From an optimization exercise on the open Yosys and OpenROAD flow, aimed at a short achievable clock period and few clock cycles; shortcuts taken in it are not production practice.
Function was checked by simulation only, so behaviour that the tests miss may differ from the original.
Some runs may be left out. An edit can pass the tests and still lose a function that they never use.
Power and IR drop assume default switching activity.

--- flow/run.sh ---
#!/bin/bash
# synth_recipe.tcl (not shown) runs the flow's synth.tcl, then flattens the netlist and writes it again
# the make line also repeats each setting of config.mk as NAME=value (left out here)
make -C /OpenROAD-flow-scripts/flow DESIGN_CONFIG=/design/flow/config.mk WORK_HOME=/design/flow/orfs CLKGATE_MAP_FILE= SYNTH_SCRIPT=/design/flow/synth_recipe.tcl finish
--- flow/config.mk ---
export PLATFORM = sky130hd
export DESIGN_NAME = luu_core
export DESIGN_NICKNAME = luu_core
export VERILOG_FILES = /design/flow/design.v
export SDC_FILE = /design/flow/constraint.sdc
export NUM_CORES = 4
export LEC_CHECK = 0
export CAP_MARGIN = 20
export CORE_MARGIN = 2
export CORE_UTILIZATION = 40
export SLEW_MARGIN = 20
--- flow/constraint.sdc ---
create_clock -name core_clock -period 7.0 [get_ports {clk}]
set_input_delay 1.4000 -clock core_clock [delete_from_list [all_inputs] [get_ports {clk}]]
set_output_delay 1.4000 -clock core_clock [all_outputs]
set_load 0.01 [all_outputs]
--- flow/design.v ---
module alu(
	input wire		  clk,
	input wire 		  rst,
	input wire[31:0]  op1,
	input wire[31:0]  op2,
	input wire[3:0]   oprt,
	input wire  	  en,
	output reg[31:0]  res,
	output reg[10:0]  flag  
);
	wire[31:0] add1;
	wire[32:0] neg_op2, add_res;
	reg[32:0] add2;
	assign neg_op2 = (~op2 + 32'b1);
	assign add1 = op1;
	assign add_res = add1 + add2; 
	always @(*) begin
		case(oprt)
			4'b0000: begin  
				add2 = op2;
			end
			4'b0001: begin  
				add2 = neg_op2[31:0];
			end
			default: add2 = op2;
		endcase
		case(oprt)
			4'b0000: begin  
				res = add_res[31:0];
			end
			4'b0001: begin  
				res = add_res[31:0];
			end
			4'b0100: begin
				res = op1 >> op2;
			end
			4'b0101: begin
				res = op1 << op2;
			end
			4'b0110: begin
				res = op1 & op2;
			end
			4'b0111: begin
				res = op1 | op2;
			end
			4'b1000: begin
				res = ~op1;
			end
			4'b1001: begin
				res = op1 >>> op2;
			end
			4'b1010: begin
				res = op1 ^ op2;
			end
			4'b1011: begin
				res = op1 && op2;
			end
			4'b1100: begin
				res = op1 || op2;
			end
			4'b1101: begin
				res = !op1;
			end
			default: begin
				add2 = op2;
				res = 32'h80000000;
			end
		endcase
	end
	always @(posedge clk) begin
		if (~rst) begin
			flag <= 11'b0;  
		end
		else begin
			flag[0] <= res[31];
			flag[1] <= &(~res);
			flag[2] <= add_res[32];
			flag[3] <= (~(add1[31] ^ add2[31])) & (res[31] ^ add1[31]);
			flag[10:4] <= 7'b0;
		end
	end
endmodule
module ex(
	input wire[4:0]   rd_addr_i,
	input wire        ram_en_i,  
	input wire		  ram_rw_i, 
	input wire 	  	  J_i,
	input wire[3:0]   flag_t_i,
	input wire[3:0]   oprt_i,
	input wire		  wen_i,
	input wire[31:0]  op1_i,
	input wire[31:0]  op2_i, 
	input wire[31:0]  ram_indata_i,
	input wire[10:0]  flags_i,  
	input wire[31:0]  res_i,  
	input wire[31:0]  ram_data_i,  
	output wire[31:0] pc_addr_set_o,  
	output reg		  pc_set_o,  
	output reg 	  	  flush_o,  
	output wire  	  regs_wen_o,
	output wire[4:0]  regs_rd_o,
	output wire[31:0] regs_rd_data_o,
	output wire[3:0]  alu_oprt_o,  
 	output wire[31:0] alu_op1_o,  
	output wire[31:0] alu_op2_o,  
	output wire  	  alu_en_o,
	output wire 	  ram_en_o,
	output wire[31:0] ram_addr_o,  
	output wire  	  ram_rw_o,  
	output wire[31:0] ram_data_o  
);
	wire[15:0] flag_t;
	assign flag_t[7:0] = {~flags_i[3],flags_i[3],~flags_i[0],flags_i[0],~flags_i[2],flags_i[2],~flags_i[1],1'b0};
	assign flag_t[8] = flags_i[2] & (~flags_i[1]);
	assign flag_t[9] = ~flag_t[8];
	assign flag_t[11] = flags_i[0] ^ flags_i[3];
	assign flag_t[10] = ~flag_t[11];
	assign flag_t[13] = flags_i[1] | (flags_i[0] ^ flags_i[3]);
	assign flag_t[12] = ~flag_t[13];
	assign flag_t[15] = 1;
	assign flag_t[14] = flags_i[1];
	assign pc_addr_set_o = res_i;
	always @(*) begin
		if(J_i) begin  
			pc_set_o = 1'b1;
			flush_o = 1'b0;
		end
		else if(~(&(~flag_t_i)) && flag_t[flag_t_i]) begin  
			pc_set_o = 1'b1;
			flush_o = 1'b0;
		end
		else begin
			pc_set_o = 1'b0;
			flush_o = 1'b1;
		end
	end
	assign regs_wen_o = wen_i;
	assign regs_rd_o = rd_addr_i;
	assign alu_op1_o = op1_i;
	assign alu_op2_o = op2_i;
	assign alu_oprt_o = oprt_i;
	assign alu_en_o = ~ram_en_o | ram_rw_o;
	assign ram_en_o = ram_en_i;
	assign ram_rw_o = ram_rw_i;
	assign ram_addr_o = op1_i;
	assign ram_data_o = ram_indata_i;
	assign regs_rd_data_o = (ram_en_i & ~ram_rw_i) ? ram_data_i : res_i;
endmodule
module id(
	input wire[31:0]  inst_i,
	input wire[31:0]  inst_addr_i,
	input wire[31:0]  op1_i,op2_i,
	output wire[31:0] inst_o, 
	output wire[31:0] inst_addr_o,
	output wire[4:0]  rs1_addr_o, 
	output wire[4:0]  rs2_addr_o, 
	output reg[4:0]   rd_addr_o,
	output reg        ram_en_o,  
	output reg		  ram_rw_o, 
	output reg 	      J_o,
	output reg[3:0]   flag_t_o,
	output reg[3:0]   oprt_o,
	output reg		  wen_o,
	output reg[31:0]  op1_o,
	output reg[31:0]  op2_o,
	output reg[31:0]  ram_indata_o
);
	wire[2:0]  opcode;
	wire[3:0]  func;
	wire[4:0]  rs1;
	wire[4:0]  rs2;
	wire[4:0]  rd;
	wire[19:0] imm20;
	wire[14:0] imm15;
	assign opcode = inst_i[2:0];
	assign func = inst_i[6:3];
	assign rs1 = inst_i[11:7];
	assign rs2 = inst_i[16:12];
	assign rd =  inst_i[21:17];
	assign imm20 = inst_i[31:12];
	assign imm15 = inst_i[31:17];
	assign rs1_addr_o = rs1;
	assign rs2_addr_o = rs2;
	assign inst_addr_o = inst_addr_i;
	assign inst_o = inst_i;
	always @(*) begin
		if (opcode == 3'b101) begin
			ram_indata_o = op2_i;
		end
		else begin
			ram_indata_o = 32'b0;
		end
		case(opcode)
			3'b000:  begin
				case(func[1:0])
					2'b00: begin 
						op1_o = 32'b0;
						op2_o = {{12{imm20[19]}}, imm20};
						rd_addr_o = rs1;
						ram_en_o = 0;
						ram_rw_o = 0;
						J_o = 0;
						flag_t_o = 4'b0;
						oprt_o = 4'b0;
						wen_o = 1;
					end
					2'b01: begin 
						op1_o = op1_i;
						op2_o = ({{17{1'b0}}, imm15} << 17);
						rd_addr_o = rs1;
						ram_en_o = 0;
						ram_rw_o = 0;
						J_o = 0;
						flag_t_o = 4'b0;
						oprt_o = 4'b0;
						wen_o = 1;
					end
					2'b11: begin 
						op1_o = op1_i;
						op2_o = {{17{imm15[14]}}, imm15};
						rd_addr_o = rs2;
						ram_en_o = 0;
						ram_rw_o = 0;
						J_o = 0;
						flag_t_o = 4'b0;
						oprt_o = 4'b0;
						wen_o = 1;
					end
					default: begin
						op1_o = 32'b0;
						op2_o = 32'b0;
						rd_addr_o = 5'b0;
						ram_en_o = 0;
						ram_rw_o = 0;
						J_o = 0;
						flag_t_o = 4'b0;
						oprt_o = 4'b0;
						wen_o = 0;
					end
				endcase
			end
			3'b001: begin  
				op1_o = op1_i;
				op2_o = op2_i;
				rd_addr_o = rd;
				ram_en_o = 0;
				ram_rw_o = 0;
				J_o = 0;
				flag_t_o = 4'b0;
				oprt_o = func;
				wen_o = 1;
			end
			3'b010: begin 
				case(func[0]) 
					1'b0: begin  
						op1_o = op1_i;
						op2_o = {{12{imm20[19]}}, imm20};
						rd_addr_o = rd;
						ram_en_o = 0;
						ram_rw_o = 0;
						J_o = 1;
						flag_t_o = 4'b0;
						oprt_o = 4'b0;
						wen_o = 0;
					end
					1'b1: begin  
						op1_o = inst_addr_i;
						op2_o = {{12{imm20[19]}}, imm20};
						rd_addr_o = rs1;
						ram_en_o = 0;
						ram_rw_o = 0;
						J_o = 0;
						flag_t_o = 4'b0;
						oprt_o = 4'b0;
						wen_o = 1;
					end
					default: begin
						op1_o = 32'b0;
						op2_o = 32'b0;
						rd_addr_o = 5'b0;
						ram_en_o = 0;
						ram_rw_o = 0;
						J_o = 0;
						flag_t_o = 4'b0;
						oprt_o = 4'b0;
						wen_o = 0;
					end
				endcase
			end
			3'b011: begin  
				op1_o = op1_i;
				op2_o = {{12{imm20[19]}}, imm20};
				rd_addr_o = rd;
				ram_en_o = 0;
				ram_rw_o = 0;
				J_o = 0;
				flag_t_o = func;
				oprt_o = 4'b0;
				wen_o = 0;		
			end
			3'b100: begin  
				op1_o = op1_i;  
				op2_o = op2_i;
				rd_addr_o = rd; 
				ram_en_o = 1;
				ram_rw_o = 0;
				J_o = 0;
				flag_t_o = 4'b0;
				oprt_o = 4'b0;
				wen_o = 1;		
			end
			3'b101: begin  
				op1_o = op1_i;  
				op2_o = {{17{imm15[14]}}, imm15};  
				rd_addr_o = rs1;
				ram_en_o = 1;
				ram_rw_o = 1;
				J_o = 0;
				flag_t_o = 4'b0;
				oprt_o = 4'b0;
				wen_o = func[0];
			end
			default: begin
				op1_o = 32'b0;
				op2_o = 32'b0;
				rd_addr_o = 5'b0;
				ram_en_o = 0;
				ram_rw_o = 0;
				J_o = 0;
				flag_t_o = 4'b0;
				oprt_o = 4'b0;
				wen_o = 0;
			end
		endcase
	end
endmodule
module id_ex(
	input wire 	 	  clk,
	input wire  	  rst,
	input wire[4:0]   rd_addr_i,
	input wire        ram_en_i,  
	input wire		  ram_rw_i, 
	input wire 	  	  J_i,
	input wire[3:0]   flag_t_i,
	input wire[3:0]   oprt_i,
	input wire		  wen_i,
	input wire[31:0]  op1_i,
	input wire[31:0]  op2_i,
	input wire[31:0]  ram_ind_i,
	output reg[4:0]   rd_addr_o,
	output reg        ram_en_o,  
	output reg		  ram_rw_o, 
	output reg 	  	  J_o,
	output reg[3:0]   flag_t_o,
	output reg[3:0]   oprt_o,
	output reg		  wen_o,
	output reg[31:0]  op1_o,
	output reg[31:0]  op2_o,
	output reg[31:0]  ram_ind_o
);
	always @(posedge clk) begin
		if (~rst) begin  
			rd_addr_o <= 5'b0;
			ram_en_o <= 1'b0;  
			ram_rw_o <= 1'b0; 
			J_o <= 1'b0;
			flag_t_o <= 4'b0;
			oprt_o <= 4'b0;
			wen_o <= 1'b0;
			op1_o <= 32'b0;
			op2_o <= 32'b0;
			ram_ind_o <= 32'b0;
		end
		else begin
			rd_addr_o <= rd_addr_i;
			ram_en_o <= ram_en_i;  
			ram_rw_o <= ram_rw_i; 
			J_o <= J_i;
			flag_t_o <= flag_t_i;
			oprt_o <= oprt_i;
			wen_o <= wen_i;
			op1_o <= op1_i;
			op2_o <= op2_i;
			ram_ind_o <= ram_ind_i;
		end
	end
endmodule
module if_id(
	input wire 		 clk,
	input wire 		 rst,
	input wire[31:0] inst_i,
	input wire[31:0] inst_addr_i,
	output reg[31:0] inst_o,
	output reg[31:0] inst_addr_o
);
	always @(posedge clk) begin
		if (~rst) begin
			inst_o <= 32'b0;
			inst_addr_o <= 32'b0;
		end
		else begin
			inst_o <= inst_i;
			inst_addr_o <= inst_addr_i; 
		end
	end
endmodule
module ifetch(
	input wire[31:0]  inst_addr_i, 
	input wire[31:0]  inst_i,  
	output wire[31:0] inst_addr_2rom_o,  
	output wire[31:0] inst_addr_2nex_o,  
	output wire[31:0] inst_o  
);
	assign inst_addr_2rom_o = inst_addr_i;
	assign inst_addr_2nex_o = inst_addr_i;
	assign inst_o = inst_i;
endmodule
module pc(
	input wire       clk,
	input wire       rst,
	input wire		 set,
	input wire[31:0] set_pc,
	output reg[31:0] pc_o
);
	always @(posedge clk) begin
		if (~rst) begin
			pc_o <= 32'b0;  
		end
		else if(set) begin
			pc_o <= set_pc;
		end
		else begin
			pc_o <= pc_o + 32'd4;
		end
	end
endmodule
module regs(
	input wire 		  clk,
	input wire 		  rst,
	input wire[4:0]   rs1_i,
	input wire[4:0]   rs2_i,
	input wire[4:0]   rd_i,
	input wire 		  wen_i,
	input wire[31:0]  rd_data_i,
	output reg[31:0]  op1_o,
	output reg[31:0]  op2_o
);
	reg[31:0] registers[31:0];
	integer i;
	always @(posedge clk) begin
		if (!rst) begin
			for(i = 0;i < 32;i = i + 1) begin  
				registers[i] <= 32'b0;
			end
		end
		else begin
			if(wen_i) begin
				registers[rd_i] <= rd_data_i;
			end
		end
	end
	always @(*) begin
		if(rs1_i == 5'b0) begin
			op1_o = 32'b0;
		end
		else if(wen_i && (rs1_i == rd_i) ) begin
			op1_o = rd_data_i;
		end
		else begin
			op1_o = registers[rs1_i];
		end
		if(rs2_i == 5'b0) begin
			op2_o = 32'b0;
		end
		else if(wen_i && (rs2_i == rd_i) ) begin
			op2_o = rd_data_i; 
		end
		else begin
			op2_o = registers[rs2_i];
		end
	end
endmodule
module luu_core(
	input wire        clk,
	input wire        rst,  
	output wire[31:0] imem_addr,  
	input wire[31:0]  imem_data,  
	output wire       dmem_en,  
	output wire       dmem_we,
	output wire[31:0] dmem_addr,
	output wire[31:0] dmem_wdata,
	input wire[31:0]  dmem_rdata  
);
	wire[31:0] ifetch_rom_addr;
	wire[31:0] rom_ifetch_inst;
	wire[31:0] pc_ifetch_addr;
	wire[31:0] ifetch_ifid_addr;
	wire[31:0] ifetch_ifid_inst;
	wire[31:0] ifid_id_inst;
	wire[31:0] ifid_id_addr;
	wire[4:0]  id_regs_rs1_addr;
	wire[4:0]  id_regs_rs2_addr;
	wire[31:0] regs_id_op1;
	wire[31:0] regs_id_op2;
	wire       id_idex_ram_en, id_idex_ram_rw, id_idex_J, id_idex_wen;
	wire[3:0]  id_idex_flag, id_idex_oprt;
	wire[4:0]  id_idex_rd_addr;
	wire[31:0] id_idex_op1, id_idex_op2, id_idex_ram_ind;
	wire       idex_ex_ram_en, idex_ex_ram_rw, idex_ex_J, idex_ex_wen;
	wire[3:0]  idex_ex_flag, idex_ex_oprt;
	wire[4:0]  idex_ex_rd_addr;
	wire[31:0] idex_ex_op1, idex_ex_op2, idex_ex_ram_ind;
	wire	   ex_flush, ex_pc_set;
	wire[31:0] ex_pc_addr;
	wire  	   ex_ram_en;
	wire 	   ex_ram_rw;
	wire[31:0] ex_ram_addr, ex_ram_data, ram_ex_data;
	wire[31:0] ex_regs_rd_data;
	wire[4:0]  ex_regs_rd_addr;
	wire 	   ex_regs_wen;
	wire  	   ex_alu_en;
	wire[3:0]  ex_alu_oprt;
	wire[31:0] ex_alu_op1, ex_alu_op2, alu_ex_res;
	wire[10:0] alu_ex_flag;
	assign imem_addr = ifetch_rom_addr;
	assign rom_ifetch_inst = imem_data;
	assign dmem_en = ex_ram_en;
	assign dmem_we = ex_ram_rw;
	assign dmem_addr = ex_ram_addr;
	assign dmem_wdata = ex_ram_data;
	assign ram_ex_data = dmem_rdata;
	pc pc_insc(
		.clk   (clk),
		.rst   (rst),
		.set   (ex_pc_set),
		.set_pc(ex_pc_addr),
		.pc_o  (pc_ifetch_addr)
	);
	ifetch ifetch_insc(
		.inst_addr_i	 (pc_ifetch_addr),  
		.inst_i 		 (rom_ifetch_inst),  
		.inst_addr_2rom_o(ifetch_rom_addr),  
		.inst_addr_2nex_o(ifetch_ifid_addr),  
		.inst_o 		 (ifetch_ifid_inst)  
	);
	if_id if_id_insc(
		.clk 		(clk),
		.rst 		(rst & ex_flush),
		.inst_i 	(ifetch_ifid_inst),  
		.inst_addr_i(ifetch_ifid_addr),  
		.inst_o 	(ifid_id_inst),  
		.inst_addr_o(ifid_id_addr)  
	);
	id id_insc(
		.inst_i      (ifid_id_inst),
		.inst_addr_i (ifid_id_addr),
		.op1_i		 (regs_id_op1),
		.op2_i 		 (regs_id_op2),
		.inst_o 	 (), 
		.inst_addr_o (),
		.rs1_addr_o  (id_regs_rs1_addr), 
		.rs2_addr_o  (id_regs_rs2_addr), 
		.rd_addr_o   (id_idex_rd_addr),
		.ram_en_o    (id_idex_ram_en),  
		.ram_rw_o    (id_idex_ram_rw), 
		.J_o  	  	 (id_idex_J),
		.flag_t_o 	 (id_idex_flag),
		.oprt_o 	 (id_idex_oprt),
		.wen_o 		 (id_idex_wen),
		.op1_o		 (id_idex_op1),
		.op2_o		 (id_idex_op2),
		.ram_indata_o(id_idex_ram_ind)
	);
	id_ex id_ex_insc(
		.clk 	   (clk),
		.rst 	   (rst & ex_flush),
		.rd_addr_i (id_idex_rd_addr),
		.ram_en_i  (id_idex_ram_en),  
		.ram_rw_i  (id_idex_ram_rw), 
		.J_i	   (id_idex_J),
		.flag_t_i  (id_idex_flag),
		.oprt_i    (id_idex_oprt),
		.wen_i	   (id_idex_wen),
		.op1_i	   (id_idex_op1),
		.op2_i	   (id_idex_op2),
		.ram_ind_i (id_idex_ram_ind),
		.rd_addr_o (idex_ex_rd_addr),
		.ram_en_o  (idex_ex_ram_en),  
		.ram_rw_o  (idex_ex_ram_rw), 
		.J_o       (idex_ex_J),
		.flag_t_o  (idex_ex_flag),
		.oprt_o    (idex_ex_oprt),
		.wen_o     (idex_ex_wen),
		.op1_o     (idex_ex_op1),
		.op2_o     (idex_ex_op2),
		.ram_ind_o (idex_ex_ram_ind)
	);
	ex ex_insc(
		.rd_addr_i     (idex_ex_rd_addr),
		.ram_en_i      (idex_ex_ram_en),  
		.ram_rw_i      (idex_ex_ram_rw), 
		.J_i   	  	   (idex_ex_J),
		.flag_t_i      (idex_ex_flag),
		.oprt_i        (idex_ex_oprt),
		.wen_i         (idex_ex_wen),
		.op1_i         (idex_ex_op1),
		.op2_i         (idex_ex_op2), 
		.ram_indata_i  (idex_ex_ram_ind),
		.flags_i       (alu_ex_flag),  
		.res_i         (alu_ex_res),  
		.ram_data_i    (ram_ex_data),  
		.pc_addr_set_o (ex_pc_addr),  
		.pc_set_o      (ex_pc_set),  
		.flush_o       (ex_flush),  
		.regs_wen_o    (ex_regs_wen),
		.regs_rd_o 	   (ex_regs_rd_addr),
		.regs_rd_data_o(ex_regs_rd_data),
		.alu_oprt_o    (ex_alu_oprt),  
	 	.alu_op1_o     (ex_alu_op1),  
		.alu_op2_o     (ex_alu_op2),  
		.alu_en_o 	   (ex_alu_en),
		.ram_en_o      (ex_ram_en),
		.ram_addr_o    (ex_ram_addr),  
		.ram_rw_o      (ex_ram_rw),  
		.ram_data_o    (ex_ram_data)  
	);
	regs regs_insc(
		.clk  	   (clk),
		.rst  	   (rst),
		.rs1_i     (id_regs_rs1_addr),
		.rs2_i     (id_regs_rs2_addr),
		.rd_i      (ex_regs_rd_addr),
		.wen_i     (ex_regs_wen),
		.rd_data_i (ex_regs_rd_data),
		.op1_o 	   (regs_id_op1),
		.op2_o 	   (regs_id_op2)
	);
	alu alu_insc(
		.clk  (clk),
		.rst  (rst),
		.op1  (ex_alu_op1),
		.op2  (ex_alu_op2),
		.oprt (ex_alu_oprt),
		.en   (ex_alu_en),
		.res  (alu_ex_res),
		.flag (alu_ex_flag)  
	);
endmodule
==> impl_results.md, run 1 <==
- WL met2: 138000 µm
- Hold Path Sink: id_ex_insc.op1_o[11]$_SDFF_PN0_
- CP max-delay cell: a21boi_0
- Post-synthesis adder-cell area fraction: 0.0196
- Crit path arrival time: 6810 ps
- Max-slew headroom: 0.183
- Static Leak: 0.0263 µW
- Clk sinks: 1237
- Number of flops mapped to enable cells by yosys: 1024
- TritonCTS Buffers: 139
- Register Area: 0.0351 mm²
- Peak VDD IR: 0.256 mV
- Cells after DPL: 7393
- CTS tree: done
- Setup Viol. Count Final: 0
- Synth warn: 7
- Starting DRT DRC Count: 8487
- Layout inverter count without the clock tree: 98
- Crit path depth: 19
- Hold depth: 1
- Largest cell class by area: flip-flops and latches
- Most frequent cell after synthesis: nor2_1
- Cts repair resizes: 0
- Max FO, Critical Path: 34
- Most frequent cells after synthesis: nor2_1 (1223), edfxtp_1 (1024), mux4_2 (691)
- Largest net degree at the start of global routing: 115
- Highest Signal Layer: met5
- Area Overhead vs Synth: 13.5%
- Sequential power: 8540 µW
- XOR/XNOR Fraction of Synth Area: 0.0106
- Final instance area: 0.0778 mm²
- Status: no timing/DRC/antenna violations
- Slew @ Worst Pin: 1220 ps
- Main combinational cell family by area after synthesis: multiplexers
- Max FFs per register: 1024
- RSZ-0062 raised after global routing: false
- H-Tree Depth: 4
- Final hold slack: 442 ps
- Count of non-CTS buffers in the layout: 392
- Flop pwr share: 0.441
- Sw power: 5850 µW
- Post-synth top area share: 0.448
- Syn_area_per_cell: 12.9 µm²
- Initial Util: 0.404
- Crit path launch: id_ex_insc.op2_o[1]$_SDFF_PN0_
- Clock transition at path regs: 70 ps
- First-pass GRT wire length: 400000 µm
- Final slew viol count: 0
- Clk tree area frac: 0.0568
- Overflow after GRT: 0
- Final min period: 6140 ps
- Setup TNS: 0 ps
- IO Count: 164
- Clock Latency Late Sink: 820 ps
- Share of cells above drive strength 1: 0.238
- Final Hold Violating Endpoints: 0
- Ant. Diodes: 2
- Top Family by Delay on Critical Path: compound AO/OA/AOI/OAI gates
- Tap Count: 2218
- CP Capture Type: flip-flop
- Total die area: 0.175 mm²
- # fillers: 15000
- Data buffer area share: 0.0456
- Combinational Power Share: 0.185
- Largest Register: regs_insc.registers
- Final Skew: 47.0 ps
- Leading power group: sequential cells
- Fin crit share: 0.877
- Nets: 5490
- Post-synthesis compound-gate area fraction: 0.0572
- DP Wirelength: 187000 µm
- WL met1: 99200 µm
Testbench counts for the RTL of run 1, summed over its fixed seeds: cycles 82,572.
Fig. 1: run 1, routing congestion
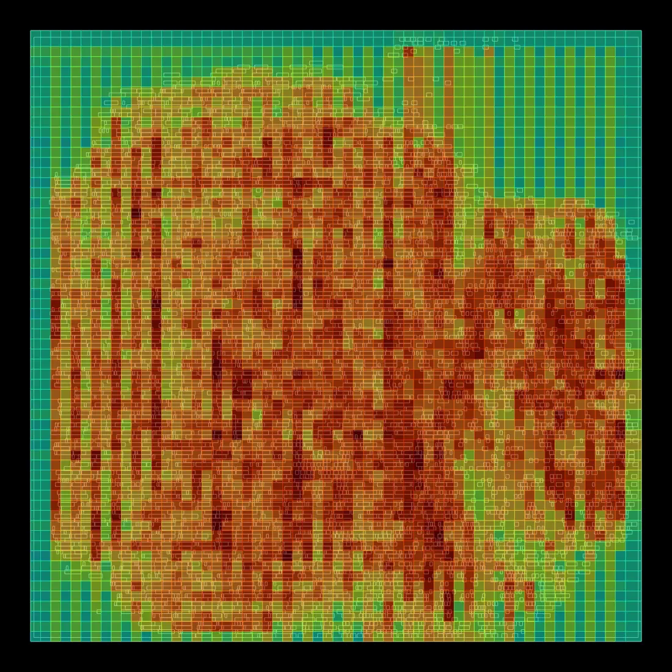
Core Util, Final: 0.458
GR Util met3: 0.0765
gr usage total: 0.330
layer with the highest usage: met2

Fig. 2: run 1, I/O nets highlighted
The bar under the picture is 100 µm long.
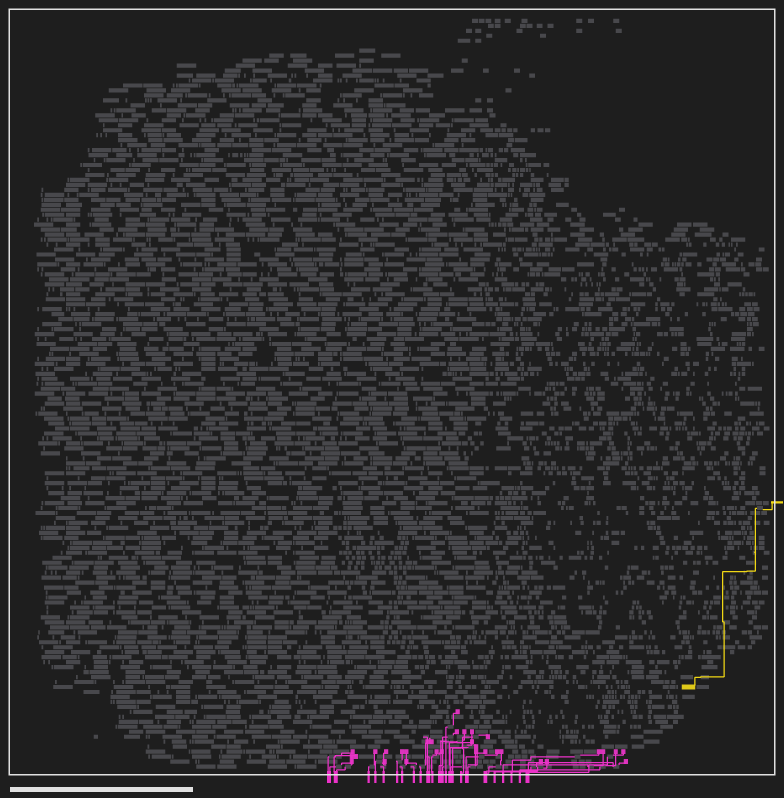
- dmem_we: yellow (direction output; edge right; end cells 1; wire 142 µm)
- imem_data: magenta (direction input; edge bottom; end cells 32; wire 857 µm)

Fig. 3: run 1, ports around the boundary
Pins as bars across the die edge, other pins in gray.
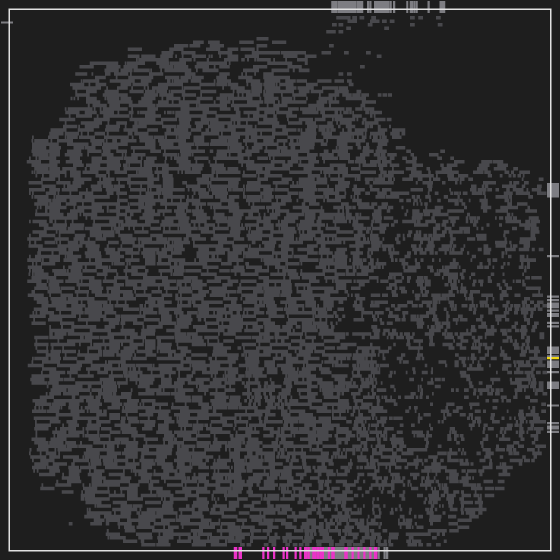
- dmem_we: yellow (pins 1; direction output; edge right)
- imem_data: magenta (pins 32; direction input; edge bottom)
PortBufs: 163
die width: 418 µm
die height: 418 µm

Fig. 4: run 1, gate-type map
The bar under the picture is 100 µm long.
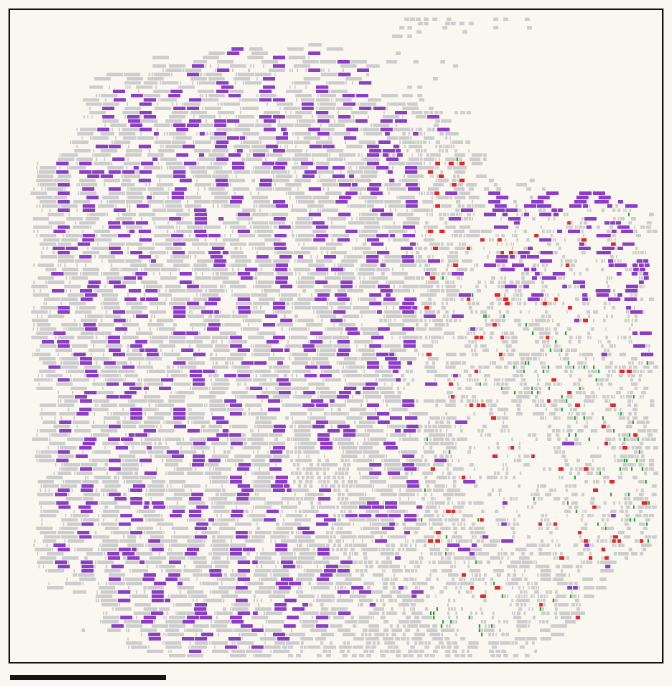
- AND-OR and OR-AND gates: red (cells 93)
- multiplexers: purple (cells 846; where widely spread)
- inverters: green (cells 98)
commonest non-fill, non-tap cell in the layout: nor2_1
multi-input combinational area share: 0.407
Non-Filler Instances: 7647

==> run 2: a larger rewrite; changed files in full <==
==> flow/design.v <==
module luu_core(
	input wire        clk,
	input wire        rst,  
	output wire[31:0] imem_addr,  
	input wire[31:0]  imem_data,  
	output wire       dmem_en,  
	output wire       dmem_we,
	output wire[31:0] dmem_addr,
	output wire[31:0] dmem_wdata,
	input wire[31:0]  dmem_rdata  
);
	reg rst_q;
	always @(posedge clk) rst_q <= rst;
	reg [31:0] pc;
	wire       redirect;
	wire [31:0] redirect_pc;
	wire [31:0] fw = imem_data;
	wire [31:0] f_sx20 = {{12{fw[31]}}, fw[31:12]};
	wire        f_rs1z = (fw[11:7] == 5'd0);
	wire        f_isj  = (fw[2:0] == 3'b010) & ~fw[3];
	wire        f_isb  = (fw[2:0] == 3'b011);
	wire        f_back = (f_sx20 < pc);
	wire        f_pred = f_rs1z & (f_isj | (f_isb & ((fw[6:3] == 4'b1111) |
	                      ((fw[6:3] != 4'b0000) & f_back))));
	wire [31:0] pc_plus4 = pc + 32'd4;
	always @(posedge clk) begin
		if (~rst)
			pc <= 32'd0;
		else if (redirect)
			pc <= redirect_pc;
		else if (f_pred)
			pc <= f_sx20;
		else
			pc <= pc_plus4;
	end
	assign imem_addr = pc;
	reg        d_valid;
	reg [31:0] d_ir;
	reg [31:0] d_pc;
	reg        d_pred;
	always @(posedge clk) begin
		if (~rst)
			d_valid <= 1'b0;
		else
			d_valid <= ~redirect;
		d_ir   <= fw;
		d_pc   <= pc;
		d_pred <= f_pred;
	end
	wire [2:0]  op   = d_ir[2:0];
	wire [3:0]  func = d_ir[6:3];
	wire [4:0]  rs1  = d_ir[11:7];
	wire [4:0]  rs2  = d_ir[16:12];
	wire [4:0]  rdf  = d_ir[21:17];
	wire [31:0] sx20 = {{12{d_ir[31]}}, d_ir[31:12]};
	wire [31:0] sx15 = {{17{d_ir[31]}}, d_ir[31:17]};
	wire [31:0] hi15 = {d_ir[31:17], 17'd0};
	wire i_imm  = (op == 3'b000) & (func[1:0] == 2'b00);
	wire i_imls = (op == 3'b000) & (func[1:0] == 2'b01);
	wire i_addi = (op == 3'b000) & (func[1:0] == 2'b11);
	wire i_cal  = (op == 3'b001);
	wire i_j    = (op == 3'b010) & ~func[0];
	wire i_link = (op == 3'b010) &  func[0];
	wire i_b    = (op == 3'b011);
	wire i_ld   = (op == 3'b100);
	wire i_st   = (op == 3'b101);
	reg [31:0] rf [1:31];
	wire [31:0] e_wb;
	wire        e_rf_we;
	reg  [4:0]  e_rd;
	wire [31:0] rf1 = (rs1 == 5'd0) ? 32'd0 : rf[rs1];
	wire [31:0] rf2 = (rs2 == 5'd0) ? 32'd0 : rf[rs2];
	wire byp1 = e_rf_we & (e_rd == rs1) & (rs1 != 5'd0);
	wire byp2 = e_rf_we & (e_rd == rs2) & (rs2 != 5'd0);
	wire [31:0] r1 = byp1 ? e_wb : rf1;
	wire [31:0] r2 = byp2 ? e_wb : rf2;
	integer k;
	always @(posedge clk) begin
		if (~rst_q) begin
			for (k = 1; k < 32; k = k + 1) rf[k] <= 32'd0;
		end else if (e_rf_we & (e_rd != 5'd0)) begin
			rf[e_rd] <= e_wb;
		end
	end
	wire a_pc   = i_link;
	wire a_zero = i_imm | ~(i_imls | i_addi | i_cal | i_j | i_link | i_b | i_ld | i_st);
	wire [31:0] d_a = a_pc ? d_pc : (a_zero ? 32'd0 : r1);
	wire b_reg  = i_cal | i_ld;
	wire b_20   = i_imm | i_j | i_link | i_b;
	wire b_15   = i_addi | i_st;
	wire b_hi   = i_imls;
	wire [31:0] d_bimm = b_20 ? sx20 : b_15 ? sx15 : b_hi ? hi15 : 32'd0;
	wire d_sub = i_cal & (func == 4'b0001);
	wire [31:0] d_b = b_reg ? (d_sub ? ~r2 : r2) : d_bimm;
	wire s_sum  = ~i_cal | (func == 4'b0000) | (func == 4'b0001);
	wire s_shr  = i_cal & ((func == 4'b0100) | (func == 4'b1001));
	wire s_shl  = i_cal & (func == 4'b0101);
	wire s_and  = i_cal & (func == 4'b0110);
	wire s_or   = i_cal & (func == 4'b0111);
	wire s_not  = i_cal & (func == 4'b1000);
	wire s_xor  = i_cal & (func == 4'b1010);
	wire s_land = i_cal & (func == 4'b1011);
	wire s_lor  = i_cal & (func == 4'b1100);
	wire s_lnot = i_cal & (func == 4'b1101);
	wire s_def  = i_cal & ((func == 4'b0010) | (func == 4'b0011) |
	                       (func == 4'b1110) | (func == 4'b1111));
	wire d_wen = i_imm | i_imls | i_addi | i_cal | i_link | i_ld | (i_st & func[0]);
	wire [4:0] d_rd = (i_imm | i_imls | i_link | i_st) ? rs1 : i_addi ? rs2 : rdf;
	reg        e_valid;
	reg [31:0] e_a, e_b, e_sd, e_pc;
	reg        e_sub, e_wen, e_ld, e_j, e_b_, e_pred;
	reg [3:0]  e_cond;
	reg        e_men, e_mwe;
	reg        e_s_sum, e_s_shr, e_s_shl, e_s_and, e_s_or, e_s_not, e_s_xor,
	           e_s_land, e_s_lor, e_s_lnot, e_s_def;
	wire d_go = d_valid & ~redirect;
	always @(posedge clk) begin
		if (~rst) begin
			e_valid <= 1'b0;
			e_men   <= 1'b0;
			e_mwe   <= 1'b0;
		end else begin
			e_valid <= d_go;
			e_men   <= d_go & (i_ld | i_st);
			e_mwe   <= d_go & i_st;
		end
		e_a    <= d_a;
		e_b    <= d_b;
		e_sd   <= r2;
		e_pc   <= d_pc;
		e_sub  <= d_sub;
		e_wen  <= d_wen;
		e_rd   <= d_rd;
		e_ld   <= i_ld;
		e_j    <= i_j;
		e_b_   <= i_b;
		e_cond <= func;
		e_pred <= d_pred;
		e_s_sum <= s_sum; e_s_shr <= s_shr; e_s_shl <= s_shl; e_s_and <= s_and;
		e_s_or <= s_or; e_s_not <= s_not; e_s_xor <= s_xor; e_s_land <= s_land;
		e_s_lor <= s_lor; e_s_lnot <= s_lnot; e_s_def <= s_def;
	end
	wire [32:0] sum = {1'b0, e_a} + {1'b0, e_b} + {32'd0, e_sub};
	wire [31:0] b_true = e_sub ? ~e_b : e_b;        
	wire        big = |e_b[31:5];
	wire [31:0] shr = big ? 32'd0 : (e_a >> e_b[4:0]);
	wire [31:0] shl = big ? 32'd0 : (e_a << e_b[4:0]);
	wire a_nz = |e_a;
	wire b_nz = |e_b;
	wire [31:0] res =
		({32{e_s_sum}}  & sum[31:0]) |
		({32{e_s_shr}}  & shr) |
		({32{e_s_shl}}  & shl) |
		({32{e_s_and}}  & (e_a & e_b)) |
		({32{e_s_or}}   & (e_a | e_b)) |
		({32{e_s_not}}  & ~e_a) |
		({32{e_s_xor}}  & (e_a ^ e_b)) |
		{31'd0, e_s_land & a_nz & b_nz} |
		{31'd0, e_s_lor & (a_nz | b_nz)} |
		{31'd0, e_s_lnot & ~a_nz} |
		{e_s_def, 31'd0};
	wire bz_sub  = &e_b;                               
	wire bp31    = e_sub ? (e_b[31] ^ (&e_b[30:0])) : e_b[31];
	wire c_now   = sum[32] & ~(e_sub & bz_sub);
	wire v_now   = (e_a[31] == bp31) & (res[31] != e_a[31]);
	reg [31:0] fr;
	reg        fc, fv;
	wire fN = fr[31];
	wire fZ = (fr == 32'd0);
	wire fC = fc;
	wire fV = fv;
	reg cond_ok;
	always @(*) begin
		case (e_cond)
			4'b0000: cond_ok = 1'b0;
			4'b0001: cond_ok = ~fZ;
			4'b0010: cond_ok = fC;
			4'b0011: cond_ok = ~fC;
			4'b0100: cond_ok = fN;
			4'b0101: cond_ok = ~fN;
			4'b0110: cond_ok = fV;
			4'b0111: cond_ok = ~fV;
			4'b1000: cond_ok = fC & ~fZ;
			4'b1001: cond_ok = ~(fC & ~fZ);
			4'b1010: cond_ok = (fN == fV);
			4'b1011: cond_ok = (fN != fV);
			4'b1100: cond_ok = ~fZ & (fN == fV);
			4'b1101: cond_ok = fZ | (fN != fV);
			4'b1110: cond_ok = fZ;
			default: cond_ok = 1'b1;
		endcase
	end
	wire taken = e_j | (e_b_ & cond_ok);
	assign redirect = e_valid & (taken != e_pred);
	assign redirect_pc = taken ? sum[31:0] : (e_pc + 32'd4);
	always @(posedge clk) begin
		if (~rst) begin
			fr <= 32'd0;
			fc <= 1'b0;
			fv <= 1'b0;
		end else if (e_valid) begin
			fr <= taken ? 32'd0 : res;
			fc <= ~taken & c_now;
			fv <= ~taken & v_now;
		end
	end
	assign e_wb    = e_ld ? dmem_rdata : res;
	assign e_rf_we = e_valid & e_wen;
	assign dmem_en    = e_men;
	assign dmem_we    = e_mwe;
	assign dmem_addr  = e_a;
	assign dmem_wdata = e_sd;
endmodule
Fig. 5: run 2, the metal 3 layer
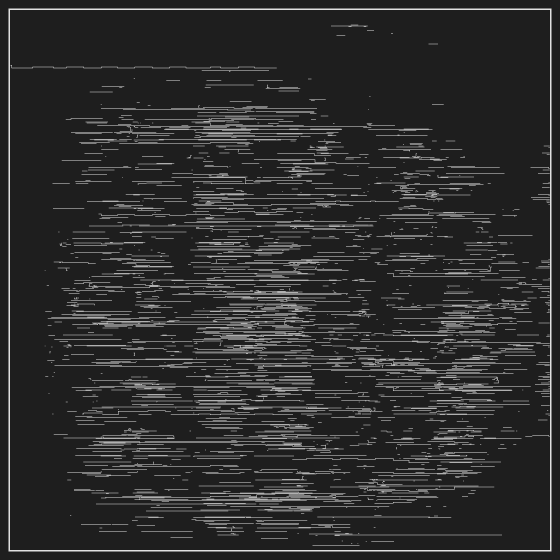
- wire length on this layer: 32.1 mm
- share of all routed wire: 11%
GR Util met3: 0.0817
Detailed Route WL: 282000 µm
DR vias: 53200

Fig. 6: run 2, ports around the boundary
Pins as bars across the die edge, other pins in gray.
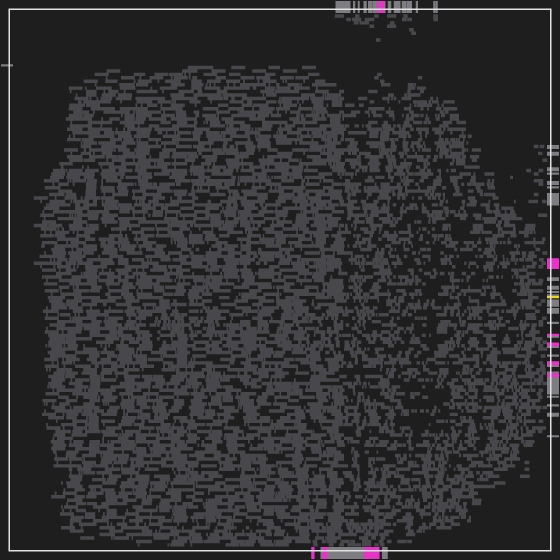
- imem_data: magenta (pins 32; direction input; edge 16 bottom, 13 right, 3 top)
- dmem_we: yellow (pins 1; direction output; edge right)
- all pins by edge: 65 right, 55 bottom, 43 top, 1 left
die width: 428 µm
die height: 428 µm

==> run 2 against run 1 <==
- still clean on timing, DRC and antenna
- maximum frequency increased by 18%
- register-to-register slack improved by 920 ps
- combinational power rose by 14%
- die area is 4.7% higher
- synthesized area rose by 4.7%
- design area grew 3.9%
- first-iteration DRC count fell by 11%
- flip-flop and latch count grew 77
- clock-buffer cell count increased by 2
- largest cell class unchanged
==> impl_results.md, run 2 <==
- Crit path arrival time: 5850 ps
- Flop pwr share: 0.439
- Synth warn: 1
- Post-synthesis adder-cell area fraction: 0.0176
- Crit path depth: 11
- Simple-gate area share of the yosys netlist: 0.109
- Final slew viol count: 0
- First-pass GRT wire length: 394000 µm
- Commonest non-fill, non-tap cells in the layout: nor2_1 (1176), edfxtp_1 (1024), mux4_2 (692)
- Initial Util: 0.402
- Clk sinks: 1314
- Setup Viol. Count Final: 0
- Cts hold-fix bufs: 0
- H-Tree Depth: 4
- Data buffer area share: 0.0389
- CTS tree: done
- Max FFs per register: 1024
- Setup TNS: 0 ps
- Reg2reg end: e_b[4]$_DFF_P_
- DR vias/cell: 6.55
- Slowest cell delay on critical path: 780 ps
- Sequential power: 9270 µW
- Count of non-CTS buffers in the layout: 347
- Max FO, Critical Path: 42
- Tap Count: 2355
- Overflow after GRT: 0
- Setup crit start kind: flip-flop
- Leading power group: sequential cells
- Vias in the first global route: 52300
- RR Startpoint: e_b[0]$_DFF_P_
- Mux contribution to synthesized area: 0.238
- Largest Register: rf
- Max-slew headroom: 0.131
- Post-synthesis cell type count: 99
- DRC: 0
- PortBufs: 163
- CP endpoint: e_b[4]$_DFF_P_
- Final min period: 5210 ps
- Worst Reg2Reg Path Length in Cells: 11
- Combinational gate power: 4080 µW
- Ant. Diodes: 2
- Final instance area: 0.0808 mm²
- Total die area: 0.183 mm²
- Hold depth: 0
- Cell mode on critical path: buf_4
- Number of flops mapped to enable cells by yosys: 1024
- WL met1: 99800 µm
- Register Area: 0.0366 mm²
- Max-Cap Viols: 0
- Hold Crit Start: d_pred$_DFF_P_
- Clock transition at path regs: 60 ps
- IO Count: 164
- Final Skew: 31.7 ps
- Commonest non-fill, non-tap cell in the layout: nor2_1
- Share of cells above drive strength 1: 0.220
- Top Family by Delay on Critical Path: compound AO/OA/AOI/OAI gates
- Seq_cells: 1314
- Fin crit share: 0.745
- WL met2: 130000 µm
- Cell Pwr Density: 261 mW/mm²
- CP Buf/Inv Count: 2
- Post-synth top flop: edfxtp_1
- Post-synth top area share: 0.428
- Highest Signal Layer: met5
- Setup repair bufs after CTS: 0
- Slew @ Worst Pin: 1300 ps
- Crit path launch: e_b[0]$_DFF_P_
- Critical path required time: 7640 ps
- Layout inverter count without the clock tree: 167
- Final Hold Violating Endpoints: 0
- Hold Path Sink: e_pred$_DFF_P_
- Core Box Area: 0.178 mm²
- DP Wirelength: 183000 µm
- TritonCTS Buffers: 145
- RSZ-0062 raised after global routing: false
- WL met3: 32100 µm
- Largest cell class by area: flip-flops and latches
- Status: no timing/DRC/antenna violations
- Switching Fraction: 0.307
- Clk pwr share: 0.368
- CP Cell Sequence: buf_4 -> mux4_2 -> mux2_2 -> mux2i_1 -> nor2_1 -> o311ai_1 -> a41o_1 -> buf_4 -> o22ai_1 -> xnor2_1 -> o21ai_1
- Register area share after synthesis: 0.509
- Syn_area_per_cell: 12.7 µm²
- Most frequent cell after synthesis: nor2_1
- Internal power: 14600 µW
- Starting DRT DRC Count: 7526
- Main combinational cell family by area after synthesis: multiplexers
- Setup WS pre-CTS: 1760 ps
- Area Overhead vs Synth: 12.6%
- XOR/XNOR Fraction of Synth Area: 0.0113
- CP max-delay cell: dfxtp_4
- CTS root buffer: clkbuf_16
- Syn Std Cell Area: 0.0718 mm²
- Dpl cell area: 0.0760 mm²
- Non-Filler Instances: 8132
- Clock Latency Late Sink: 810 ps
- Clk. pwr: 7760 µW
- Layer with the highest usage: met2
- Clk tree area frac: 0.0591
- Peak VDD IR: 0.212 mV
- Sw power: 6480 µW
- Most frequent cells after synthesis: nor2_1 (1177), edfxtp_1 (1024), mux4_2 (692)
- Static Leak: 0.0289 µW
- Mapped Cells: 5673
- Top cells by area, synth: edfxtp_1 (43%), mux4_2 (22%), dfxtp_1 (8.1%)
- Total number of placement rows: 155
- Nets: 5818
- Post-synthesis compound-gate area fraction: 0.0742
- Multi-input combinational area share: 0.405
- Setup WS post-layout: 1790 ps
- CP Capture Type: flip-flop
- Multi-input gates: 3677
- Combinational Power Share: 0.193
- Clock Buffer Count: 179
- Final hold slack: 329 ps
- # fillers: 15900
- Cells after DPL: 7857
- Largest net degree at the start of global routing: 100
- Cts repair resizes: 0
Testbench counts for the RTL of run 2, summed over its fixed seeds: cycles 78,198.
Fig. 7: run 2, routing congestion
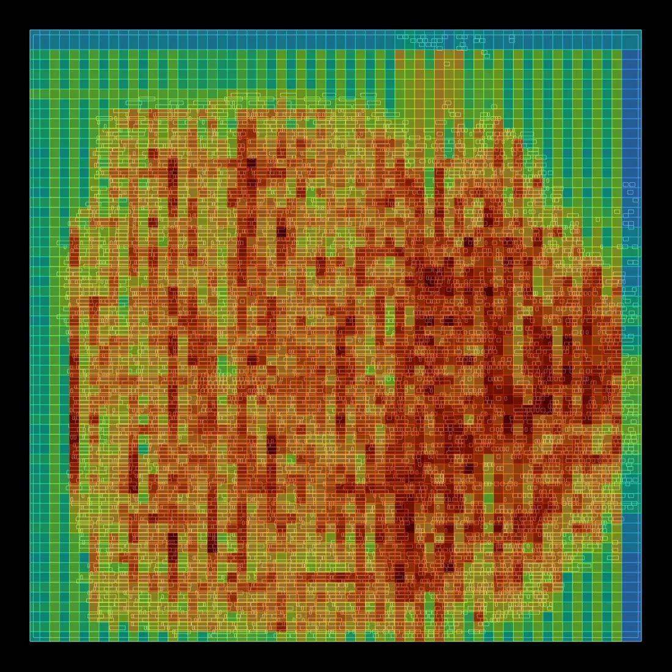
met2 usage: 0.478
gr usage total: 0.305
Avg WL per Cell: 34.7 µm
M1 GR Usage: 0.378
Core Util, Final: 0.453

==> run 2 -> run 3 <==
--- a/flow/config.mk
+++ b/flow/config.mk
@@ -6,6 +6,8 @@
 export NUM_CORES = 4
 export LEC_CHECK = 0
+export ABC_CLOCK_PERIOD_IN_PS = 2000
 export CAP_MARGIN = 20
 export CORE_MARGIN = 2
 export CORE_UTILIZATION = 40
+export SETUP_SLACK_MARGIN = 4.5
 export SLEW_MARGIN = 20
Fig. 8: run 3, routing congestion
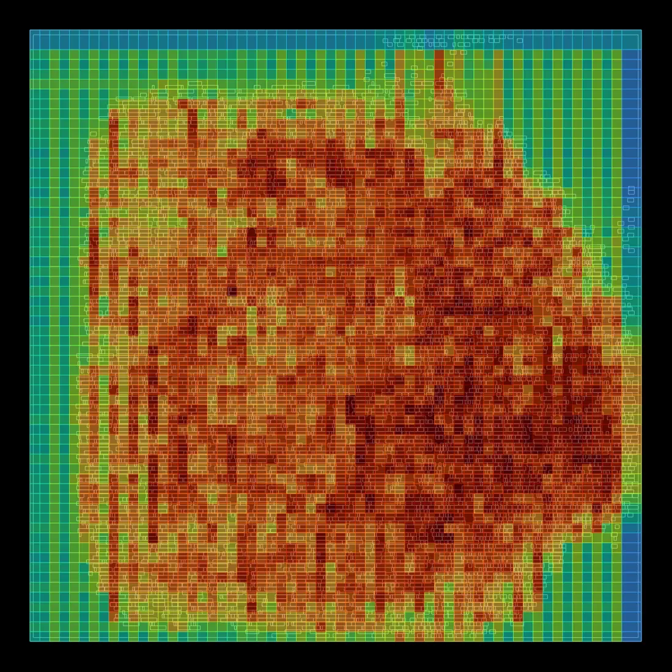
Core Util, Final: 0.562
gr usage total: 0.358

Fig. 9: run 3, I/O nets highlighted
The bar under the picture is 100 µm long.
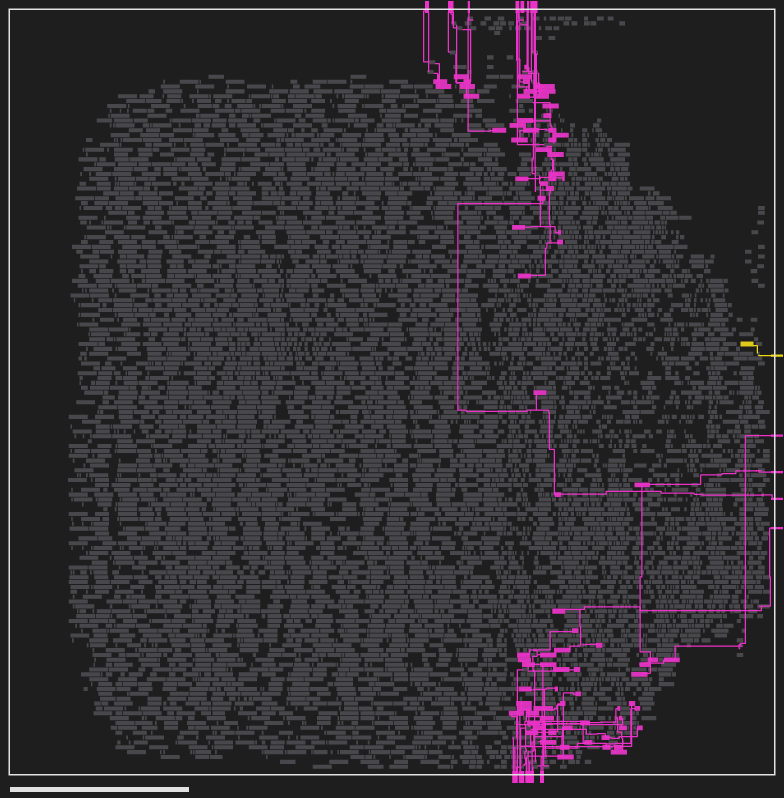
- dmem_we: yellow (direction output; edge right; end cells 1; wire 14.9 µm)
- imem_data: magenta (direction input; edge 15 top, 13 bottom, 4 right; end cells 91; wire 3540 µm)

==> run 3 against run 2 <==
- non-clock buffer count rose by 777
- clock power increased by 1%
- critical path type is now in -> reg
- setup slack improved by 1600 ps
- largest cell class is now multi-input gates
- clock skew grew 17 ps
==> impl_results.md, run 3 <==
- Status: no timing/DRC/antenna violations
- DRC: 0
- Critical path required time: 7680 ps
- Core Box Area: 0.178 mm²
- Peak VDD IR: 0.178 mV
- Internal power: 17300 µW
- Static Leak: 0.0355 µW
- WL met3: 52600 µm
- Most frequent cell after synthesis: nor2_1
- Switching Fraction: 0.334
- Highest Signal Layer: met5
- DR vias: 61100
- Final hold slack: 332 ps
- Clock transition at path regs: 60 ps
- Nets: 6630
- Sw power: 8680 µW
- Simple-gate area share of the yosys netlist: 0.109
- Multi-input gates: 3708
- Setup WS post-layout: 3340 ps
- Post-synth top area share: 0.428
- Largest cell class by area: multi-input gates
- Crit path depth: 11
- Crit path launch: imem_data[26]
- Die width: 428 µm
- First-pass GRT wire length: 454000 µm
- Clock Latency Late Sink: 830 ps
- Max FFs per register: 1024
- Combinational gate power: 8960 µW
- Leading power group: sequential cells
- CP Cell Sequence: buf_12 -> ha_4 -> nand4_1 -> a2111o_1 -> o211ai_1 -> buf_4 -> buf_6 -> a2111oi_4 -> buf_4 -> buf_6 -> a2111o_1
- Reg2reg end: rf[28][22]$_SDFFCE_PN0P_
- Max-Cap Viols: 0
- Met2 usage: 0.539
- Final min period: 3660 ps
- Post-synthesis compound-gate area fraction: 0.0742
- Mux contribution to synthesized area: 0.238
- Max-slew headroom: 0.142
- Die height: 428 µm
- Final Skew: 48.8 ps
- TritonCTS Buffers: 146
- Post-synthesis adder-cell area fraction: 0.0176
- Overflow after GRT: 0
- PortBufs: 163
- Combinational Power Share: 0.345
- CP Buf/Inv Count: 5
- DP Wirelength: 178000 µm
- Most frequent cells after synthesis: nor2_1 (1177), edfxtp_1 (1024), mux4_2 (692)
- Post-synthesis cell type count: 99
- Flop pwr share: 0.353
- CP Capture Type: flip-flop
- CP max-delay cell: nand4_1
- Clk tree area frac: 0.0480
- Max FO, Critical Path: 4
- Sequential power: 9170 µW
- Slowest cell delay on critical path: 650 ps
- Clk pwr share: 0.303
- RR Startpoint: e_b[0]$_DFF_P_
- Layout inverter count without the clock tree: 170
- Dpl cell area: 0.0765 mm²
- Detailed Route WL: 341000 µm
- Initial Util: 0.402
- Total die area: 0.183 mm²
- Seq_cells: 1314
- Number of flops mapped to enable cells by yosys: 1024
- Crit path arrival time: 4340 ps
- Main combinational cell family by area after synthesis: multiplexers
- Post-synth top flop: edfxtp_1
Fig. 10: run 3, gate-type map
The bar under the picture is 100 µm long.
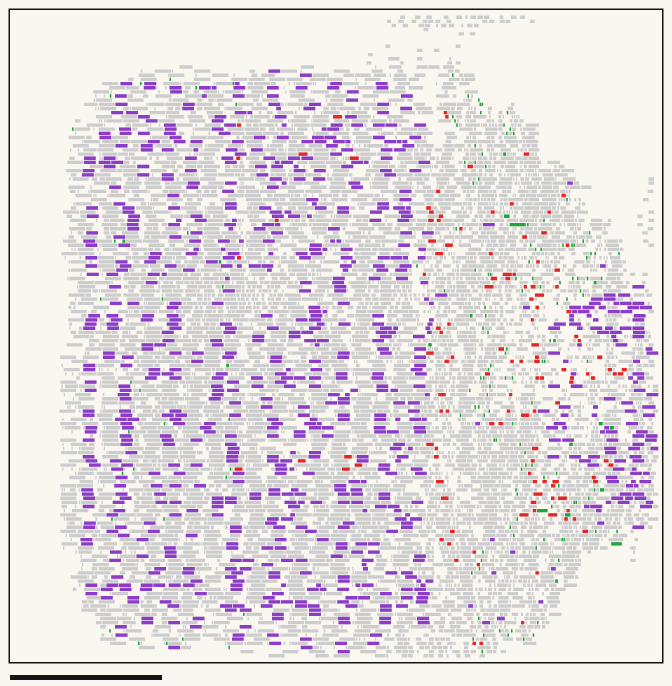
- inverters: green (cells 170; where widely spread)
- AND-OR and OR-AND gates: red (cells 124)
- multiplexers: purple (cells 839; where widely spread)
Non-Filler Instances: 8938
multi-input combinational area share: 0.399
commonest non-fill, non-tap cell in the layout: edfxtp_1

## Run 4: files that changed since run 3, shown whole
==> flow/design.v <==
module luu_core(
	input wire        clk,
	input wire        rst,  
	output wire[31:0] imem_addr,  
	input wire[31:0]  imem_data,  
	output wire       dmem_en,  
	output wire       dmem_we,
	output wire[31:0] dmem_addr,
	output wire[31:0] dmem_wdata,
	input wire[31:0]  dmem_rdata  
);
	reg rst_q;
	always @(posedge clk) rst_q <= rst;
	reg [31:0] pc;
	wire       redirect;
	wire [31:0] redirect_pc;
	wire [31:0] fw = imem_data;
	wire [31:0] f_sx20 = {{12{fw[31]}}, fw[31:12]};
	wire        f_rs1z = (fw[11:7] == 5'd0);
	wire        f_isj  = (fw[2:0] == 3'b010) & ~fw[3];
	wire        f_isb  = (fw[2:0] == 3'b011);
	wire        f_back = (f_sx20 < pc);
	wire        f_pred = f_rs1z & (f_isj | (f_isb & ((fw[6:3] == 4'b1111) |
	                      ((fw[6:3] != 4'b0000) & f_back))));
	wire [31:0] pc_plus4 = pc + 32'd4;
	wire [31:0] next_pc = redirect ? redirect_pc : (f_pred ? f_sx20 : pc_plus4);
	reg [31:0] pc_n;
	always @(posedge clk) begin
		if (~rst) begin
			pc   <= 32'd0;
			pc_n <= 32'hFFFFFFFF;
		end else begin
			pc   <= next_pc;
			pc_n <= ~next_pc;
		end
	end
	assign imem_addr = ~pc_n;
	reg        d_valid;
	reg [31:0] d_ir;
	reg [31:0] d_pc;
	reg        d_pred;
	always @(posedge clk) begin
		if (~rst)
			d_valid <= 1'b0;
		else
			d_valid <= ~redirect;
		d_ir   <= fw;
		d_pc   <= pc;
		d_pred <= f_pred;
	end
	wire [2:0]  op   = d_ir[2:0];
	wire [3:0]  func = d_ir[6:3];
	wire [4:0]  rs1  = d_ir[11:7];
	wire [4:0]  rs2  = d_ir[16:12];
	wire [4:0]  rdf  = d_ir[21:17];
	wire [31:0] sx20 = {{12{d_ir[31]}}, d_ir[31:12]};
	wire [31:0] sx15 = {{17{d_ir[31]}}, d_ir[31:17]};
	wire [31:0] hi15 = {d_ir[31:17], 17'd0};
	wire i_imm  = (op == 3'b000) & (func[1:0] == 2'b00);
	wire i_imls = (op == 3'b000) & (func[1:0] == 2'b01);
	wire i_addi = (op == 3'b000) & (func[1:0] == 2'b11);
	wire i_cal  = (op == 3'b001);
	wire i_j    = (op == 3'b010) & ~func[0];
	wire i_link = (op == 3'b010) &  func[0];
	wire i_b    = (op == 3'b011);
	wire i_ld   = (op == 3'b100);
	wire i_st   = (op == 3'b101);
	reg [31:0] rf [1:31];
	reg        w_we;
	reg [4:0]  w_rd;
	reg [31:0] w_data;
	integer k;
	always @(posedge clk) begin
		if (~rst_q) begin
			for (k = 1; k < 32; k = k + 1) rf[k] <= 32'd0;
		end else if (w_we) begin
			rf[w_rd] <= w_data;
		end
	end
	wire [31:0] rf1 = (rs1 == 5'd0) ? 32'd0 : rf[rs1];
	wire [31:0] rf2 = (rs2 == 5'd0) ? 32'd0 : rf[rs2];
	reg         e_valid, e_wen, e_ld;
	reg  [4:0]  e_rd;
	wire [31:0] res;
	wire        e_wr = e_valid & e_wen;      
	wire be1 = e_wr & (e_rd == rs1);
	wire be2 = e_wr & (e_rd == rs2);
	wire bw1 = w_we & (w_rd == rs1);
	wire bw2 = w_we & (w_rd == rs2);
	wire [31:0] r1_early = (be1 & e_ld) ? dmem_rdata : bw1 ? w_data : rf1;
	wire [31:0] r2_early = (be2 & e_ld) ? dmem_rdata : bw2 ? w_data : rf2;
	wire ba1 = be1 & ~e_ld;
	wire ba2 = be2 & ~e_ld;
	wire [31:0] r1 = ba1 ? res : r1_early;
	wire [31:0] r2 = ba2 ? res : r2_early;
	wire a_pc   = i_link;
	wire a_zero = i_imm | ~(i_imls | i_addi | i_cal | i_j | i_link | i_b | i_ld | i_st);
	wire [31:0] a_other = a_pc ? d_pc : (a_zero ? 32'd0 : r1_early);
	wire        a_res   = ba1 & ~a_pc & ~a_zero;
	wire [31:0] d_a = a_res ? res : a_other;
	wire b_reg  = i_cal | i_ld;
	wire b_20   = i_imm | i_j | i_link | i_b;
	wire b_15   = i_addi | i_st;
	wire b_hi   = i_imls;
	wire [31:0] d_bimm = b_20 ? sx20 : b_15 ? sx15 : b_hi ? hi15 : 32'd0;
	wire d_sub = i_cal & (func == 4'b0001);
	wire [31:0] b_other = b_reg ? (r2_early ^ {32{d_sub}}) : d_bimm;
	wire        b_res   = ba2 & b_reg;
	wire [31:0] d_b = b_res ? (res ^ {32{d_sub}}) : b_other;
	wire s_sum  = ~i_cal | (func == 4'b0000) | (func == 4'b0001);
	wire s_shr  = i_cal & ((func == 4'b0100) | (func == 4'b1001));
	wire s_shl  = i_cal & (func == 4'b0101);
	wire s_and  = i_cal & (func == 4'b0110);
	wire s_or   = i_cal & (func == 4'b0111);
	wire s_not  = i_cal & (func == 4'b1000);
	wire s_xor  = i_cal & (func == 4'b1010);
	wire s_land = i_cal & (func == 4'b1011);
	wire s_lor  = i_cal & (func == 4'b1100);
	wire s_lnot = i_cal & (func == 4'b1101);
	wire s_def  = i_cal & ((func == 4'b0010) | (func == 4'b0011) |
	                       (func == 4'b1110) | (func == 4'b1111));
	wire d_wen = i_imm | i_imls | i_addi | i_cal | i_link | i_ld | (i_st & func[0]);
	wire [4:0] d_rd = (i_imm | i_imls | i_link | i_st) ? rs1 : i_addi ? rs2 : rdf;
	reg [31:0] e_a, e_b, e_pc;
	reg [31:0] m_addr, m_wdata;
	reg        e_sub, e_j, e_b_, e_pred;
	reg [3:0]  e_cond;
	reg        e_men, e_mwe;
	reg        e_s_sum, e_s_shr, e_s_shl, e_s_and, e_s_or, e_s_not, e_s_xor,
	           e_s_land, e_s_lor, e_s_lnot, e_s_def;
	wire d_go = d_valid & ~redirect;
	always @(posedge clk) begin
		if (~rst) begin
			e_valid <= 1'b0;
			e_men   <= 1'b0;
			e_mwe   <= 1'b0;
		end else begin
			e_valid <= d_go;
			e_men   <= d_go & (i_ld | i_st);
			e_mwe   <= d_go & i_st;
		end
		e_a     <= d_a;
		e_b     <= d_b;
		m_addr  <= r1;
		m_wdata <= r2;
		e_pc    <= d_pc;
		e_sub   <= d_sub;
		e_wen   <= d_wen & (d_rd != 5'd0);
		e_rd    <= d_rd;
		e_ld    <= i_ld;
		e_j     <= i_j;
		e_b_    <= i_b;
		e_cond  <= func;
		e_pred  <= d_pred;
		e_s_sum <= s_sum; e_s_shr <= s_shr; e_s_shl <= s_shl; e_s_and <= s_and;
		e_s_or <= s_or; e_s_not <= s_not; e_s_xor <= s_xor; e_s_land <= s_land;
		e_s_lor <= s_lor; e_s_lnot <= s_lnot; e_s_def <= s_def;
	end
	wire [31:0] sum;
	wire        cout;
	wire [33:0] sum34 = {1'b0, e_a, 1'b1} + {1'b0, e_b, e_sub};
	assign sum  = sum34[32:1];
	assign cout = sum34[33];
	wire        big = |e_b[31:5];
	wire [31:0] shr = big ? 32'd0 : (e_a >> e_b[4:0]);
	wire [31:0] shl = big ? 32'd0 : (e_a << e_b[4:0]);
	wire a_nz = |e_a;
	wire b_nz = |e_b;
	wire [31:0] other =
		({32{e_s_shr}}  & shr) |
		({32{e_s_shl}}  & shl) |
		({32{e_s_and}}  & (e_a & e_b)) |
		({32{e_s_or}}   & (e_a | e_b)) |
		({32{e_s_not}}  & ~e_a) |
		({32{e_s_xor}}  & (e_a ^ e_b)) |
		{31'd0, e_s_land & a_nz & b_nz} |
		{31'd0, e_s_lor & (a_nz | b_nz)} |
		{31'd0, e_s_lnot & ~a_nz} |
		{e_s_def, 31'd0};
	assign res = e_s_sum ? sum : other;
	wire bz_sub  = &e_b;                               
	wire bp31    = e_sub ? (e_b[31] ^ (&e_b[30:0])) : e_b[31];
	wire c_now   = cout & ~(e_sub & bz_sub);
	wire v_now   = (e_a[31] == bp31) & (res[31] != e_a[31]);
	reg [31:0] fr;
	reg        fc, fv;
	wire fN = fr[31];
	wire fZ = (fr == 32'd0);
	wire fC = fc;
	wire fV = fv;
	reg cond_ok;
	always @(*) begin
		case (e_cond)
			4'b0000: cond_ok = 1'b0;
			4'b0001: cond_ok = ~fZ;
			4'b0010: cond_ok = fC;
			4'b0011: cond_ok = ~fC;
			4'b0100: cond_ok = fN;
			4'b0101: cond_ok = ~fN;
			4'b0110: cond_ok = fV;
			4'b0111: cond_ok = ~fV;
			4'b1000: cond_ok = fC & ~fZ;
			4'b1001: cond_ok = ~(fC & ~fZ);
			4'b1010: cond_ok = (fN == fV);
			4'b1011: cond_ok = (fN != fV);
			4'b1100: cond_ok = ~fZ & (fN == fV);
			4'b1101: cond_ok = fZ | (fN != fV);
			4'b1110: cond_ok = fZ;
			default: cond_ok = 1'b1;
		endcase
	end
	wire taken = e_j | (e_b_ & cond_ok);
	assign redirect = e_valid & (taken != e_pred);
	assign redirect_pc = taken ? sum : (e_pc + 32'd4);
	always @(posedge clk) begin
		if (~rst) begin
			fr <= 32'd0;
			fc <= 1'b0;
			fv <= 1'b0;
		end else if (e_valid) begin
			fr <= taken ? 32'd0 : res;
			fc <= ~taken & c_now;
			fv <= ~taken & v_now;
		end
	end
	always @(posedge clk) begin
		if (~rst)
			w_we <= 1'b0;
		else
			w_we <= e_wr;
		w_rd   <= e_rd;
		w_data <= e_ld ? dmem_rdata : res;
	end
	assign dmem_en    = e_men;
	assign dmem_we    = e_mwe;
	assign dmem_addr  = m_addr;
	assign dmem_wdata = m_wdata;
endmodule
Fig. 11: run 4, gate-type map
The bar under the picture is 100 µm long.
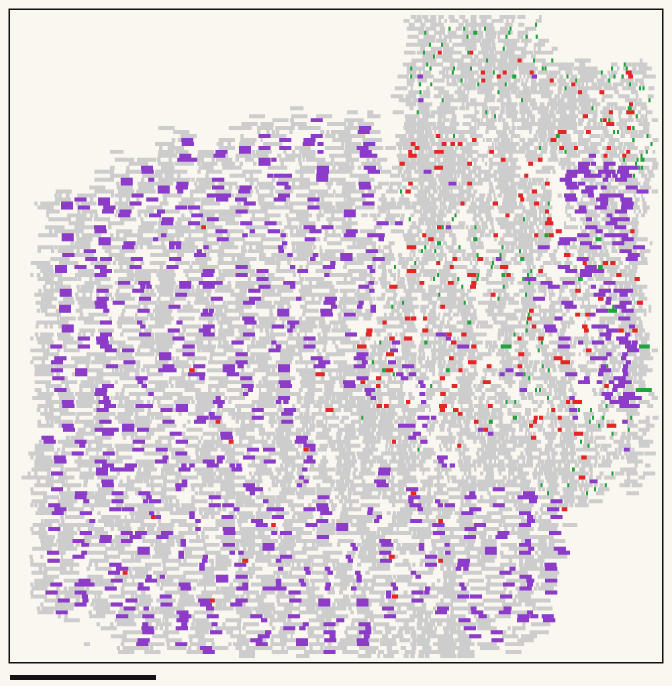
- AND-OR and OR-AND gates: red (cells 187)
- inverters: green (cells 189)
- multiplexers: purple (cells 902; where widely spread)

Fig. 12: run 4, the metal 3 layer
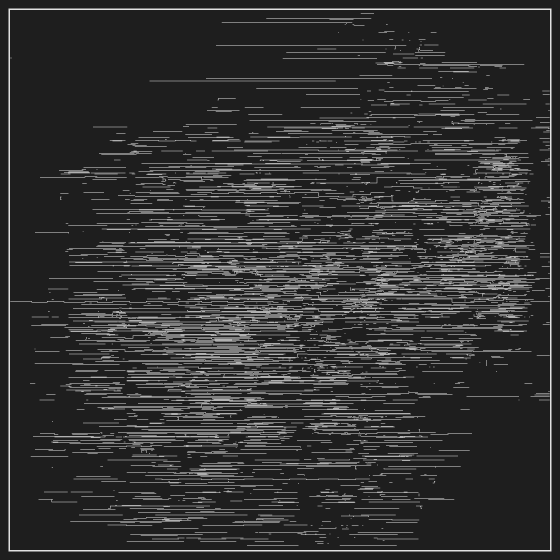
- wire length on this layer: 48.3 mm
- longest straight run: 187 µm
- share of all routed wire: 13%
- main direction: horizontal
- nets with wire on the layer: 1249
Detailed Route WL: 369000 µm
DR vias: 63700
GR Util met3: 0.134

==> run 4 against run 3 <==
- via count is 4.2% higher
- worst hold slack worse by 4.5 ps
- die area is 9.1% higher
- flip-flop and latch count is 102 higher
- routed wire length is 8.4% higher
- sequential power is 9% higher
- utilization is 2.8 points lower
- register-to-register slack better by 96 ps
- clock skew is 30 ps higher
- clock-buffer cell count is 16 higher
- critical path type is now reg -> reg
- critical endpoint is now e_a[3]$_DFF_P_
- largest power group unchanged
==> impl_results.md, run 4 <==
- WL met3: 48300 µm
- M1 GR Usage: 0.428
- Number of flops mapped to enable cells by yosys: 1024
- Hold Crit Start: d_pred$_DFF_P_
- Main combinational cell family by area after synthesis: multiplexers
- Core Util, Final: 0.534
- RSZ-0062 raised after global routing: true
- Area Overhead vs Synth: 32.8%
- Final Skew: 78.8 ps
- Crit path depth: 16
- Peak VDD IR: 0.263 mV
- Post-synthesis adder-cell area fraction: 0.0159
- Multi-input combinational area share: 0.414
- Final Hold Violating Endpoints: 0
- # fillers: 15900
- Sw power: 8680 µW
- Fin crit share: 0.508
- Core Box Area: 0.195 mm²
- Sequential power: 10000 µW
- Max-slew headroom: 0.211
- DRC: 0
- Post-synth top flop: edfxtp_1
- Setup repair bufs after CTS: 512
- Post-synthesis cell type count: 96
- Clock transition at path regs: 60 ps
- Top cells by area, synth: edfxtp_1 (39%), mux4_2 (17%), dfxtp_1 (10%)
- Seq_cells: 1416
- Slew @ Worst Pin: 1180 ps
- Final slew viol count: 0
- Flop pwr share: 0.388
- Switching Fraction: 0.336
- Max-Cap Viols: 0
- Count of non-CTS buffers in the layout: 1116
- DR vias/cell: 6.56
- Dpl cell area: 0.0838 mm²
- Max FO, Critical Path: 5
- Initial Util: 0.402
- Cells after DPL: 8691
- Clk tree area frac: 0.0482
- Max FFs per register: 1024
- First-pass GRT wire length: 503000 µm
- CP Capture Type: flip-flop
- Worst Reg2Reg Path Length in Cells: 16
- Largest net degree at the start of global routing: 58
- XOR/XNOR Fraction of Synth Area: 0.0131
- CP Buf/Inv Count: 7
- Top Family by Delay on Critical Path: compound AO/OA/AOI/OAI gates
- Commonest non-fill, non-tap cell in the layout: edfxtp_1
- Tap Count: 2624
- TritonCTS Buffers: 159
- Most frequent cells after synthesis: edfxtp_1 (1024), and2_1 (1020), mux4_2 (576)
- Reg2reg end: e_a[3]$_DFF_P_
- Post-synth top area share: 0.392
- Largest cell class by area: multi-input gates
- Critical path required time: 7740 ps
- Synth warn: 1
- Syn Std Cell Area: 0.0784 mm²
- Cell Pwr Density: 248 mW/mm²
- Clk sinks: 1416
- Simple-gate area share of the yosys netlist: 0.135
- Crit path launch: e_b[1]$_DFF_P_
- Starting DRT DRC Count: 9353
- Die width: 447 µm
- CTS tree: done
- Highest Signal Layer: met5
- IO Count: 164
- Data buffer area share: 0.123
- Register Area: 0.0390 mm²
- Status: no timing/DRC/antenna violations
- Multi-input gates: 4084
- Met2 usage: 0.525
- Total die area: 0.200 mm²
- Layer with the highest usage: met2
- Post-synthesis compound-gate area fraction: 0.0919
- Final min period: 3550 ps
- Vias in the first global route: 61500
- Crit path arrival time: 4300 ps
- Largest Register: rf
- WL met1: 125000 µm
- Hold depth: 0
- Cts repair resizes: 1960
- Final instance area: 0.104 mm²
- Mapped Cells: 6291
- Leading power group: sequential cells
- Total number of placement rows: 162
- Internal power: 17100 µW
- Setup WS pre-CTS: 1450 ps
- RR Startpoint: e_b[1]$_DFF_P_
- Setup crit start kind: flip-flop
- Overflow after GRT: 0
- Cts hold-fix bufs: 0
- Clock Buffer Count: 201
- Layout inverter count without the clock tree: 189
- Slowest cell delay on critical path: 440 ps
- DP Wirelength: 219000 µm
Testbench counts for the RTL of run 4, summed over its fixed seeds: cycles 78,198.
Fig. 13: run 4, routing congestion
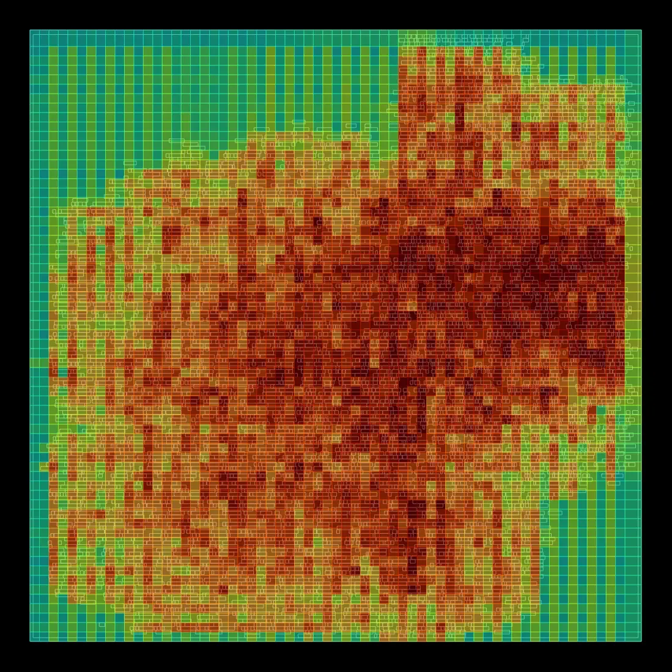
Avg WL per Cell: 38.0 µm
gr usage total: 0.364

## Run 5: files that changed since run 4, shown whole
==> flow/design.v <==
module luu_core(
	input wire        clk,
	input wire        rst,  
	output wire[31:0] imem_addr,  
	input wire[31:0]  imem_data,  
	output wire       dmem_en,  
	output wire       dmem_we,
	output wire[31:0] dmem_addr,
	output wire[31:0] dmem_wdata,
	input wire[31:0]  dmem_rdata  
);
	reg rst_q;
	always @(posedge clk) rst_q <= rst;
	reg [31:0] pc;
	reg [31:0] pc_n;           
	wire       redirect;       
	wire [31:0] redirect_pc;
	reg        pend;           
	reg [31:0] tgt_q;
	wire [31:0] fw = imem_data;
	wire [2:0]  f_op   = fw[2:0];
	wire [3:0]  f_func = fw[6:3];
	wire [4:0]  f_rs1  = fw[11:7];
	wire [4:0]  f_rs2  = fw[16:12];
	wire [31:0] f_sx20 = {{12{fw[31]}}, fw[31:12]};
	wire        f_rs1z = (f_rs1 == 5'd0);
	wire        f_isj  = (f_op == 3'b010) & ~f_func[0];
	wire        f_isb  = (f_op == 3'b011);
	wire        f_back = (fw[25:14] < pc[13:2]);
	wire        f_pred = f_rs1z & (f_isj | (f_isb & ((f_func == 4'b1111) |
	                      ((f_func != 4'b0000) & f_back))));
	wire [31:0] pc_plus4 = pc + 32'd4;
	wire        stall;          
	wire        hold_f = pend | redirect | stall;
	wire [31:0] seq_pc = pend ? tgt_q : redirect ? redirect_pc :
	                     stall ? pc : pc_plus4;
	wire [31:0] next_pc = (f_pred & ~hold_f) ? f_sx20 : seq_pc;
	always @(posedge clk) begin
		if (~rst) begin
			pc   <= 32'd0;
			pc_n <= 32'hFFFFFFFF;
		end else begin
			pc   <= next_pc;
			pc_n <= ~next_pc;
		end
	end
	assign imem_addr = ~pc_n;
	wire f_imm  = (f_op == 3'b000) & (f_func[1:0] == 2'b00);
	wire f_imls = (f_op == 3'b000) & (f_func[1:0] == 2'b01);
	wire f_addi = (f_op == 3'b000) & (f_func[1:0] == 2'b11);
	wire f_cal  = (f_op == 3'b001);
	wire f_link = (f_op == 3'b010) &  f_func[0];
	wire f_ld   = (f_op == 3'b100);
	wire f_st   = (f_op == 3'b101);
	wire [4:0] f_rdf = fw[21:17];
	wire f_wen = f_imm | f_imls | f_addi | f_cal | f_link | f_ld | (f_st & f_func[0]);
	wire [4:0] f_rd = (f_imm | f_imls | f_link | f_st) ? f_rs1 : f_addi ? f_rs2 : f_rdf;
	reg        d_valid;
	reg [31:0] d_ir;
	reg [31:0] d_pc;
	reg        d_pred;
	reg [31:1] d_oh1, d_oh2;            
	reg        d_a_pc, d_a_zero, d_b_reg, d_b_20, d_b_15, d_b_hi, d_sub;
	reg        d_s_oth;
	reg        d_s_sum, d_s_shr, d_s_shl, d_s_and, d_s_or, d_s_not, d_s_xor,
	           d_s_land, d_s_lor, d_s_lnot, d_s_def;
	reg        d_ld, d_st, d_j, d_b, d_wen, d_tfast;
	reg [4:0]  d_rd;
	integer j;
	always @(posedge clk) begin
		if (~rst)
			d_valid <= 1'b0;
		else if (redirect | pend)
			d_valid <= 1'b0;
		else if (~stall)
			d_valid <= 1'b1;
	end
	always @(posedge clk) if (~stall) begin
		d_ir   <= fw;
		d_pc   <= pc;
		d_pred <= f_pred;
		for (j = 1; j < 32; j = j + 1) begin
			d_oh1[j] <= (f_rs1 == j);
			d_oh2[j] <= (f_rs2 == j);
		end
		d_a_pc   <= f_link;
		d_a_zero <= f_imm | (f_op == 3'b000 & f_func[1:0] == 2'b10) | f_op[2] & f_op[1];
		d_b_reg  <= f_cal | f_ld;
		d_b_20   <= f_imm | (f_op == 3'b010) | f_isb;
		d_b_15   <= f_addi | f_st;
		d_b_hi   <= f_imls;
		d_sub    <= f_cal & (f_func == 4'b0001);
		d_s_sum  <= ~f_cal | (f_func == 4'b0000) | (f_func == 4'b0001);
		d_s_oth  <= f_cal & ~((f_func == 4'b0000) | (f_func == 4'b0001));
		d_s_shr  <= f_cal & ((f_func == 4'b0100) | (f_func == 4'b1001));
		d_s_shl  <= f_cal & (f_func == 4'b0101);
		d_s_and  <= f_cal & (f_func == 4'b0110);
		d_s_or   <= f_cal & (f_func == 4'b0111);
		d_s_not  <= f_cal & (f_func == 4'b1000);
		d_s_xor  <= f_cal & (f_func == 4'b1010);
		d_s_land <= f_cal & (f_func == 4'b1011);
		d_s_lor  <= f_cal & (f_func == 4'b1100);
		d_s_lnot <= f_cal & (f_func == 4'b1101);
		d_s_def  <= f_cal & ((f_func == 4'b0010) | (f_func == 4'b0011) |
		                     (f_func == 4'b1110) | (f_func == 4'b1111));
		d_ld     <= f_ld;
		d_st     <= f_st;
		d_j      <= f_isj;
		d_b      <= f_isb;
		d_wen    <= f_wen & (f_rd != 5'd0);
		d_rd     <= f_rd;
		d_tfast  <= f_rs1z | (fw[31:12] == 20'd0);   
	end
	wire [4:0]  rs1  = d_ir[11:7];
	wire [4:0]  rs2  = d_ir[16:12];
	wire [31:0] sx20 = {{12{d_ir[31]}}, d_ir[31:12]};
	wire [31:0] sx15 = {{17{d_ir[31]}}, d_ir[31:17]};
	wire [31:0] hi15 = {d_ir[31:17], 17'd0};
	reg [31:0] rf [1:31];
	reg        w_we;
	reg [4:0]  w_rd;
	reg [31:0] w_data;
	integer k;
	always @(posedge clk) begin
		if (~rst_q) begin
			for (k = 1; k < 32; k = k + 1) rf[k] <= 32'd0;
		end else if (w_we) begin
			rf[w_rd] <= w_data;
		end
	end
	reg [31:0] rf1, rf2;
	always @(*) begin
		rf1 = 32'd0;
		rf2 = 32'd0;
		for (k = 1; k < 32; k = k + 1) begin
			rf1 = rf1 | ({32{d_oh1[k]}} & rf[k]);
			rf2 = rf2 | ({32{d_oh2[k]}} & rf[k]);
		end
	end
	reg         e_valid, e_wen, e_ld;
	reg  [4:0]  e_rd;
	wire [31:0] res;
	wire        e_wr = e_valid & e_wen;      
	wire be1 = e_wr & (e_rd == rs1);
	wire be2 = e_wr & (e_rd == rs2);
	wire bw1 = w_we & (w_rd == rs1);
	wire bw2 = w_we & (w_rd == rs2);
	wire [31:0] r1_early = (be1 & e_ld) ? dmem_rdata : bw1 ? w_data : rf1;
	wire [31:0] r2_early = (be2 & e_ld) ? dmem_rdata : bw2 ? w_data : rf2;
	wire ba1 = be1 & ~e_ld;
	wire ba2 = be2 & ~e_ld;
	wire [31:0] r1 = ba1 ? sum : r1_early;
	wire [31:0] r2 = ba2 ? sum : r2_early;
	wire use1 = ~d_a_pc & ~d_a_zero;
	wire use2 = d_b_reg | d_st;
	wire hz1  = ba1 & use1 & (~e_s_sum | d_s_oth);
	wire hz2  = ba2 & use2 & (~e_s_sum | d_s_oth | d_sub);
	assign stall = d_valid & (hz1 | hz2);
	wire [31:0] a_other = d_a_pc ? d_pc : (d_a_zero ? 32'd0 : r1_early);
	wire        a_res   = ba1 & ~d_a_pc & ~d_a_zero;
	wire [31:0] d_a = a_res ? sum : a_other;
	wire [31:0] d_bimm = d_b_20 ? sx20 : d_b_15 ? sx15 : d_b_hi ? hi15 : 32'd0;
	wire [31:0] b_other = d_b_reg ? (r2_early ^ {32{d_sub}}) : d_bimm;
	wire        b_res   = ba2 & d_b_reg;
	wire [31:0] d_b_op  = b_res ? sum : b_other;
	reg [31:0] e_a, e_b, e_pc4;
	reg [31:0] e_sa, e_sb;                 
	reg [31:0] m_addr, m_wdata;
	reg        e_sub, e_j, e_b_, e_pred, e_tfast;
	reg [3:0]  e_cond;
	reg        e_men, e_mwe;
	reg        e_s_sum, e_s_shr, e_s_shl, e_s_and, e_s_or, e_s_not, e_s_xor,
	           e_s_land, e_s_lor, e_s_lnot, e_s_def;
	wire d_go = d_valid & ~redirect & ~pend & ~stall;
	always @(posedge clk) begin
		if (~rst) begin
			e_valid <= 1'b0;
			e_men   <= 1'b0;
			e_mwe   <= 1'b0;
		end else begin
			e_valid <= d_go;
			e_men   <= d_go & (d_ld | d_st);
			e_mwe   <= d_go & d_st;
		end
		e_a     <= d_a;
		e_b     <= d_b_op;
		if (d_s_oth) begin
			e_sa <= r1_early;
			e_sb <= r2_early;
		end
		m_addr  <= r1;
		m_wdata <= r2;
		e_pc4   <= d_pc + 32'd4;
		e_sub   <= d_sub;
		e_wen   <= d_wen;
		e_rd    <= d_rd;
		e_ld    <= d_ld;
		e_j     <= d_j;
		e_b_    <= d_b;
		e_tfast <= d_tfast;
		e_cond  <= d_ir[6:3];
		e_pred  <= d_pred;
		e_s_sum <= d_s_sum; e_s_shr <= d_s_shr; e_s_shl <= d_s_shl; e_s_and <= d_s_and;
		e_s_or <= d_s_or; e_s_not <= d_s_not; e_s_xor <= d_s_xor; e_s_land <= d_s_land;
		e_s_lor <= d_s_lor; e_s_lnot <= d_s_lnot; e_s_def <= d_s_def;
	end
	wire [33:0] sum34 = {1'b0, e_a, 1'b1} + {1'b0, e_b, e_sub};
	wire [31:0] sum   = sum34[32:1];
	wire        cout  = sum34[33];
	wire        big = |e_sb[31:5];
	wire [31:0] shr = big ? 32'd0 : (e_sa >> e_sb[4:0]);
	wire [31:0] shl = big ? 32'd0 : (e_sa << e_sb[4:0]);
	wire a_nz = |e_sa;
	wire b_nz = |e_sb;
	wire [31:0] other =
		({32{e_s_shr}}  & shr) |
		({32{e_s_shl}}  & shl) |
		({32{e_s_and}}  & (e_sa & e_sb)) |
		({32{e_s_or}}   & (e_sa | e_sb)) |
		({32{e_s_not}}  & ~e_sa) |
		({32{e_s_xor}}  & (e_sa ^ e_sb)) |
		{31'd0, e_s_land & a_nz & b_nz} |
		{31'd0, e_s_lor & (a_nz | b_nz)} |
		{31'd0, e_s_lnot & ~a_nz} |
		{e_s_def, 31'd0};
	assign res = e_s_sum ? sum : other;
	wire bz_sub  = &e_b;                               
	wire bp31    = e_sub ? (e_b[31] ^ (&e_b[30:0])) : e_b[31];
	wire c_now   = cout & ~(e_sub & bz_sub);
	wire v_now   = (e_a[31] == bp31) & (res[31] != e_a[31]);
	reg [31:0] fr;
	reg        fc, fv;
	wire fN = fr[31];
	wire fZ = (fr == 32'd0);
	wire fC = fc;
	wire fV = fv;
	reg cond_ok;
	always @(*) begin
		case (e_cond)
			4'b0000: cond_ok = 1'b0;
			4'b0001: cond_ok = ~fZ;
			4'b0010: cond_ok = fC;
			4'b0011: cond_ok = ~fC;
			4'b0100: cond_ok = fN;
			4'b0101: cond_ok = ~fN;
			4'b0110: cond_ok = fV;
			4'b0111: cond_ok = ~fV;
			4'b1000: cond_ok = fC & ~fZ;
			4'b1001: cond_ok = ~(fC & ~fZ);
			4'b1010: cond_ok = (fN == fV);
			4'b1011: cond_ok = (fN != fV);
			4'b1100: cond_ok = ~fZ & (fN == fV);
			4'b1101: cond_ok = fZ | (fN != fV);
			4'b1110: cond_ok = fZ;
			default: cond_ok = 1'b1;
		endcase
	end
	wire taken = e_j | (e_b_ & cond_ok);
	wire slow = taken & ~e_tfast;
	assign redirect = e_valid & (taken != e_pred);
	assign redirect_pc = ~taken ? e_pc4 : (e_a | e_b);
	always @(posedge clk) begin
		if (~rst)
			pend <= 1'b0;
		else
			pend <= e_valid & slow & ~pend;
		tgt_q <= sum;
	end
	always @(posedge clk) begin
		if (~rst) begin
			fr <= 32'd0;
			fc <= 1'b0;
			fv <= 1'b0;
		end else if (e_valid) begin
			fr <= taken ? 32'd0 : res;
			fc <= ~taken & c_now;
			fv <= ~taken & v_now;
		end
	end
	always @(posedge clk) begin
		if (~rst)
			w_we <= 1'b0;
		else
			w_we <= e_wr;
		w_rd   <= e_rd;
		w_data <= e_ld ? dmem_rdata : res;
	end
	assign dmem_en    = e_men;
	assign dmem_we    = e_mwe;
	assign dmem_addr  = m_addr;
	assign dmem_wdata = m_wdata;
endmodule
==> flow/config.mk <==
export PLATFORM = sky130hd
export DESIGN_NAME = luu_core
export DESIGN_NICKNAME = luu_core
export VERILOG_FILES = /design/flow/design.v
export SDC_FILE = /design/flow/constraint.sdc
export NUM_CORES = 4
export LEC_CHECK = 0
export ABC_AREA = 1
export CAP_MARGIN = 20
export CORE_MARGIN = 2
export CORE_UTILIZATION = 40
export SETUP_SLACK_MARGIN = 4.5
export SLEW_MARGIN = 20
Fig. 14: run 5, I/O nets highlighted
The bar under the picture is 100 µm long.
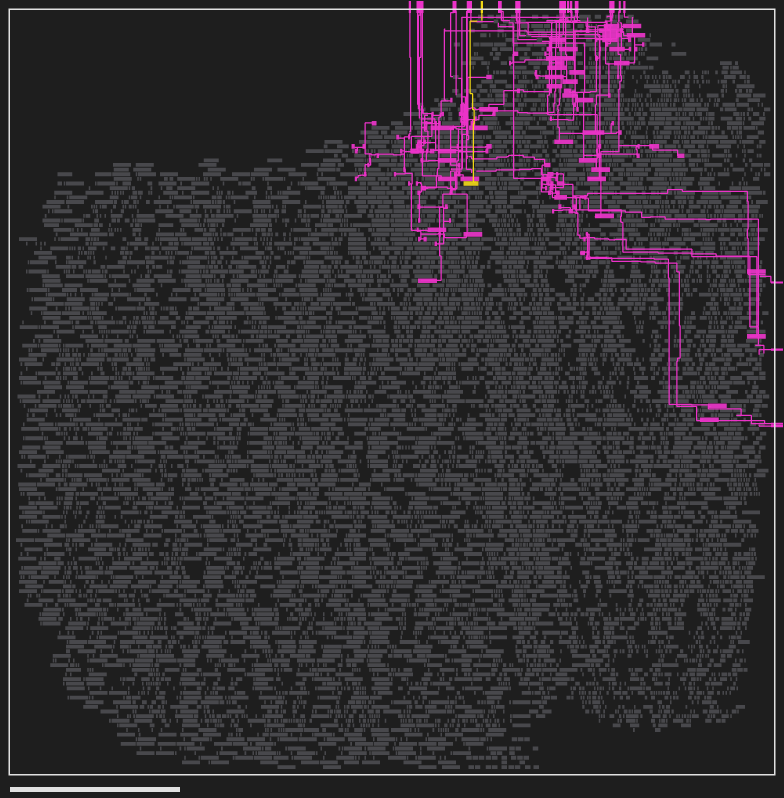
- dmem_we: yellow (direction output; edge top; end cells 1; wire 109 µm)
- imem_data: magenta (direction input; edge 28 top, 4 right; end cells 174; wire 5540 µm)

Fig. 15: run 5, ports around the boundary
Pins as bars across the die edge, other pins in gray.
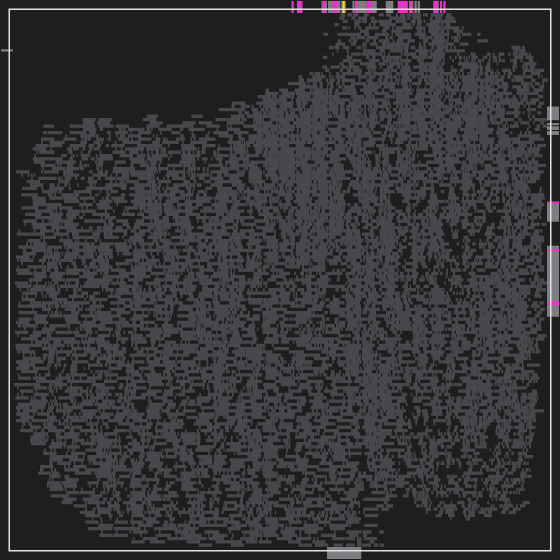
- imem_data: magenta (pins 32; direction input; edge 28 top, 4 right)
- dmem_we: yellow (pins 1; direction output; edge top)
- all pins by edge: 68 right, 65 top, 30 bottom, 1 left

==> run 5 against run 4 <==
- still clean
- via count is 34% higher
- synthesized cell count increased by 45%
- flip-flop and latch count rose by 155
- synthesized area rose by 0.89%
- final cell count grew 31%
- utilization is 2.0 points higher
- combinational power shrank 32%
- die area grew 0.88%
- clock skew is 4.4 ps higher
- critical endpoint is now m_addr[1]$_DFF_P_
- largest cell class is now flip-flops and latches
- largest power group unchanged
==> impl_results.md, run 5 <==
- Overflow after GRT: 0
- Clk. pwr: 9350 µW
- Top Family by Delay on Critical Path: compound AO/OA/AOI/OAI gates
- Setup WS post-layout: 3970 ps
- Highest Signal Layer: met5
- Main combinational cell family by area after synthesis: simple AND/OR/NAND/NOR gates
- Met2 usage: 0.612
- Crit path arrival time: 3760 ps
- Internal power: 17300 µW
- Mux contribution to synthesized area: 0.00266
- Hold Path Sink: e_wen$_DFF_P_
- Setup WS pre-CTS: 1860 ps
- Status: no timing/DRC/antenna violations
- First-pass GRT wire length: 621000 µm
- Cts hold-fix bufs: 0
- Final min period: 3030 ps
- Syn Std Cell Area: 0.0791 mm²
- Most frequent cells after synthesis: nand2_1 (2517), nor2_1 (1460), edfxtp_1 (1210)
- Hold depth: 0
- Final hold slack: 345 ps
- CP Buf/Inv Count: 1
- Avg WL per Cell: 37.8 µm
- RR Startpoint: d_oh1[27]$_DFFE_PN_
- Clock Buffer Count: 232
- Cts repair resizes: 2200
- Dpl cell area: 0.0841 mm²
- Die height: 449 µm
- Total die area: 0.201 mm²
- Largest cell class by area: flip-flops and latches
- WL met2: 187000 µm
- Register Area: 0.0438 mm²
- CP Capture Type: flip-flop
- Total number of placement rows: 163
- Register area share after synthesis: 0.551
- Combinational gate power: 5100 µW
- Layer with the highest usage: met2
- Crit path depth: 7
- Fin crit share: 0.432
- Post-synthesis compound-gate area fraction: 0.108
- Mapped Cells: 9135
- Synth warn: 1
- Crit path launch: d_oh1[27]$_DFFE_PN_
- H-Tree Depth: 4
- DR vias: 85600
- Commonest non-fill, non-tap cells in the layout: nand2_1 (2142), nor2_1 (1315), edfxtp_1 (1210)
- Switching Fraction: 0.319
- Setup Viol. Count Final: 0
- Area Overhead vs Synth: 38.0%
- Ant. Diodes: 28
- DR vias/cell: 6.73
- Sw power: 8140 µW
- Setup crit start kind: flip-flop
- Layout inverter count without the clock tree: 678
- IO Count: 164
- Top cells by area, synth: edfxtp_1 (46%), nand2_1 (12%), dfxtp_1 (9.1%)
- Non-Filler Instances: 12700
- Max FFs per register: 992
- Starting DRT DRC Count: 17900
- Syn_area_per_cell: 8.66 µm²
- Hold Crit Start: d_wen$_DFFE_PN_
- Final slew viol count: 0
- Max FO, Critical Path: 32
- Multi-input gates: 6330
- WL met3: 82600 µm
- Simple-gate area share of the yosys netlist: 0.244
- Initial Util: 0.401
- Multi-input combinational area share: 0.362
- Slowest cell delay on critical path: 980 ps
- Static Leak: 0.0439 µW
- PortBufs: 163
- Max-slew headroom: 0.176
- Clock transition at path regs: 70 ps
- Leading power group: sequential cells
- Worst Reg2Reg Path Length in Cells: 7
- Count of non-CTS buffers in the layout: 1159
- Clk pwr share: 0.367
- Nets: 10100
- Flop pwr share: 0.433
- DP Wirelength: 269000 µm
- Cells after DPL: 11600
- Setup repair bufs after CTS: 410
- Clk tree area frac: 0.0507
- Clk sinks: 1571
- Share of cells above drive strength 1: 0.289
- Critical path required time: 7730 ps
- Detailed Route WL: 481000 µm
- CP max-delay cell: o41ai_4
- Largest Register: rf
- Commonest non-fill, non-tap cell in the layout: nand2_1
- Post-synth top flop: edfxtp_1
- Max-Cap Viols: 0
- Most frequent cell after synthesis: nand2_1
- Final instance area: 0.109 mm²
- CP Cell Sequence: buf_8 -> a221oi_2 -> nand4_1 -> o41ai_4 -> a21oi_4 -> nand2_1 -> nand2_2
- CTS root buffer: clkbuf_16
- Final Hold Violating Endpoints: 0
- TritonCTS Buffers: 171
- Setup TNS: 0 ps
- DRC: 0
- Peak VDD IR: 0.303 mV
- CP endpoint: m_addr[1]$_DFF_P_
- Number of flops mapped to enable cells by yosys: 1210
- CTS tree: done
- Core Box Area: 0.197 mm²
- Die width: 449 µm
Testbench counts for the RTL of run 5, summed over its fixed seeds: cycles 78,760.
Fig. 16: run 5, routing congestion
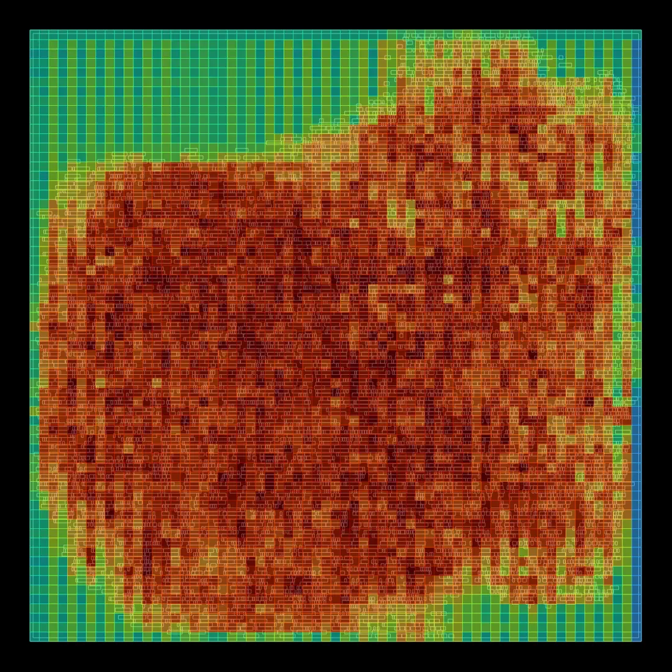
gr usage total: 0.444
GR Util met3: 0.224
Core Util, Final: 0.554
M1 GR Usage: 0.497

==> run 6: a larger rewrite; changed files in full <==
==> flow/design.v <==
module luu_core(
	input wire        clk,
	input wire        rst,  
	output wire[31:0] imem_addr,  
	input wire[31:0]  imem_data,  
	output wire       dmem_en,  
	output wire       dmem_we,
	output wire[31:0] dmem_addr,
	output wire[31:0] dmem_wdata,
	input wire[31:0]  dmem_rdata  
);
	reg rst_q;
	always @(posedge clk) rst_q <= rst;
	reg [31:0] pc;
	reg [31:0] pc_n;           
	wire       redirect;       
	wire [31:0] redirect_pc;
	reg        pend;           
	reg [31:0] tgt_q;
	wire [31:0] fw = imem_data;
	wire [2:0]  f_op   = fw[2:0];
	wire [3:0]  f_func = fw[6:3];
	wire [4:0]  f_rs1  = fw[11:7];
	wire [4:0]  f_rs2  = fw[16:12];
	wire [31:0] f_sx20 = {{12{fw[31]}}, fw[31:12]};
	wire        f_rs1z = (f_rs1 == 5'd0);
	wire        f_isj  = (f_op == 3'b010) & ~f_func[0];
	wire        f_isb  = (f_op == 3'b011);
	wire        f_back = (fw[21:14] < pc[9:2]);
	wire        f_pred = f_rs1z & (f_isj | (f_isb & ((f_func == 4'b1111) |
	                      ((f_func != 4'b0000) & f_back))));
	wire [31:0] pc_plus4 = pc + 32'd4;
	wire        stall;          
	wire        d_redirect;     
	wire [31:0] d_target;
	wire        e_red  = pend | redirect;
	wire [31:0] base_pc = e_red ? (pend ? tgt_q : redirect_pc) :
	                      stall ? pc : pc_plus4;
	wire        use_f  = f_pred & ~e_red & ~stall;
	wire        use_d  = d_redirect & ~e_red;
	wire [31:0] next_pc = use_d ? d_target : use_f ? f_sx20 : base_pc;
	reg  rst_qq;
	always @(posedge clk) rst_qq <= rst_q;
	wire capt = ~rst_q & rst_qq & (pc == 32'd0);
	always @(posedge clk) begin
		if (~rst) begin
			if (capt) begin
				pc   <= next_pc;
				pc_n <= ~next_pc;
			end else begin
				pc   <= 32'd0;
				pc_n <= 32'hFFFFFFFF;
			end
		end else begin
			pc   <= next_pc;
			pc_n <= ~next_pc;
		end
	end
	assign imem_addr = ~pc_n;
	wire f_imm  = (f_op == 3'b000) & (f_func[1:0] == 2'b00);
	wire f_imls = (f_op == 3'b000) & (f_func[1:0] == 2'b01);
	wire f_addi = (f_op == 3'b000) & (f_func[1:0] == 2'b11);
	wire f_cal  = (f_op == 3'b001);
	wire f_link = (f_op == 3'b010) &  f_func[0];
	wire f_ld   = (f_op == 3'b100);
	wire f_st   = (f_op == 3'b101);
	wire [4:0] f_rdf = fw[21:17];
	wire f_wen = f_imm | f_imls | f_addi | f_cal | f_link | f_ld | (f_st & f_func[0]);
	wire [4:0] f_rd = (f_imm | f_imls | f_link | f_st) ? f_rs1 : f_addi ? f_rs2 : f_rdf;
	reg        d_valid;
	reg [31:0] d_ir;
	reg [31:0] d_pc;
	reg        d_pred;
	reg [31:1] d_oh1, d_oh2;            
	reg        d_a_pc, d_a_zero, d_b_reg, d_b_20, d_b_15, d_b_hi, d_sub;
	reg        d_s_oth;
	reg        d_s_sum, d_s_shr, d_s_shl, d_s_and, d_s_or, d_s_not, d_s_xor,
	           d_s_land, d_s_lor, d_s_lnot, d_s_def;
	reg        d_ld, d_st, d_j, d_b, d_b0, d_jr, d_link, d_wen, d_tfast;
	reg [4:0]  d_rd;
	integer j;
	always @(posedge clk) begin
		if (~rst) begin
			if (capt)
				d_valid <= 1'b1;
			else
				d_valid <= 1'b0;
		end
		else if (redirect | pend | d_redirect)
			d_valid <= 1'b0;
		else if (~stall)
			d_valid <= 1'b1;
	end
	always @(posedge clk) if (~stall) begin
		d_ir   <= fw;
		d_pc   <= pc;
		d_pred <= f_pred;
		d_a_pc   <= f_link;
		d_a_zero <= f_imm | (f_op == 3'b000 & f_func[1:0] == 2'b10) | f_op[2] & f_op[1];
		d_b_reg  <= f_cal | f_ld;
		d_b_20   <= f_imm | (f_op == 3'b010) | f_isb;
		d_b_15   <= f_addi | f_st;
		d_b_hi   <= f_imls;
		d_sub    <= f_cal & (f_func == 4'b0001);
		d_s_sum  <= ~f_cal | (f_func == 4'b0000) | (f_func == 4'b0001);
		d_s_oth  <= f_cal & ~((f_func == 4'b0000) | (f_func == 4'b0001));
		d_s_shr  <= f_cal & ((f_func == 4'b0100) | (f_func == 4'b1001));
		d_s_shl  <= f_cal & (f_func == 4'b0101);
		d_s_and  <= f_cal & (f_func == 4'b0110);
		d_s_or   <= f_cal & (f_func == 4'b0111);
		d_s_not  <= f_cal & (f_func == 4'b1000);
		d_s_xor  <= f_cal & (f_func == 4'b1010);
		d_s_land <= f_cal & (f_func == 4'b1011);
		d_s_lor  <= f_cal & (f_func == 4'b1100);
		d_s_lnot <= f_cal & (f_func == 4'b1101);
		d_s_def  <= f_cal & ((f_func == 4'b0010) | (f_func == 4'b0011) |
		                     (f_func == 4'b1110) | (f_func == 4'b1111));
		d_ld     <= f_ld;
		d_st     <= f_st;
		d_j      <= f_isj;
		d_b      <= f_isb;
		d_b0     <= f_isb & f_rs1z;
		d_jr     <= f_isj & ~f_rs1z & (fw[31:12] == 20'd0);
		d_link   <= f_link;
		d_wen    <= f_wen & (f_rd != 5'd0);
		d_rd     <= f_rd;
		d_tfast  <= f_rs1z | (fw[31:12] == 20'd0);   
	end
	wire [4:0]  rs1  = d_ir[11:7];
	wire [4:0]  rs2  = d_ir[16:12];
	wire [31:0] sx20 = {{12{d_ir[31]}}, d_ir[31:12]};
	wire [31:0] sx15 = {{17{d_ir[31]}}, d_ir[31:17]};
	wire [31:0] hi15 = {d_ir[31:17], 17'd0};
	reg [31:0] rf [1:31];
	reg        w_we;
	reg [4:0]  w_rd;
	reg [31:0] w_data;
	integer k;
	always @(posedge clk) begin
		if (~rst_q) begin
			for (k = 1; k < 32; k = k + 1) rf[k] <= 32'd0;
		end else if (w_we) begin
			rf[w_rd] <= w_data;
		end
	end
	wire [32*32-1:0] t1, t2;
	assign t1[31:0] = 32'd0;
	assign t2[31:0] = 32'd0;
	genvar g;
	generate
		for (g = 1; g < 32; g = g + 1) begin : rd_and
			assign t1[g*32 +: 32] = {32{d_oh1[g]}} & rf[g];
			assign t2[g*32 +: 32] = {32{d_oh2[g]}} & rf[g];
		end
	endgenerate
	wire [31:0] rf1, rf2;
	or_tree32 ort1(.in(t1), .out(rf1));
	or_tree32 ort2(.in(t2), .out(rf2));
	reg         e_valid, e_wen, e_ld;
	reg  [4:0]  e_rd;
	wire [31:0] res;
	wire        e_wr = e_valid & e_wen;      
	always @(posedge clk) begin
		for (j = 1; j < 32; j = j + 1) begin
			d_oh1[j] <= stall ? (rs1 == j) : (f_rs1 == j);
			d_oh2[j] <= stall ? (rs2 == j) : (f_rs2 == j);
		end
	end
	reg  d_me1, d_me2, d_mw1, d_mw2;
	always @(posedge clk) begin
		d_me1 <= (d_rd == f_rs1);
		d_me2 <= (d_rd == f_rs2);
		d_mw1 <= stall ? (e_rd == rs1) : (e_rd == f_rs1);
		d_mw2 <= stall ? (e_rd == rs2) : (e_rd == f_rs2);
	end
	wire be1 = e_wr & d_me1;
	wire be2 = e_wr & d_me2;
	wire bw1 = w_we & d_mw1;
	wire bw2 = w_we & d_mw2;
	reg  [31:0] e_lv;
	reg         e_link;
	wire [31:0] bv1 = be1 ? (e_ld ? dmem_rdata : e_lv) : w_data;
	wire [31:0] bv2 = be2 ? (e_ld ? dmem_rdata : e_lv) : w_data;
	wire [31:0] r1_early = (be1 | bw1) ? bv1 : rf1;
	wire [31:0] r2_early = (be2 | bw2) ? bv2 : rf2;
	wire ba1 = be1 & ~e_ld & ~e_link;
	wire ba2 = be2 & ~e_ld & ~e_link;
	wire [31:0] r1 = ba1 ? sum : r1_early;
	wire [31:0] r2 = ba2 ? sum : r2_early;
	wire use1 = ~d_a_pc & ~d_a_zero;
	wire use2 = d_b_reg | d_st;
	wire hz1  = ba1 & use1 & (~e_s_sum | d_s_oth);
	wire hz2  = ba2 & use2 & (~e_s_sum | d_s_oth | d_sub);
	assign stall = d_valid & (hz1 | hz2);
	wire [31:0] d_pc4 = d_pc + 32'd4;
	wire [31:0] a_other = d_a_pc ? d_pc : (d_a_zero ? 32'd0 : r1_early);
	wire        a_res   = ba1 & ~d_a_pc & ~d_a_zero;
	wire [31:0] d_a = a_res ? sum : a_other;
	wire [31:0] d_bimm = d_b_20 ? sx20 : d_b_15 ? sx15 : d_b_hi ? hi15 : 32'd0;
	wire [31:0] b_other = d_b_reg ? (r2_early ^ {32{d_sub}}) : d_bimm;
	wire        b_res   = ba2 & d_b_reg;
	wire [31:0] d_b_op  = b_res ? sum : b_other;
	reg [31:0] e_a, e_b, e_pc4;
	reg [31:0] e_sa, e_sb;                 
	reg [31:0] m_addr, m_wdata;
	reg        e_sub, e_j, e_b_, e_pred, e_tfast;
	reg [3:0]  e_cond;
	reg        e_men, e_mwe;
	reg        e_s_sum, e_s_shr, e_s_shl, e_s_and, e_s_or, e_s_not, e_s_xor,
	           e_s_land, e_s_lor, e_s_lnot, e_s_def;
	wire d_go = d_valid & ~redirect & ~pend & ~stall;
	wire [3:0] d_cond = d_ir[6:3];
	wire       zfast;
	wire       e_taken;
	wire       fZ_r, fN_r, fC_r, fV_r;
	function cond_eval(input [3:0] c, input n, input z, input cf, input v);
		case (c)
			4'b0000: cond_eval = 1'b0;
			4'b0001: cond_eval = ~z;
			4'b0010: cond_eval = cf;
			4'b0011: cond_eval = ~cf;
			4'b0100: cond_eval = n;
			4'b0101: cond_eval = ~n;
			4'b0110: cond_eval = v;
			4'b0111: cond_eval = ~v;
			4'b1000: cond_eval = cf & ~z;
			4'b1001: cond_eval = ~(cf & ~z);
			4'b1010: cond_eval = (n == v);
			4'b1011: cond_eval = (n != v);
			4'b1100: cond_eval = ~z & (n == v);
			4'b1101: cond_eval = z | (n != v);
			4'b1110: cond_eval = z;
			default: cond_eval = 1'b1;
		endcase
	endfunction
	wire d_zonly   = (d_cond == 4'b0001) | (d_cond == 4'b1110);
	wire d_t_reg   = cond_eval(d_cond, fN_r, fZ_r, fC_r, fV_r);
	wire d_t_fix   = cond_eval(d_cond, 1'b0, 1'b1, 1'b0, 1'b0);
	wire d_t_z     = (d_cond == 4'b0001) ? ~zfast : zfast;
	wire d_bv      = d_valid & d_b0;
	wire en_r      = d_bv & ~e_valid;
	wire en_f      = d_bv & e_valid & e_taken;
	wire en_z      = d_bv & e_valid & ~e_taken & e_s_sum & d_zonly;
	wire k_z       = (d_cond == 4'b0001) ^ d_pred;
	wire en_jr     = d_valid & d_jr & (be1 ? e_link : bw1);
	assign d_redirect = (en_r & (d_t_reg ^ d_pred)) | (en_f & (d_t_fix ^ d_pred)) |
	                    (en_z & (zfast ^ k_z)) | en_jr;
	assign d_target   = d_jr ? (be1 ? e_lv : w_data) : d_pred ? d_pc4 : sx20;
	wire e_pred_n = en_jr | (en_r ? d_t_reg : en_f ? d_t_fix : en_z ? d_t_z : d_pred);
	always @(posedge clk) begin
		if (~rst) begin
			e_valid <= 1'b0;
			e_men   <= 1'b0;
			e_mwe   <= 1'b0;
		end else begin
			e_valid <= d_go;
			e_men   <= d_go & (d_ld | d_st);
			e_mwe   <= d_go & d_st;
		end
		e_a     <= d_a;
		e_b     <= d_b_op;
		if (d_s_oth) begin
			e_sa <= r1_early;
			e_sb <= r2_early;
		end
		m_addr  <= r1;
		m_wdata <= r2;
		e_lv    <= d_pc + sx20;
		e_link  <= d_link;
		e_pc4   <= d_pc4;
		e_sub   <= d_sub;
		e_wen   <= d_wen;
		e_rd    <= d_rd;
		e_ld    <= d_ld;
		e_j     <= d_j;
		e_b_    <= d_b;
		e_tfast <= d_tfast;
		e_cond  <= d_ir[6:3];
		e_pred  <= e_pred_n;
		e_s_sum <= d_s_sum; e_s_shr <= d_s_shr; e_s_shl <= d_s_shl; e_s_and <= d_s_and;
		e_s_or <= d_s_or; e_s_not <= d_s_not; e_s_xor <= d_s_xor; e_s_land <= d_s_land;
		e_s_lor <= d_s_lor; e_s_lnot <= d_s_lnot; e_s_def <= d_s_def;
	end
	wire [33:0] sum34 = {1'b0, e_a, 1'b1} + {1'b0, e_b, e_sub};
	wire [31:0] sum   = sum34[32:1];
	wire        cout  = sum34[33];
	wire        big = |e_sb[31:5];
	wire [31:0] shr = big ? 32'd0 : (e_sa >> e_sb[4:0]);
	wire [31:0] shl = big ? 32'd0 : (e_sa << e_sb[4:0]);
	wire a_nz = |e_sa;
	wire b_nz = |e_sb;
	wire [31:0] other =
		((({32{e_s_shr}}  & shr) | ({32{e_s_shl}}  & shl)) |
		 (({32{e_s_and}}  & (e_sa & e_sb)) | ({32{e_s_or}}   & (e_sa | e_sb)))) |
		((({32{e_s_not}}  & ~e_sa) | ({32{e_s_xor}}  & (e_sa ^ e_sb))) |
		 ({31'd0, (e_s_land & a_nz & b_nz) | (e_s_lor & (a_nz | b_nz)) | (e_s_lnot & ~a_nz)} |
		  {e_s_def, 31'd0}));
	assign res = e_s_sum ? sum : other;
	wire bz_sub  = &e_b;                               
	wire bp31    = e_sub ? (e_b[31] ^ (&e_b[30:0])) : e_b[31];
	wire c_now   = cout & ~(e_sub & bz_sub);
	wire v_now   = (e_a[31] == bp31) & (res[31] != e_a[31]);
	reg [31:0] fr;
	reg        fc, fv;
	wire fN = fr[31];
	wire fZ = (fr == 32'd0);
	wire fC = fc;
	wire fV = fv;
	assign fN_r = fN;
	assign fZ_r = fZ;
	assign fC_r = fC;
	assign fV_r = fV;
	wire [31:0] zc = {e_a[30:0] | e_b[30:0], e_sub};
	assign zfast = ~|(e_a ^ e_b ^ zc);
	reg cond_ok;
	always @(*) begin
		case (e_cond)
			4'b0000: cond_ok = 1'b0;
			4'b0001: cond_ok = ~fZ;
			4'b0010: cond_ok = fC;
			4'b0011: cond_ok = ~fC;
			4'b0100: cond_ok = fN;
			4'b0101: cond_ok = ~fN;
			4'b0110: cond_ok = fV;
			4'b0111: cond_ok = ~fV;
			4'b1000: cond_ok = fC & ~fZ;
			4'b1001: cond_ok = ~(fC & ~fZ);
			4'b1010: cond_ok = (fN == fV);
			4'b1011: cond_ok = (fN != fV);
			4'b1100: cond_ok = ~fZ & (fN == fV);
			4'b1101: cond_ok = fZ | (fN != fV);
			4'b1110: cond_ok = fZ;
			default: cond_ok = 1'b1;
		endcase
	end
	wire taken = e_j | (e_b_ & cond_ok);
	assign e_taken = taken;
	wire slow = taken & ~e_tfast;
	assign redirect = e_valid & (taken != e_pred);
	assign redirect_pc = ~taken ? e_pc4 : (e_a | e_b);
	always @(posedge clk) begin
		if (~rst)
			pend <= 1'b0;
		else
			pend <= e_valid & slow & ~pend;
		tgt_q <= sum;
	end
	always @(posedge clk) begin
		if (~rst) begin
			fr <= 32'd0;
			fc <= 1'b0;
			fv <= 1'b0;
		end else if (e_valid) begin
			fr <= taken ? 32'd0 : res;
			fc <= ~taken & c_now;
			fv <= ~taken & v_now;
		end
	end
	always @(posedge clk) begin
		if (~rst)
			w_we <= 1'b0;
		else
			w_we <= e_wr;
		w_rd   <= e_rd;
		w_data <= e_ld ? dmem_rdata : res;
	end
	assign dmem_en    = e_men;
	assign dmem_we    = e_mwe;
	assign dmem_addr  = m_addr;
	assign dmem_wdata = m_wdata;
endmodule
module or_tree32(
	input wire [32*32-1:0] in,
	output wire [31:0]     out
);
	wire [16*32-1:0] l1;
	wire [8*32-1:0]  l2;
	wire [4*32-1:0]  l3;
	wire [2*32-1:0]  l4;
	genvar i;
	generate
		for (i = 0; i < 16; i = i + 1) begin : a1
			assign l1[i*32 +: 32] = in[(2*i)*32 +: 32] | in[(2*i+1)*32 +: 32];
		end
		for (i = 0; i < 8; i = i + 1) begin : a2
			assign l2[i*32 +: 32] = l1[(2*i)*32 +: 32] | l1[(2*i+1)*32 +: 32];
		end
		for (i = 0; i < 4; i = i + 1) begin : a3
			assign l3[i*32 +: 32] = l2[(2*i)*32 +: 32] | l2[(2*i+1)*32 +: 32];
		end
		for (i = 0; i < 2; i = i + 1) begin : a4
			assign l4[i*32 +: 32] = l3[(2*i)*32 +: 32] | l3[(2*i+1)*32 +: 32];
		end
	endgenerate
	assign out = l4[31:0] | l4[63:32];
endmodule
Fig. 17: run 6, ports around the boundary
Pins as bars across the die edge, other pins in gray.
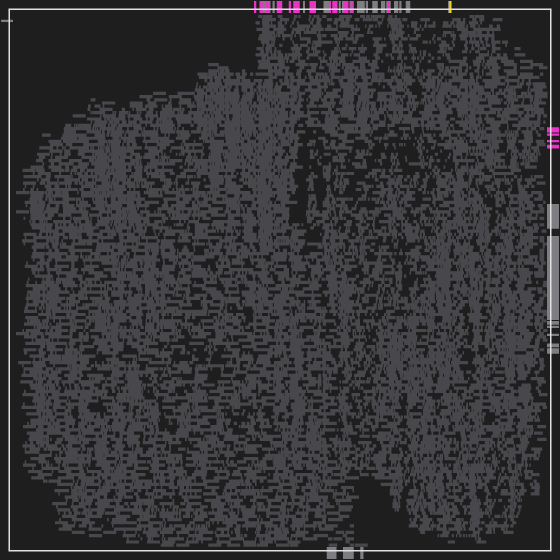
- dmem_we: yellow (pins 1; direction output; edge top)
- imem_data: magenta (pins 32; direction input; edge 25 top, 7 right)
- all pins by edge: 83 right, 62 top, 18 bottom, 1 left

Fig. 18: run 6, the metal 3 layer
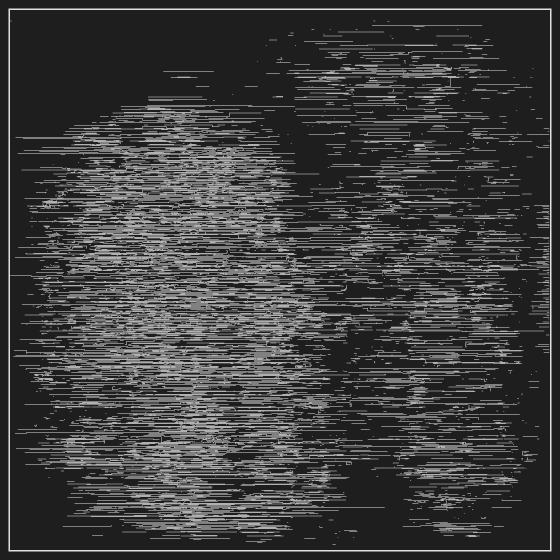
- wire length on this layer: 80.6 mm
- nets with wire on the layer: 2133
- share of all routed wire: 16%
- longest straight run: 227 µm

==> run 6 against run 5 <==
- synthesized cell count increased by 5.8%
- combinational power increased by 25%
- register-to-register slack got worse by 220 ps
- critical path depth increased by 6
- largest cell class unchanged
- largest power group unchanged
==> impl_results.md, run 6 <==
- Final hold slack: 341 ps
- Peak VDD IR: 0.297 mV
- Multi-input combinational area share: 0.371
- Hold Path Sink: e_s_and$_DFF_P_
- Avg WL per Cell: 37.5 µm
- Top cells by area, synth: edfxtp_1 (42%), dfxtp_1 (11%), nand2_1 (10%)
- Hold Crit Start: d_s_and$_DFFE_PN_
- Clock Buffer Count: 242
- Met2 usage: 0.649
- Setup repair bufs after CTS: 618
- Die width: 458 µm
- Seq_cells: 1612
- Max FFs per register: 992
- Detailed Route WL: 509000 µm
- WL met1: 162000 µm
- Switching Fraction: 0.336
- Commonest non-fill, non-tap cell in the layout: nand2_1
- CP Capture Type: flip-flop
- Initial antenna violation count: 43
- Cell Pwr Density: 236 mW/mm²
- PortBufs: 163
- Non-Filler Instances: 13600
- Slowest cell delay on critical path: 650 ps
- Final min period: 3240 ps
- Combinational gate power: 6360 µW
- Static Leak: 0.0477 µW
- Critical path required time: 7780 ps
- Share of cells above drive strength 1: 0.320
- Post-synth top area share: 0.419
- CP max-delay cell: o41ai_4
- Dpl cell area: 0.0878 mm²
- Gr usage total: 0.460
- Largest Register: rf
- Core Box Area: 0.205 mm²
- Top Family by Delay on Critical Path: simple AND/OR/NAND/NOR gates
- Hold depth: 0
- TritonCTS Buffers: 182
- Flop pwr share: 0.410
- Combinational Power Share: 0.230
- Setup Viol. Count Final: 0
- Max-slew headroom: 0.207
- Final ANT Viol Nets: 0
- Mapped Cells: 9666
- Highest Signal Layer: met5
- Worst Reg2Reg Path Length in Cells: 13
- Number of flops mapped to enable cells by yosys: 1151
- Commonest non-fill, non-tap cells in the layout: nand2_1 (1858), nor2_1 (1256), edfxtp_1 (1151)
- Count of non-CTS buffers in the layout: 1398
- GR Util met3: 0.209
- WL met3: 80600 µm
- WL met2: 203000 µm
- DP Wirelength: 309000 µm
- First-pass GRT wire length: 668000 µm
- Multi-input gates: 6545
- Post-synthesis compound-gate area fraction: 0.142
- Largest net degree at the start of global routing: 74
- Vias in the first global route: 81300
- Setup WS pre-CTS: 2010 ps
- Overflow after GRT: 0
- Max FO, Critical Path: 5
- Clock Latency Late Sink: 930 ps
- Crit path arrival time: 4020 ps
- Final slew viol count: 0
- Post-synthesis cell type count: 69
- Crit path launch: d_oh1[26]$_DFF_P_
- Post-synth top flop: edfxtp_1
- # fillers: 17400
- Total number of placement rows: 166
- Data buffer area share: 0.137
- H-Tree Depth: 4
- Slew @ Worst Pin: 1190 ps
- Cts hold-fix bufs: 0
- RSZ-0062 raised after global routing: true
- XOR/XNOR Fraction of Synth Area: 0.0129
- Layer with the highest usage: met2
- Syn_area_per_cell: 8.54 µm²
- IO Count: 164
- DR vias/cell: 6.60
- Status: no timing/DRC/antenna violations
- Crit path depth: 13
- Internal power: 18300 µW
- Final instance area: 0.117 mm²
- Register Area: 0.0441 mm²
- Cts repair resizes: 2743
- Clock transition at path regs: 70 ps
- CP endpoint: e_a[16]$_DFF_P_
- RR Startpoint: d_oh1[26]$_DFF_P_
- Nets: 10900
- Tap Count: 2688
- Most frequent cell after synthesis: nand2_1
- Yosys top cell by area: edfxtp_1
- Main combinational cell family by area after synthesis: simple AND/OR/NAND/NOR gates
- Clk pwr share: 0.359
- Reg2reg end: e_a[16]$_DFF_P_
- Setup WS post-layout: 3760 ps
- Core Util, Final: 0.571
- Mux contribution to synthesized area: 0.00220
- Layout inverter count without the clock tree: 938
- CP Buf/Inv Count: 4
- Sw power: 9270 µW
- Clk tree area frac: 0.0516
- Clk. pwr: 9930 µW
- Final Hold Violating Endpoints: 0
- Fin crit share: 0.463
- Synth warn: 1
- Final Skew: 93.9 ps
- CP Cell Sequence: buf_12 -> buf_4 -> buf_8 -> buf_6 -> a22o_1 -> a21oi_2 -> nand4_1 -> o41ai_4 -> nand3_2 -> nand2_2 -> o21ai_4 -> nand2_1 -> nand2_1
- Syn Std Cell Area: 0.0826 mm²
- Initial Util: 0.403
- CTS root buffer: clkbuf_16
- Largest cell class by area: flip-flops and latches
- DR vias: 89500
- Setup TNS: 0 ps
- Simple-gate area share of the yosys netlist: 0.215
- Die height: 458 µm
- Max-Cap Viols: 0
- Cell mode on critical path: nand2_1
- Total die area: 0.210 mm²
- Ant. Diodes: 41
- Setup crit start kind: flip-flop
- Leading power group: sequential cells
- Cells after DPL: 12200
- Area Overhead vs Synth: 41.6%
- M1 GR Usage: 0.519
- Starting DRT DRC Count: 16900
Testbench counts for the RTL of run 6, summed over its fixed seeds: cycles 76,468.
Fig. 19: run 6, gate-type map
The bar under the picture is 100 µm long.
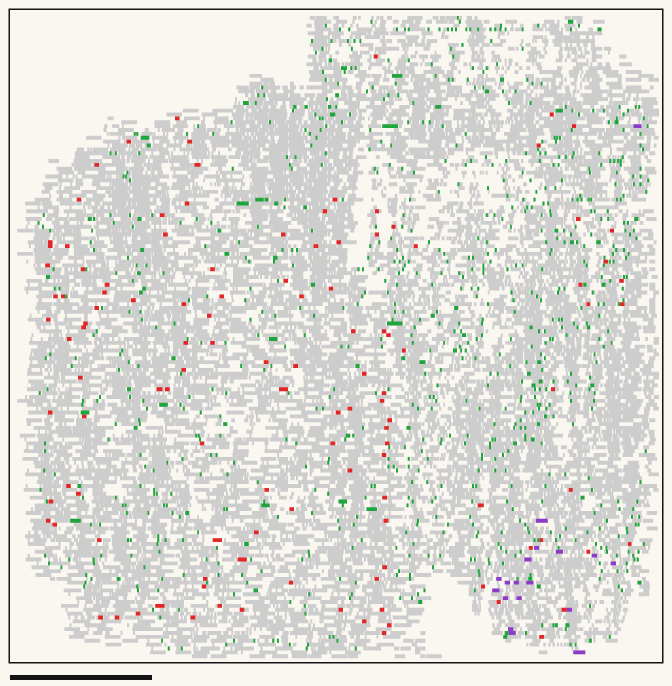
- multiplexers: purple (cells 18; where lower right)
- AND-OR and OR-AND gates: red (cells 119; where widely spread)
- inverters: green (cells 938; where widely spread)

==> run 6 -> run 7 <==
--- a/flow/config.mk
+++ b/flow/config.mk
@@ -7,7 +7,7 @@
 export LEC_CHECK = 0
 export ABC_AREA = 1
-export CAP_MARGIN = 20
+export CAP_MARGIN = 40
 export CORE_MARGIN = 2
 export CORE_UTILIZATION = 40
 export SETUP_SLACK_MARGIN = 4.5
-export SLEW_MARGIN = 20
+export SLEW_MARGIN = 40
Fig. 20: run 7, routing congestion
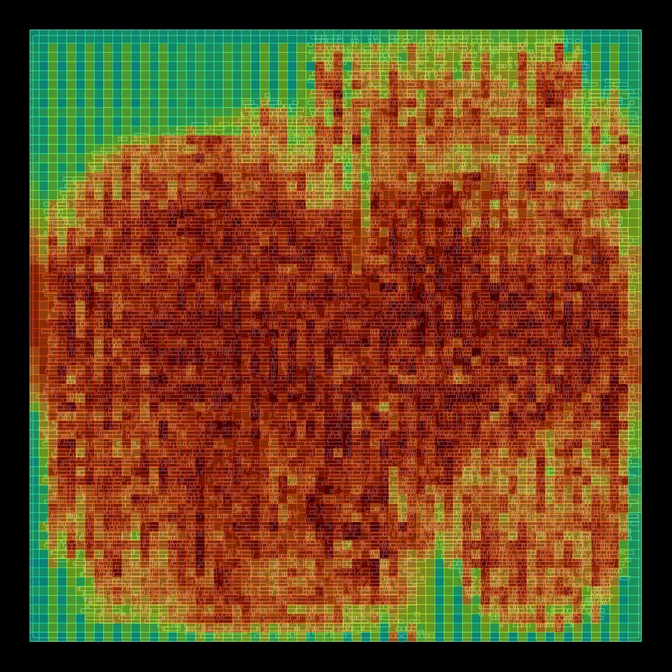
GR Util met3: 0.205
gr usage total: 0.461
met2 usage: 0.655
M1 GR Usage: 0.519
Avg WL per Cell: 37.5 µm

Fig. 21: run 7, I/O nets highlighted
The bar under the picture is 100 µm long.
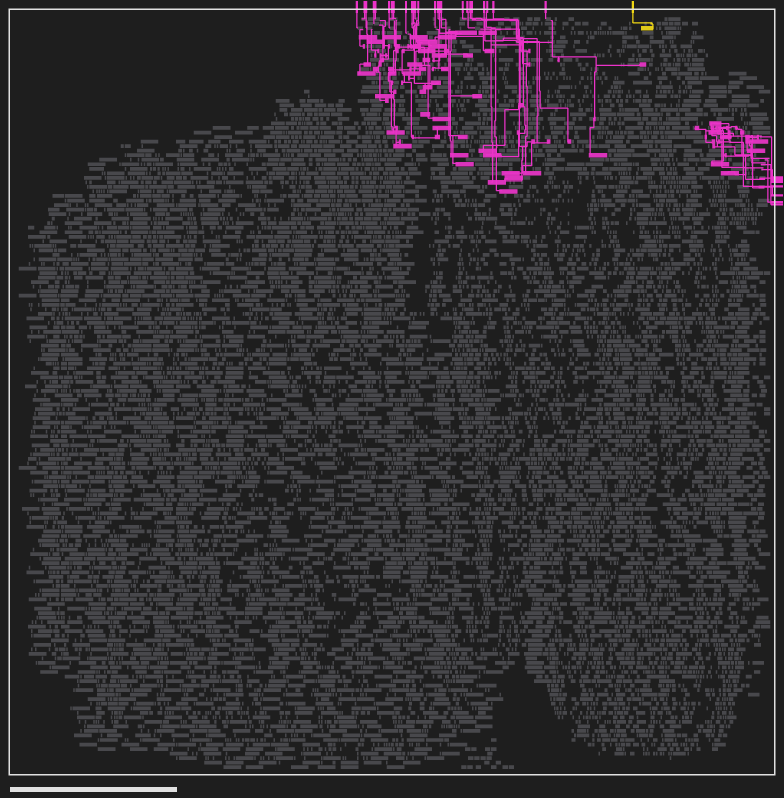
- imem_data: magenta (direction input; edge 25 top, 7 right; end cells 124; wire 3120 µm)
- dmem_we: yellow (direction output; edge top; end cells 1; wire 23.2 µm)
IO Count: 164

==> run 7 against run 6 <==
- worst hold slack improved by 1.7 ps
- clock-buffer cell count fell by 8
- routed wire length fell by 0.38%
- sequential share of layout area rose by 0.23 points
- largest power group unchanged
- synthesized area did not move
- power fell by 0.62%
- sequential power barely moved
- critical endpoint is now pc_n[27]$_DFF_P_
- design area fell by 0.64%
==> impl_results.md, run 7 <==
- Status: no timing/DRC/antenna violations
- Clk tree area frac: 0.0513
- Max-Cap Viols: 0
- Setup repair bufs after CTS: 591
- Data buffer area share: 0.134
- Hold Crit Start: d_s_and$_DFFE_PN_
- H-Tree Depth: 4
- Core Box Area: 0.205 mm²
- Mux contribution to synthesized area: 0.00220
- Number of flops mapped to enable cells by yosys: 1151
- Leading power group: sequential cells
- Setup Viol. Count Final: 0
- CTS root buffer: clkbuf_16
- Most frequent cell after synthesis: nand2_1
- Final ANT Viol Nets: 0
- Total die area: 0.210 mm²
- Ant. Diodes: 47
- Yosys top cell by area: edfxtp_1
- Final hold slack: 343 ps
- Clock transition at path regs: 70 ps
- Clock Latency Late Sink: 920 ps
- Post-synth top area share: 0.419
- CP Buf/Inv Count: 4
- Most frequent cells after synthesis: nand2_1 (2271), nor2_1 (1374), edfxtp_1 (1151)
- Max FFs per register: 992
- Dpl cell area: 0.0879 mm²
- CTS tree: done
- Final Skew: 64.6 ps
- Crit path launch: e_a[3]$_DFF_P_
- Clk pwr share: 0.359
- Commonest non-fill, non-tap cells in the layout: nand2_1 (1868), nor2_1 (1264), edfxtp_1 (1151)
- Cell mode on critical path: nand2_2
- Sequential power: 11300 µW
- Seq_cells: 1612
- RSZ-0062 raised after global routing: true
- Clk sinks: 1612
- Die width: 458 µm
- CP Cell Sequence: inv_1 -> ha_4 -> inv_1 -> nand2_1 -> nand4_1 -> nor2_1 -> nand2_2 -> nor2_4 -> nand2_2 -> xor2_1 -> nand4_1 -> nand2_2 -> nor2_4 -> buf_12 -> nor2_8 -> buf_12 -> nor2_4 -> nand2_2 -> nand2_1 -> nand2_1
- Slew @ Worst Pin: 1040 ps
- Syn_area_per_cell: 8.54 µm²
- Clock Buffer Count: 234
- DR vias: 89200
- Cts repair resizes: 2730
- Initial antenna violation count: 40
- DP Wirelength: 309000 µm
- Largest Register: rf
- Commonest non-fill, non-tap cell in the layout: nand2_1
- Final Hold Violating Endpoints: 0
- Overflow after GRT: 0
- CP Capture Type: flip-flop
- Final slew viol count: 0
- Simple-gate area share of the yosys netlist: 0.215
- Count of non-CTS buffers in the layout: 1341
- Starting DRT DRC Count: 16200
- Combinational gate power: 6260 µW
- PortBufs: 163
- Crit path arrival time: 3890 ps
- # fillers: 17600
- Top cells by area, synth: edfxtp_1 (42%), dfxtp_1 (11%), nand2_1 (10%)
- RR Startpoint: e_a[3]$_DFF_P_
- Hold depth: 0
- Flop pwr share: 0.413
- Setup crit start kind: flip-flop
- Cells after DPL: 12200
- CP max-delay cell: dfxtp_2
- WL met3: 79200 µm
- Largest cell class by area: flip-flops and latches
- Area Overhead vs Synth: 40.7%
- First-pass GRT wire length: 670000 µm
- XOR/XNOR Fraction of Synth Area: 0.0129
- DRC: 0
- Final min period: 3120 ps
Fig. 22: run 7, the metal 3 layer
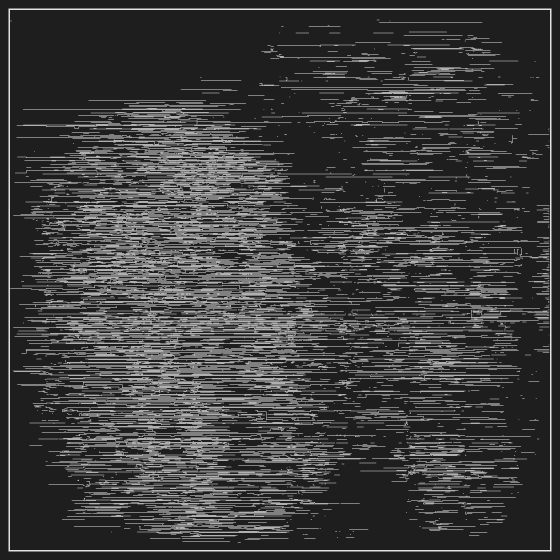
- main direction: horizontal
- share of all routed wire: 16%
- wire length on this layer: 79.2 mm
- longest straight run: 237 µm


==> layout pictures side by side <==
Gate-type map.
The bar under the picture is 100 µm long.
picture 1
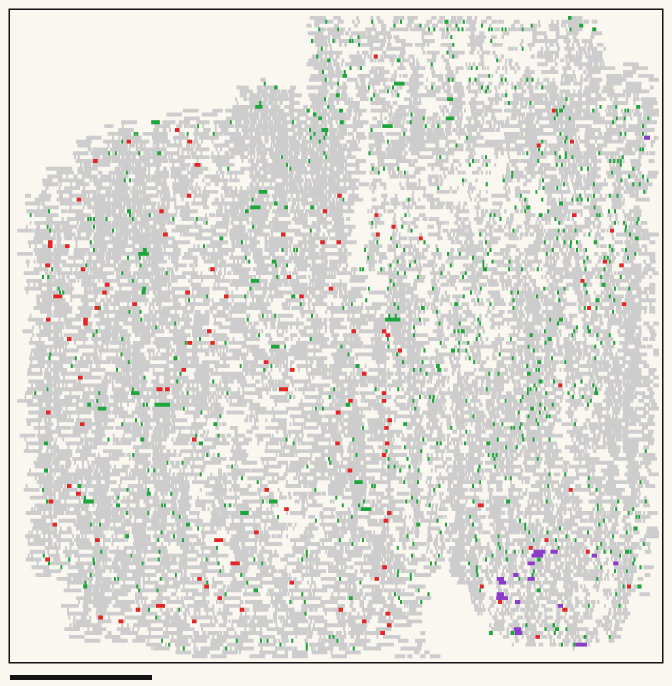
picture 2
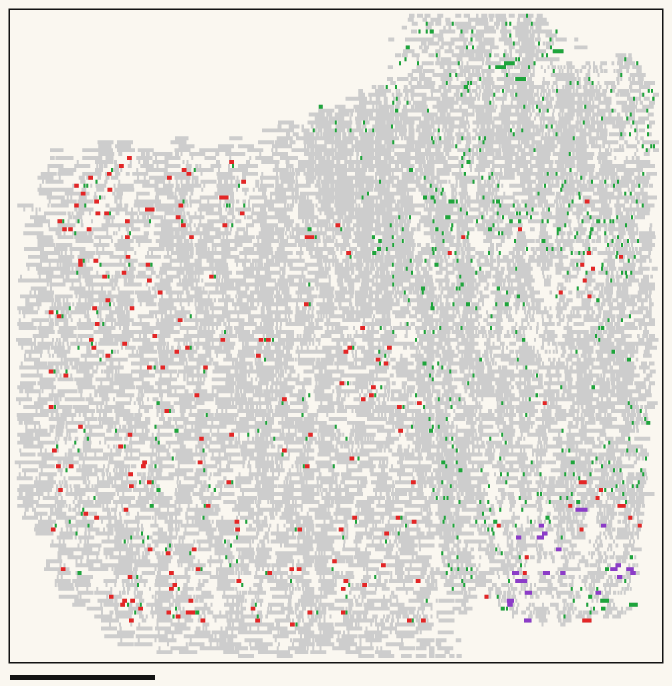
picture 3
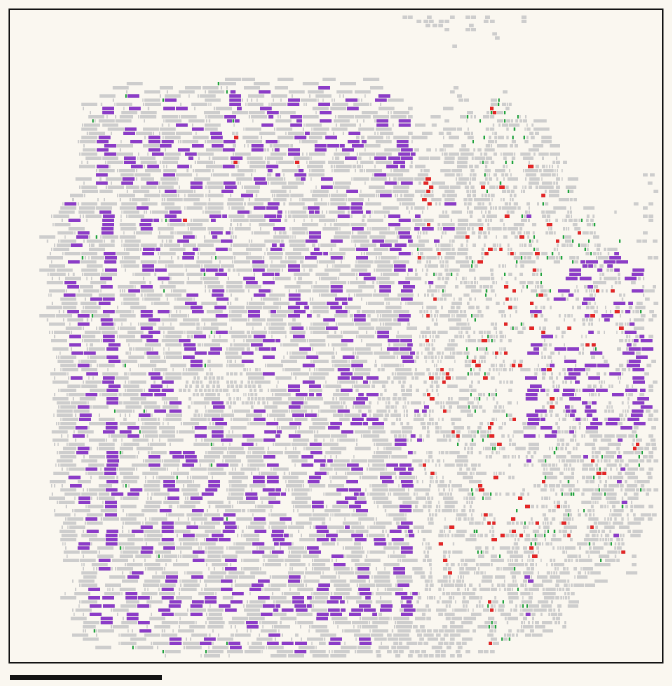
picture 2 -> run 5
picture 1 -> run 7
picture 3 -> run 2
- fewest cells: picture 3


==> notes/layouts.md <==
Pictures saved along the way, in no particular order.

The metal 3 layer.
panel A
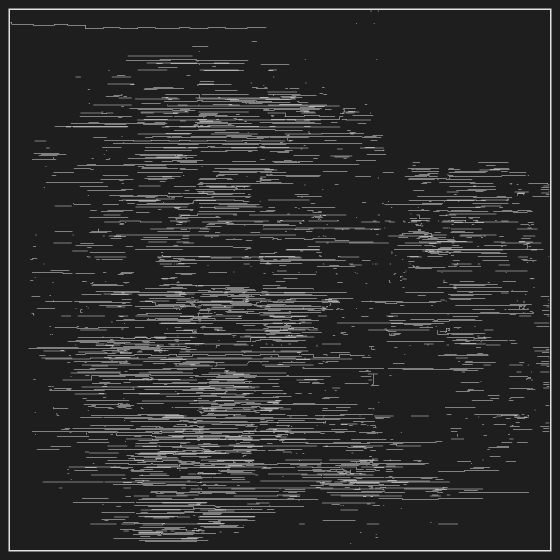
panel B
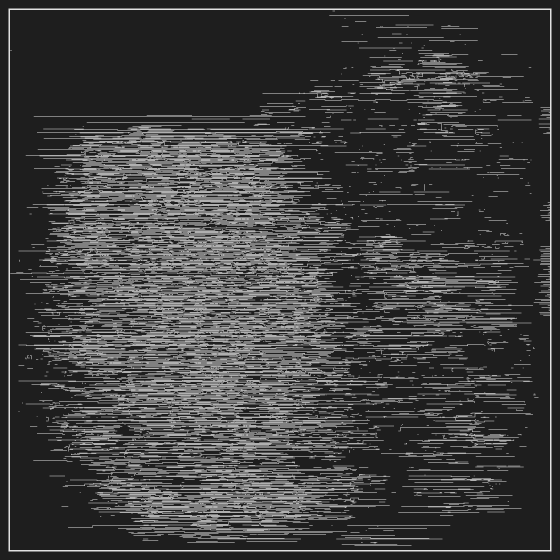
panel C
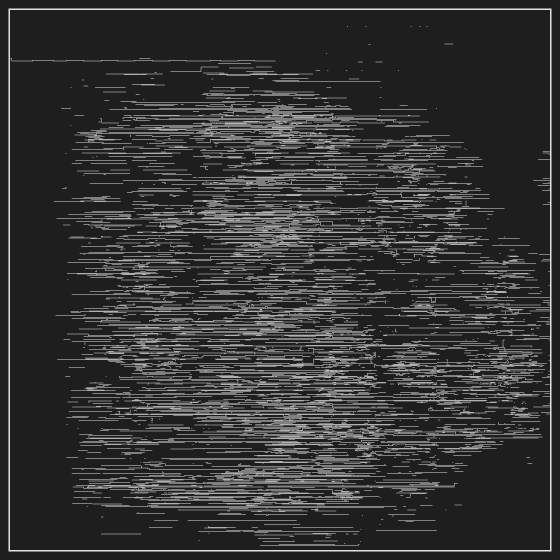
- run 3 = panel C
- run 5 = panel B
- run 1 = panel A

Key to panel B:
- longest straight run: 251 µm
- share of all routed wire: 17%
- main direction: horizontal
- wire length on this layer: 82.6 mm
- nets with wire on the layer: 1875

-- port drivers added, routing unchanged --
No port has a modelled driver above. Below, the same layouts with a new extraction and two added sets of constraints. Step 1, drivers: a clkbuf_16 drives clk and a buf_2 each remaining input, both assumed. Step 2 also shifts input and output timing later by t, the mid clock arrival at the registers, as if the neighbouring blocks saw the same clock. Three values: no drivers, after step 1, after step 2; two values: the first two.
| run | t, ns | setup WS [ns] | worst hold slack (ns) | slew at the worst register clock pin (ns) |
|---|---|---|---|---|
| run 1 | 0.875 | 0.861 / 0.861 / 0.861 | 0.442 / 0.442 / 0.442 | 0.07 / 0.07 |
| run 2 | 0.874 | 1.785 / 1.785 / 1.732 | 0.329 / 0.329 / 0.329 | 0.07 / 0.07 |
| run 3 | 0.887 | 3.337 / 3.345 / 2.471 | 0.332 / 0.332 / 0.332 | 0.07 / 0.07 |
| run 4 | 0.931 | 3.446 / 3.446 / 3.020 | 0.328 / 0.328 / 0.328 | 0.07 / 0.07 |
| run 5 | 0.970 | 3.974 / 3.974 / 3.216 | 0.345 / 0.345 / 0.345 | 0.07 / 0.07 |
| run 6 | 0.983 | 3.759 / 3.759 / 3.213 | 0.341 / 0.341 / 0.341 | 0.07 / 0.07 |
| run 7 | 0.983 | 3.876 / 3.876 / 3.228 | 0.343 / 0.343 / 0.343 | 0.07 / 0.07 |
After both steps every run listed still meets setup and hold. For run 3, which loses most, drivers alone change the setup slack by +0.008 ns; drivers and shift together by -0.866 ns.
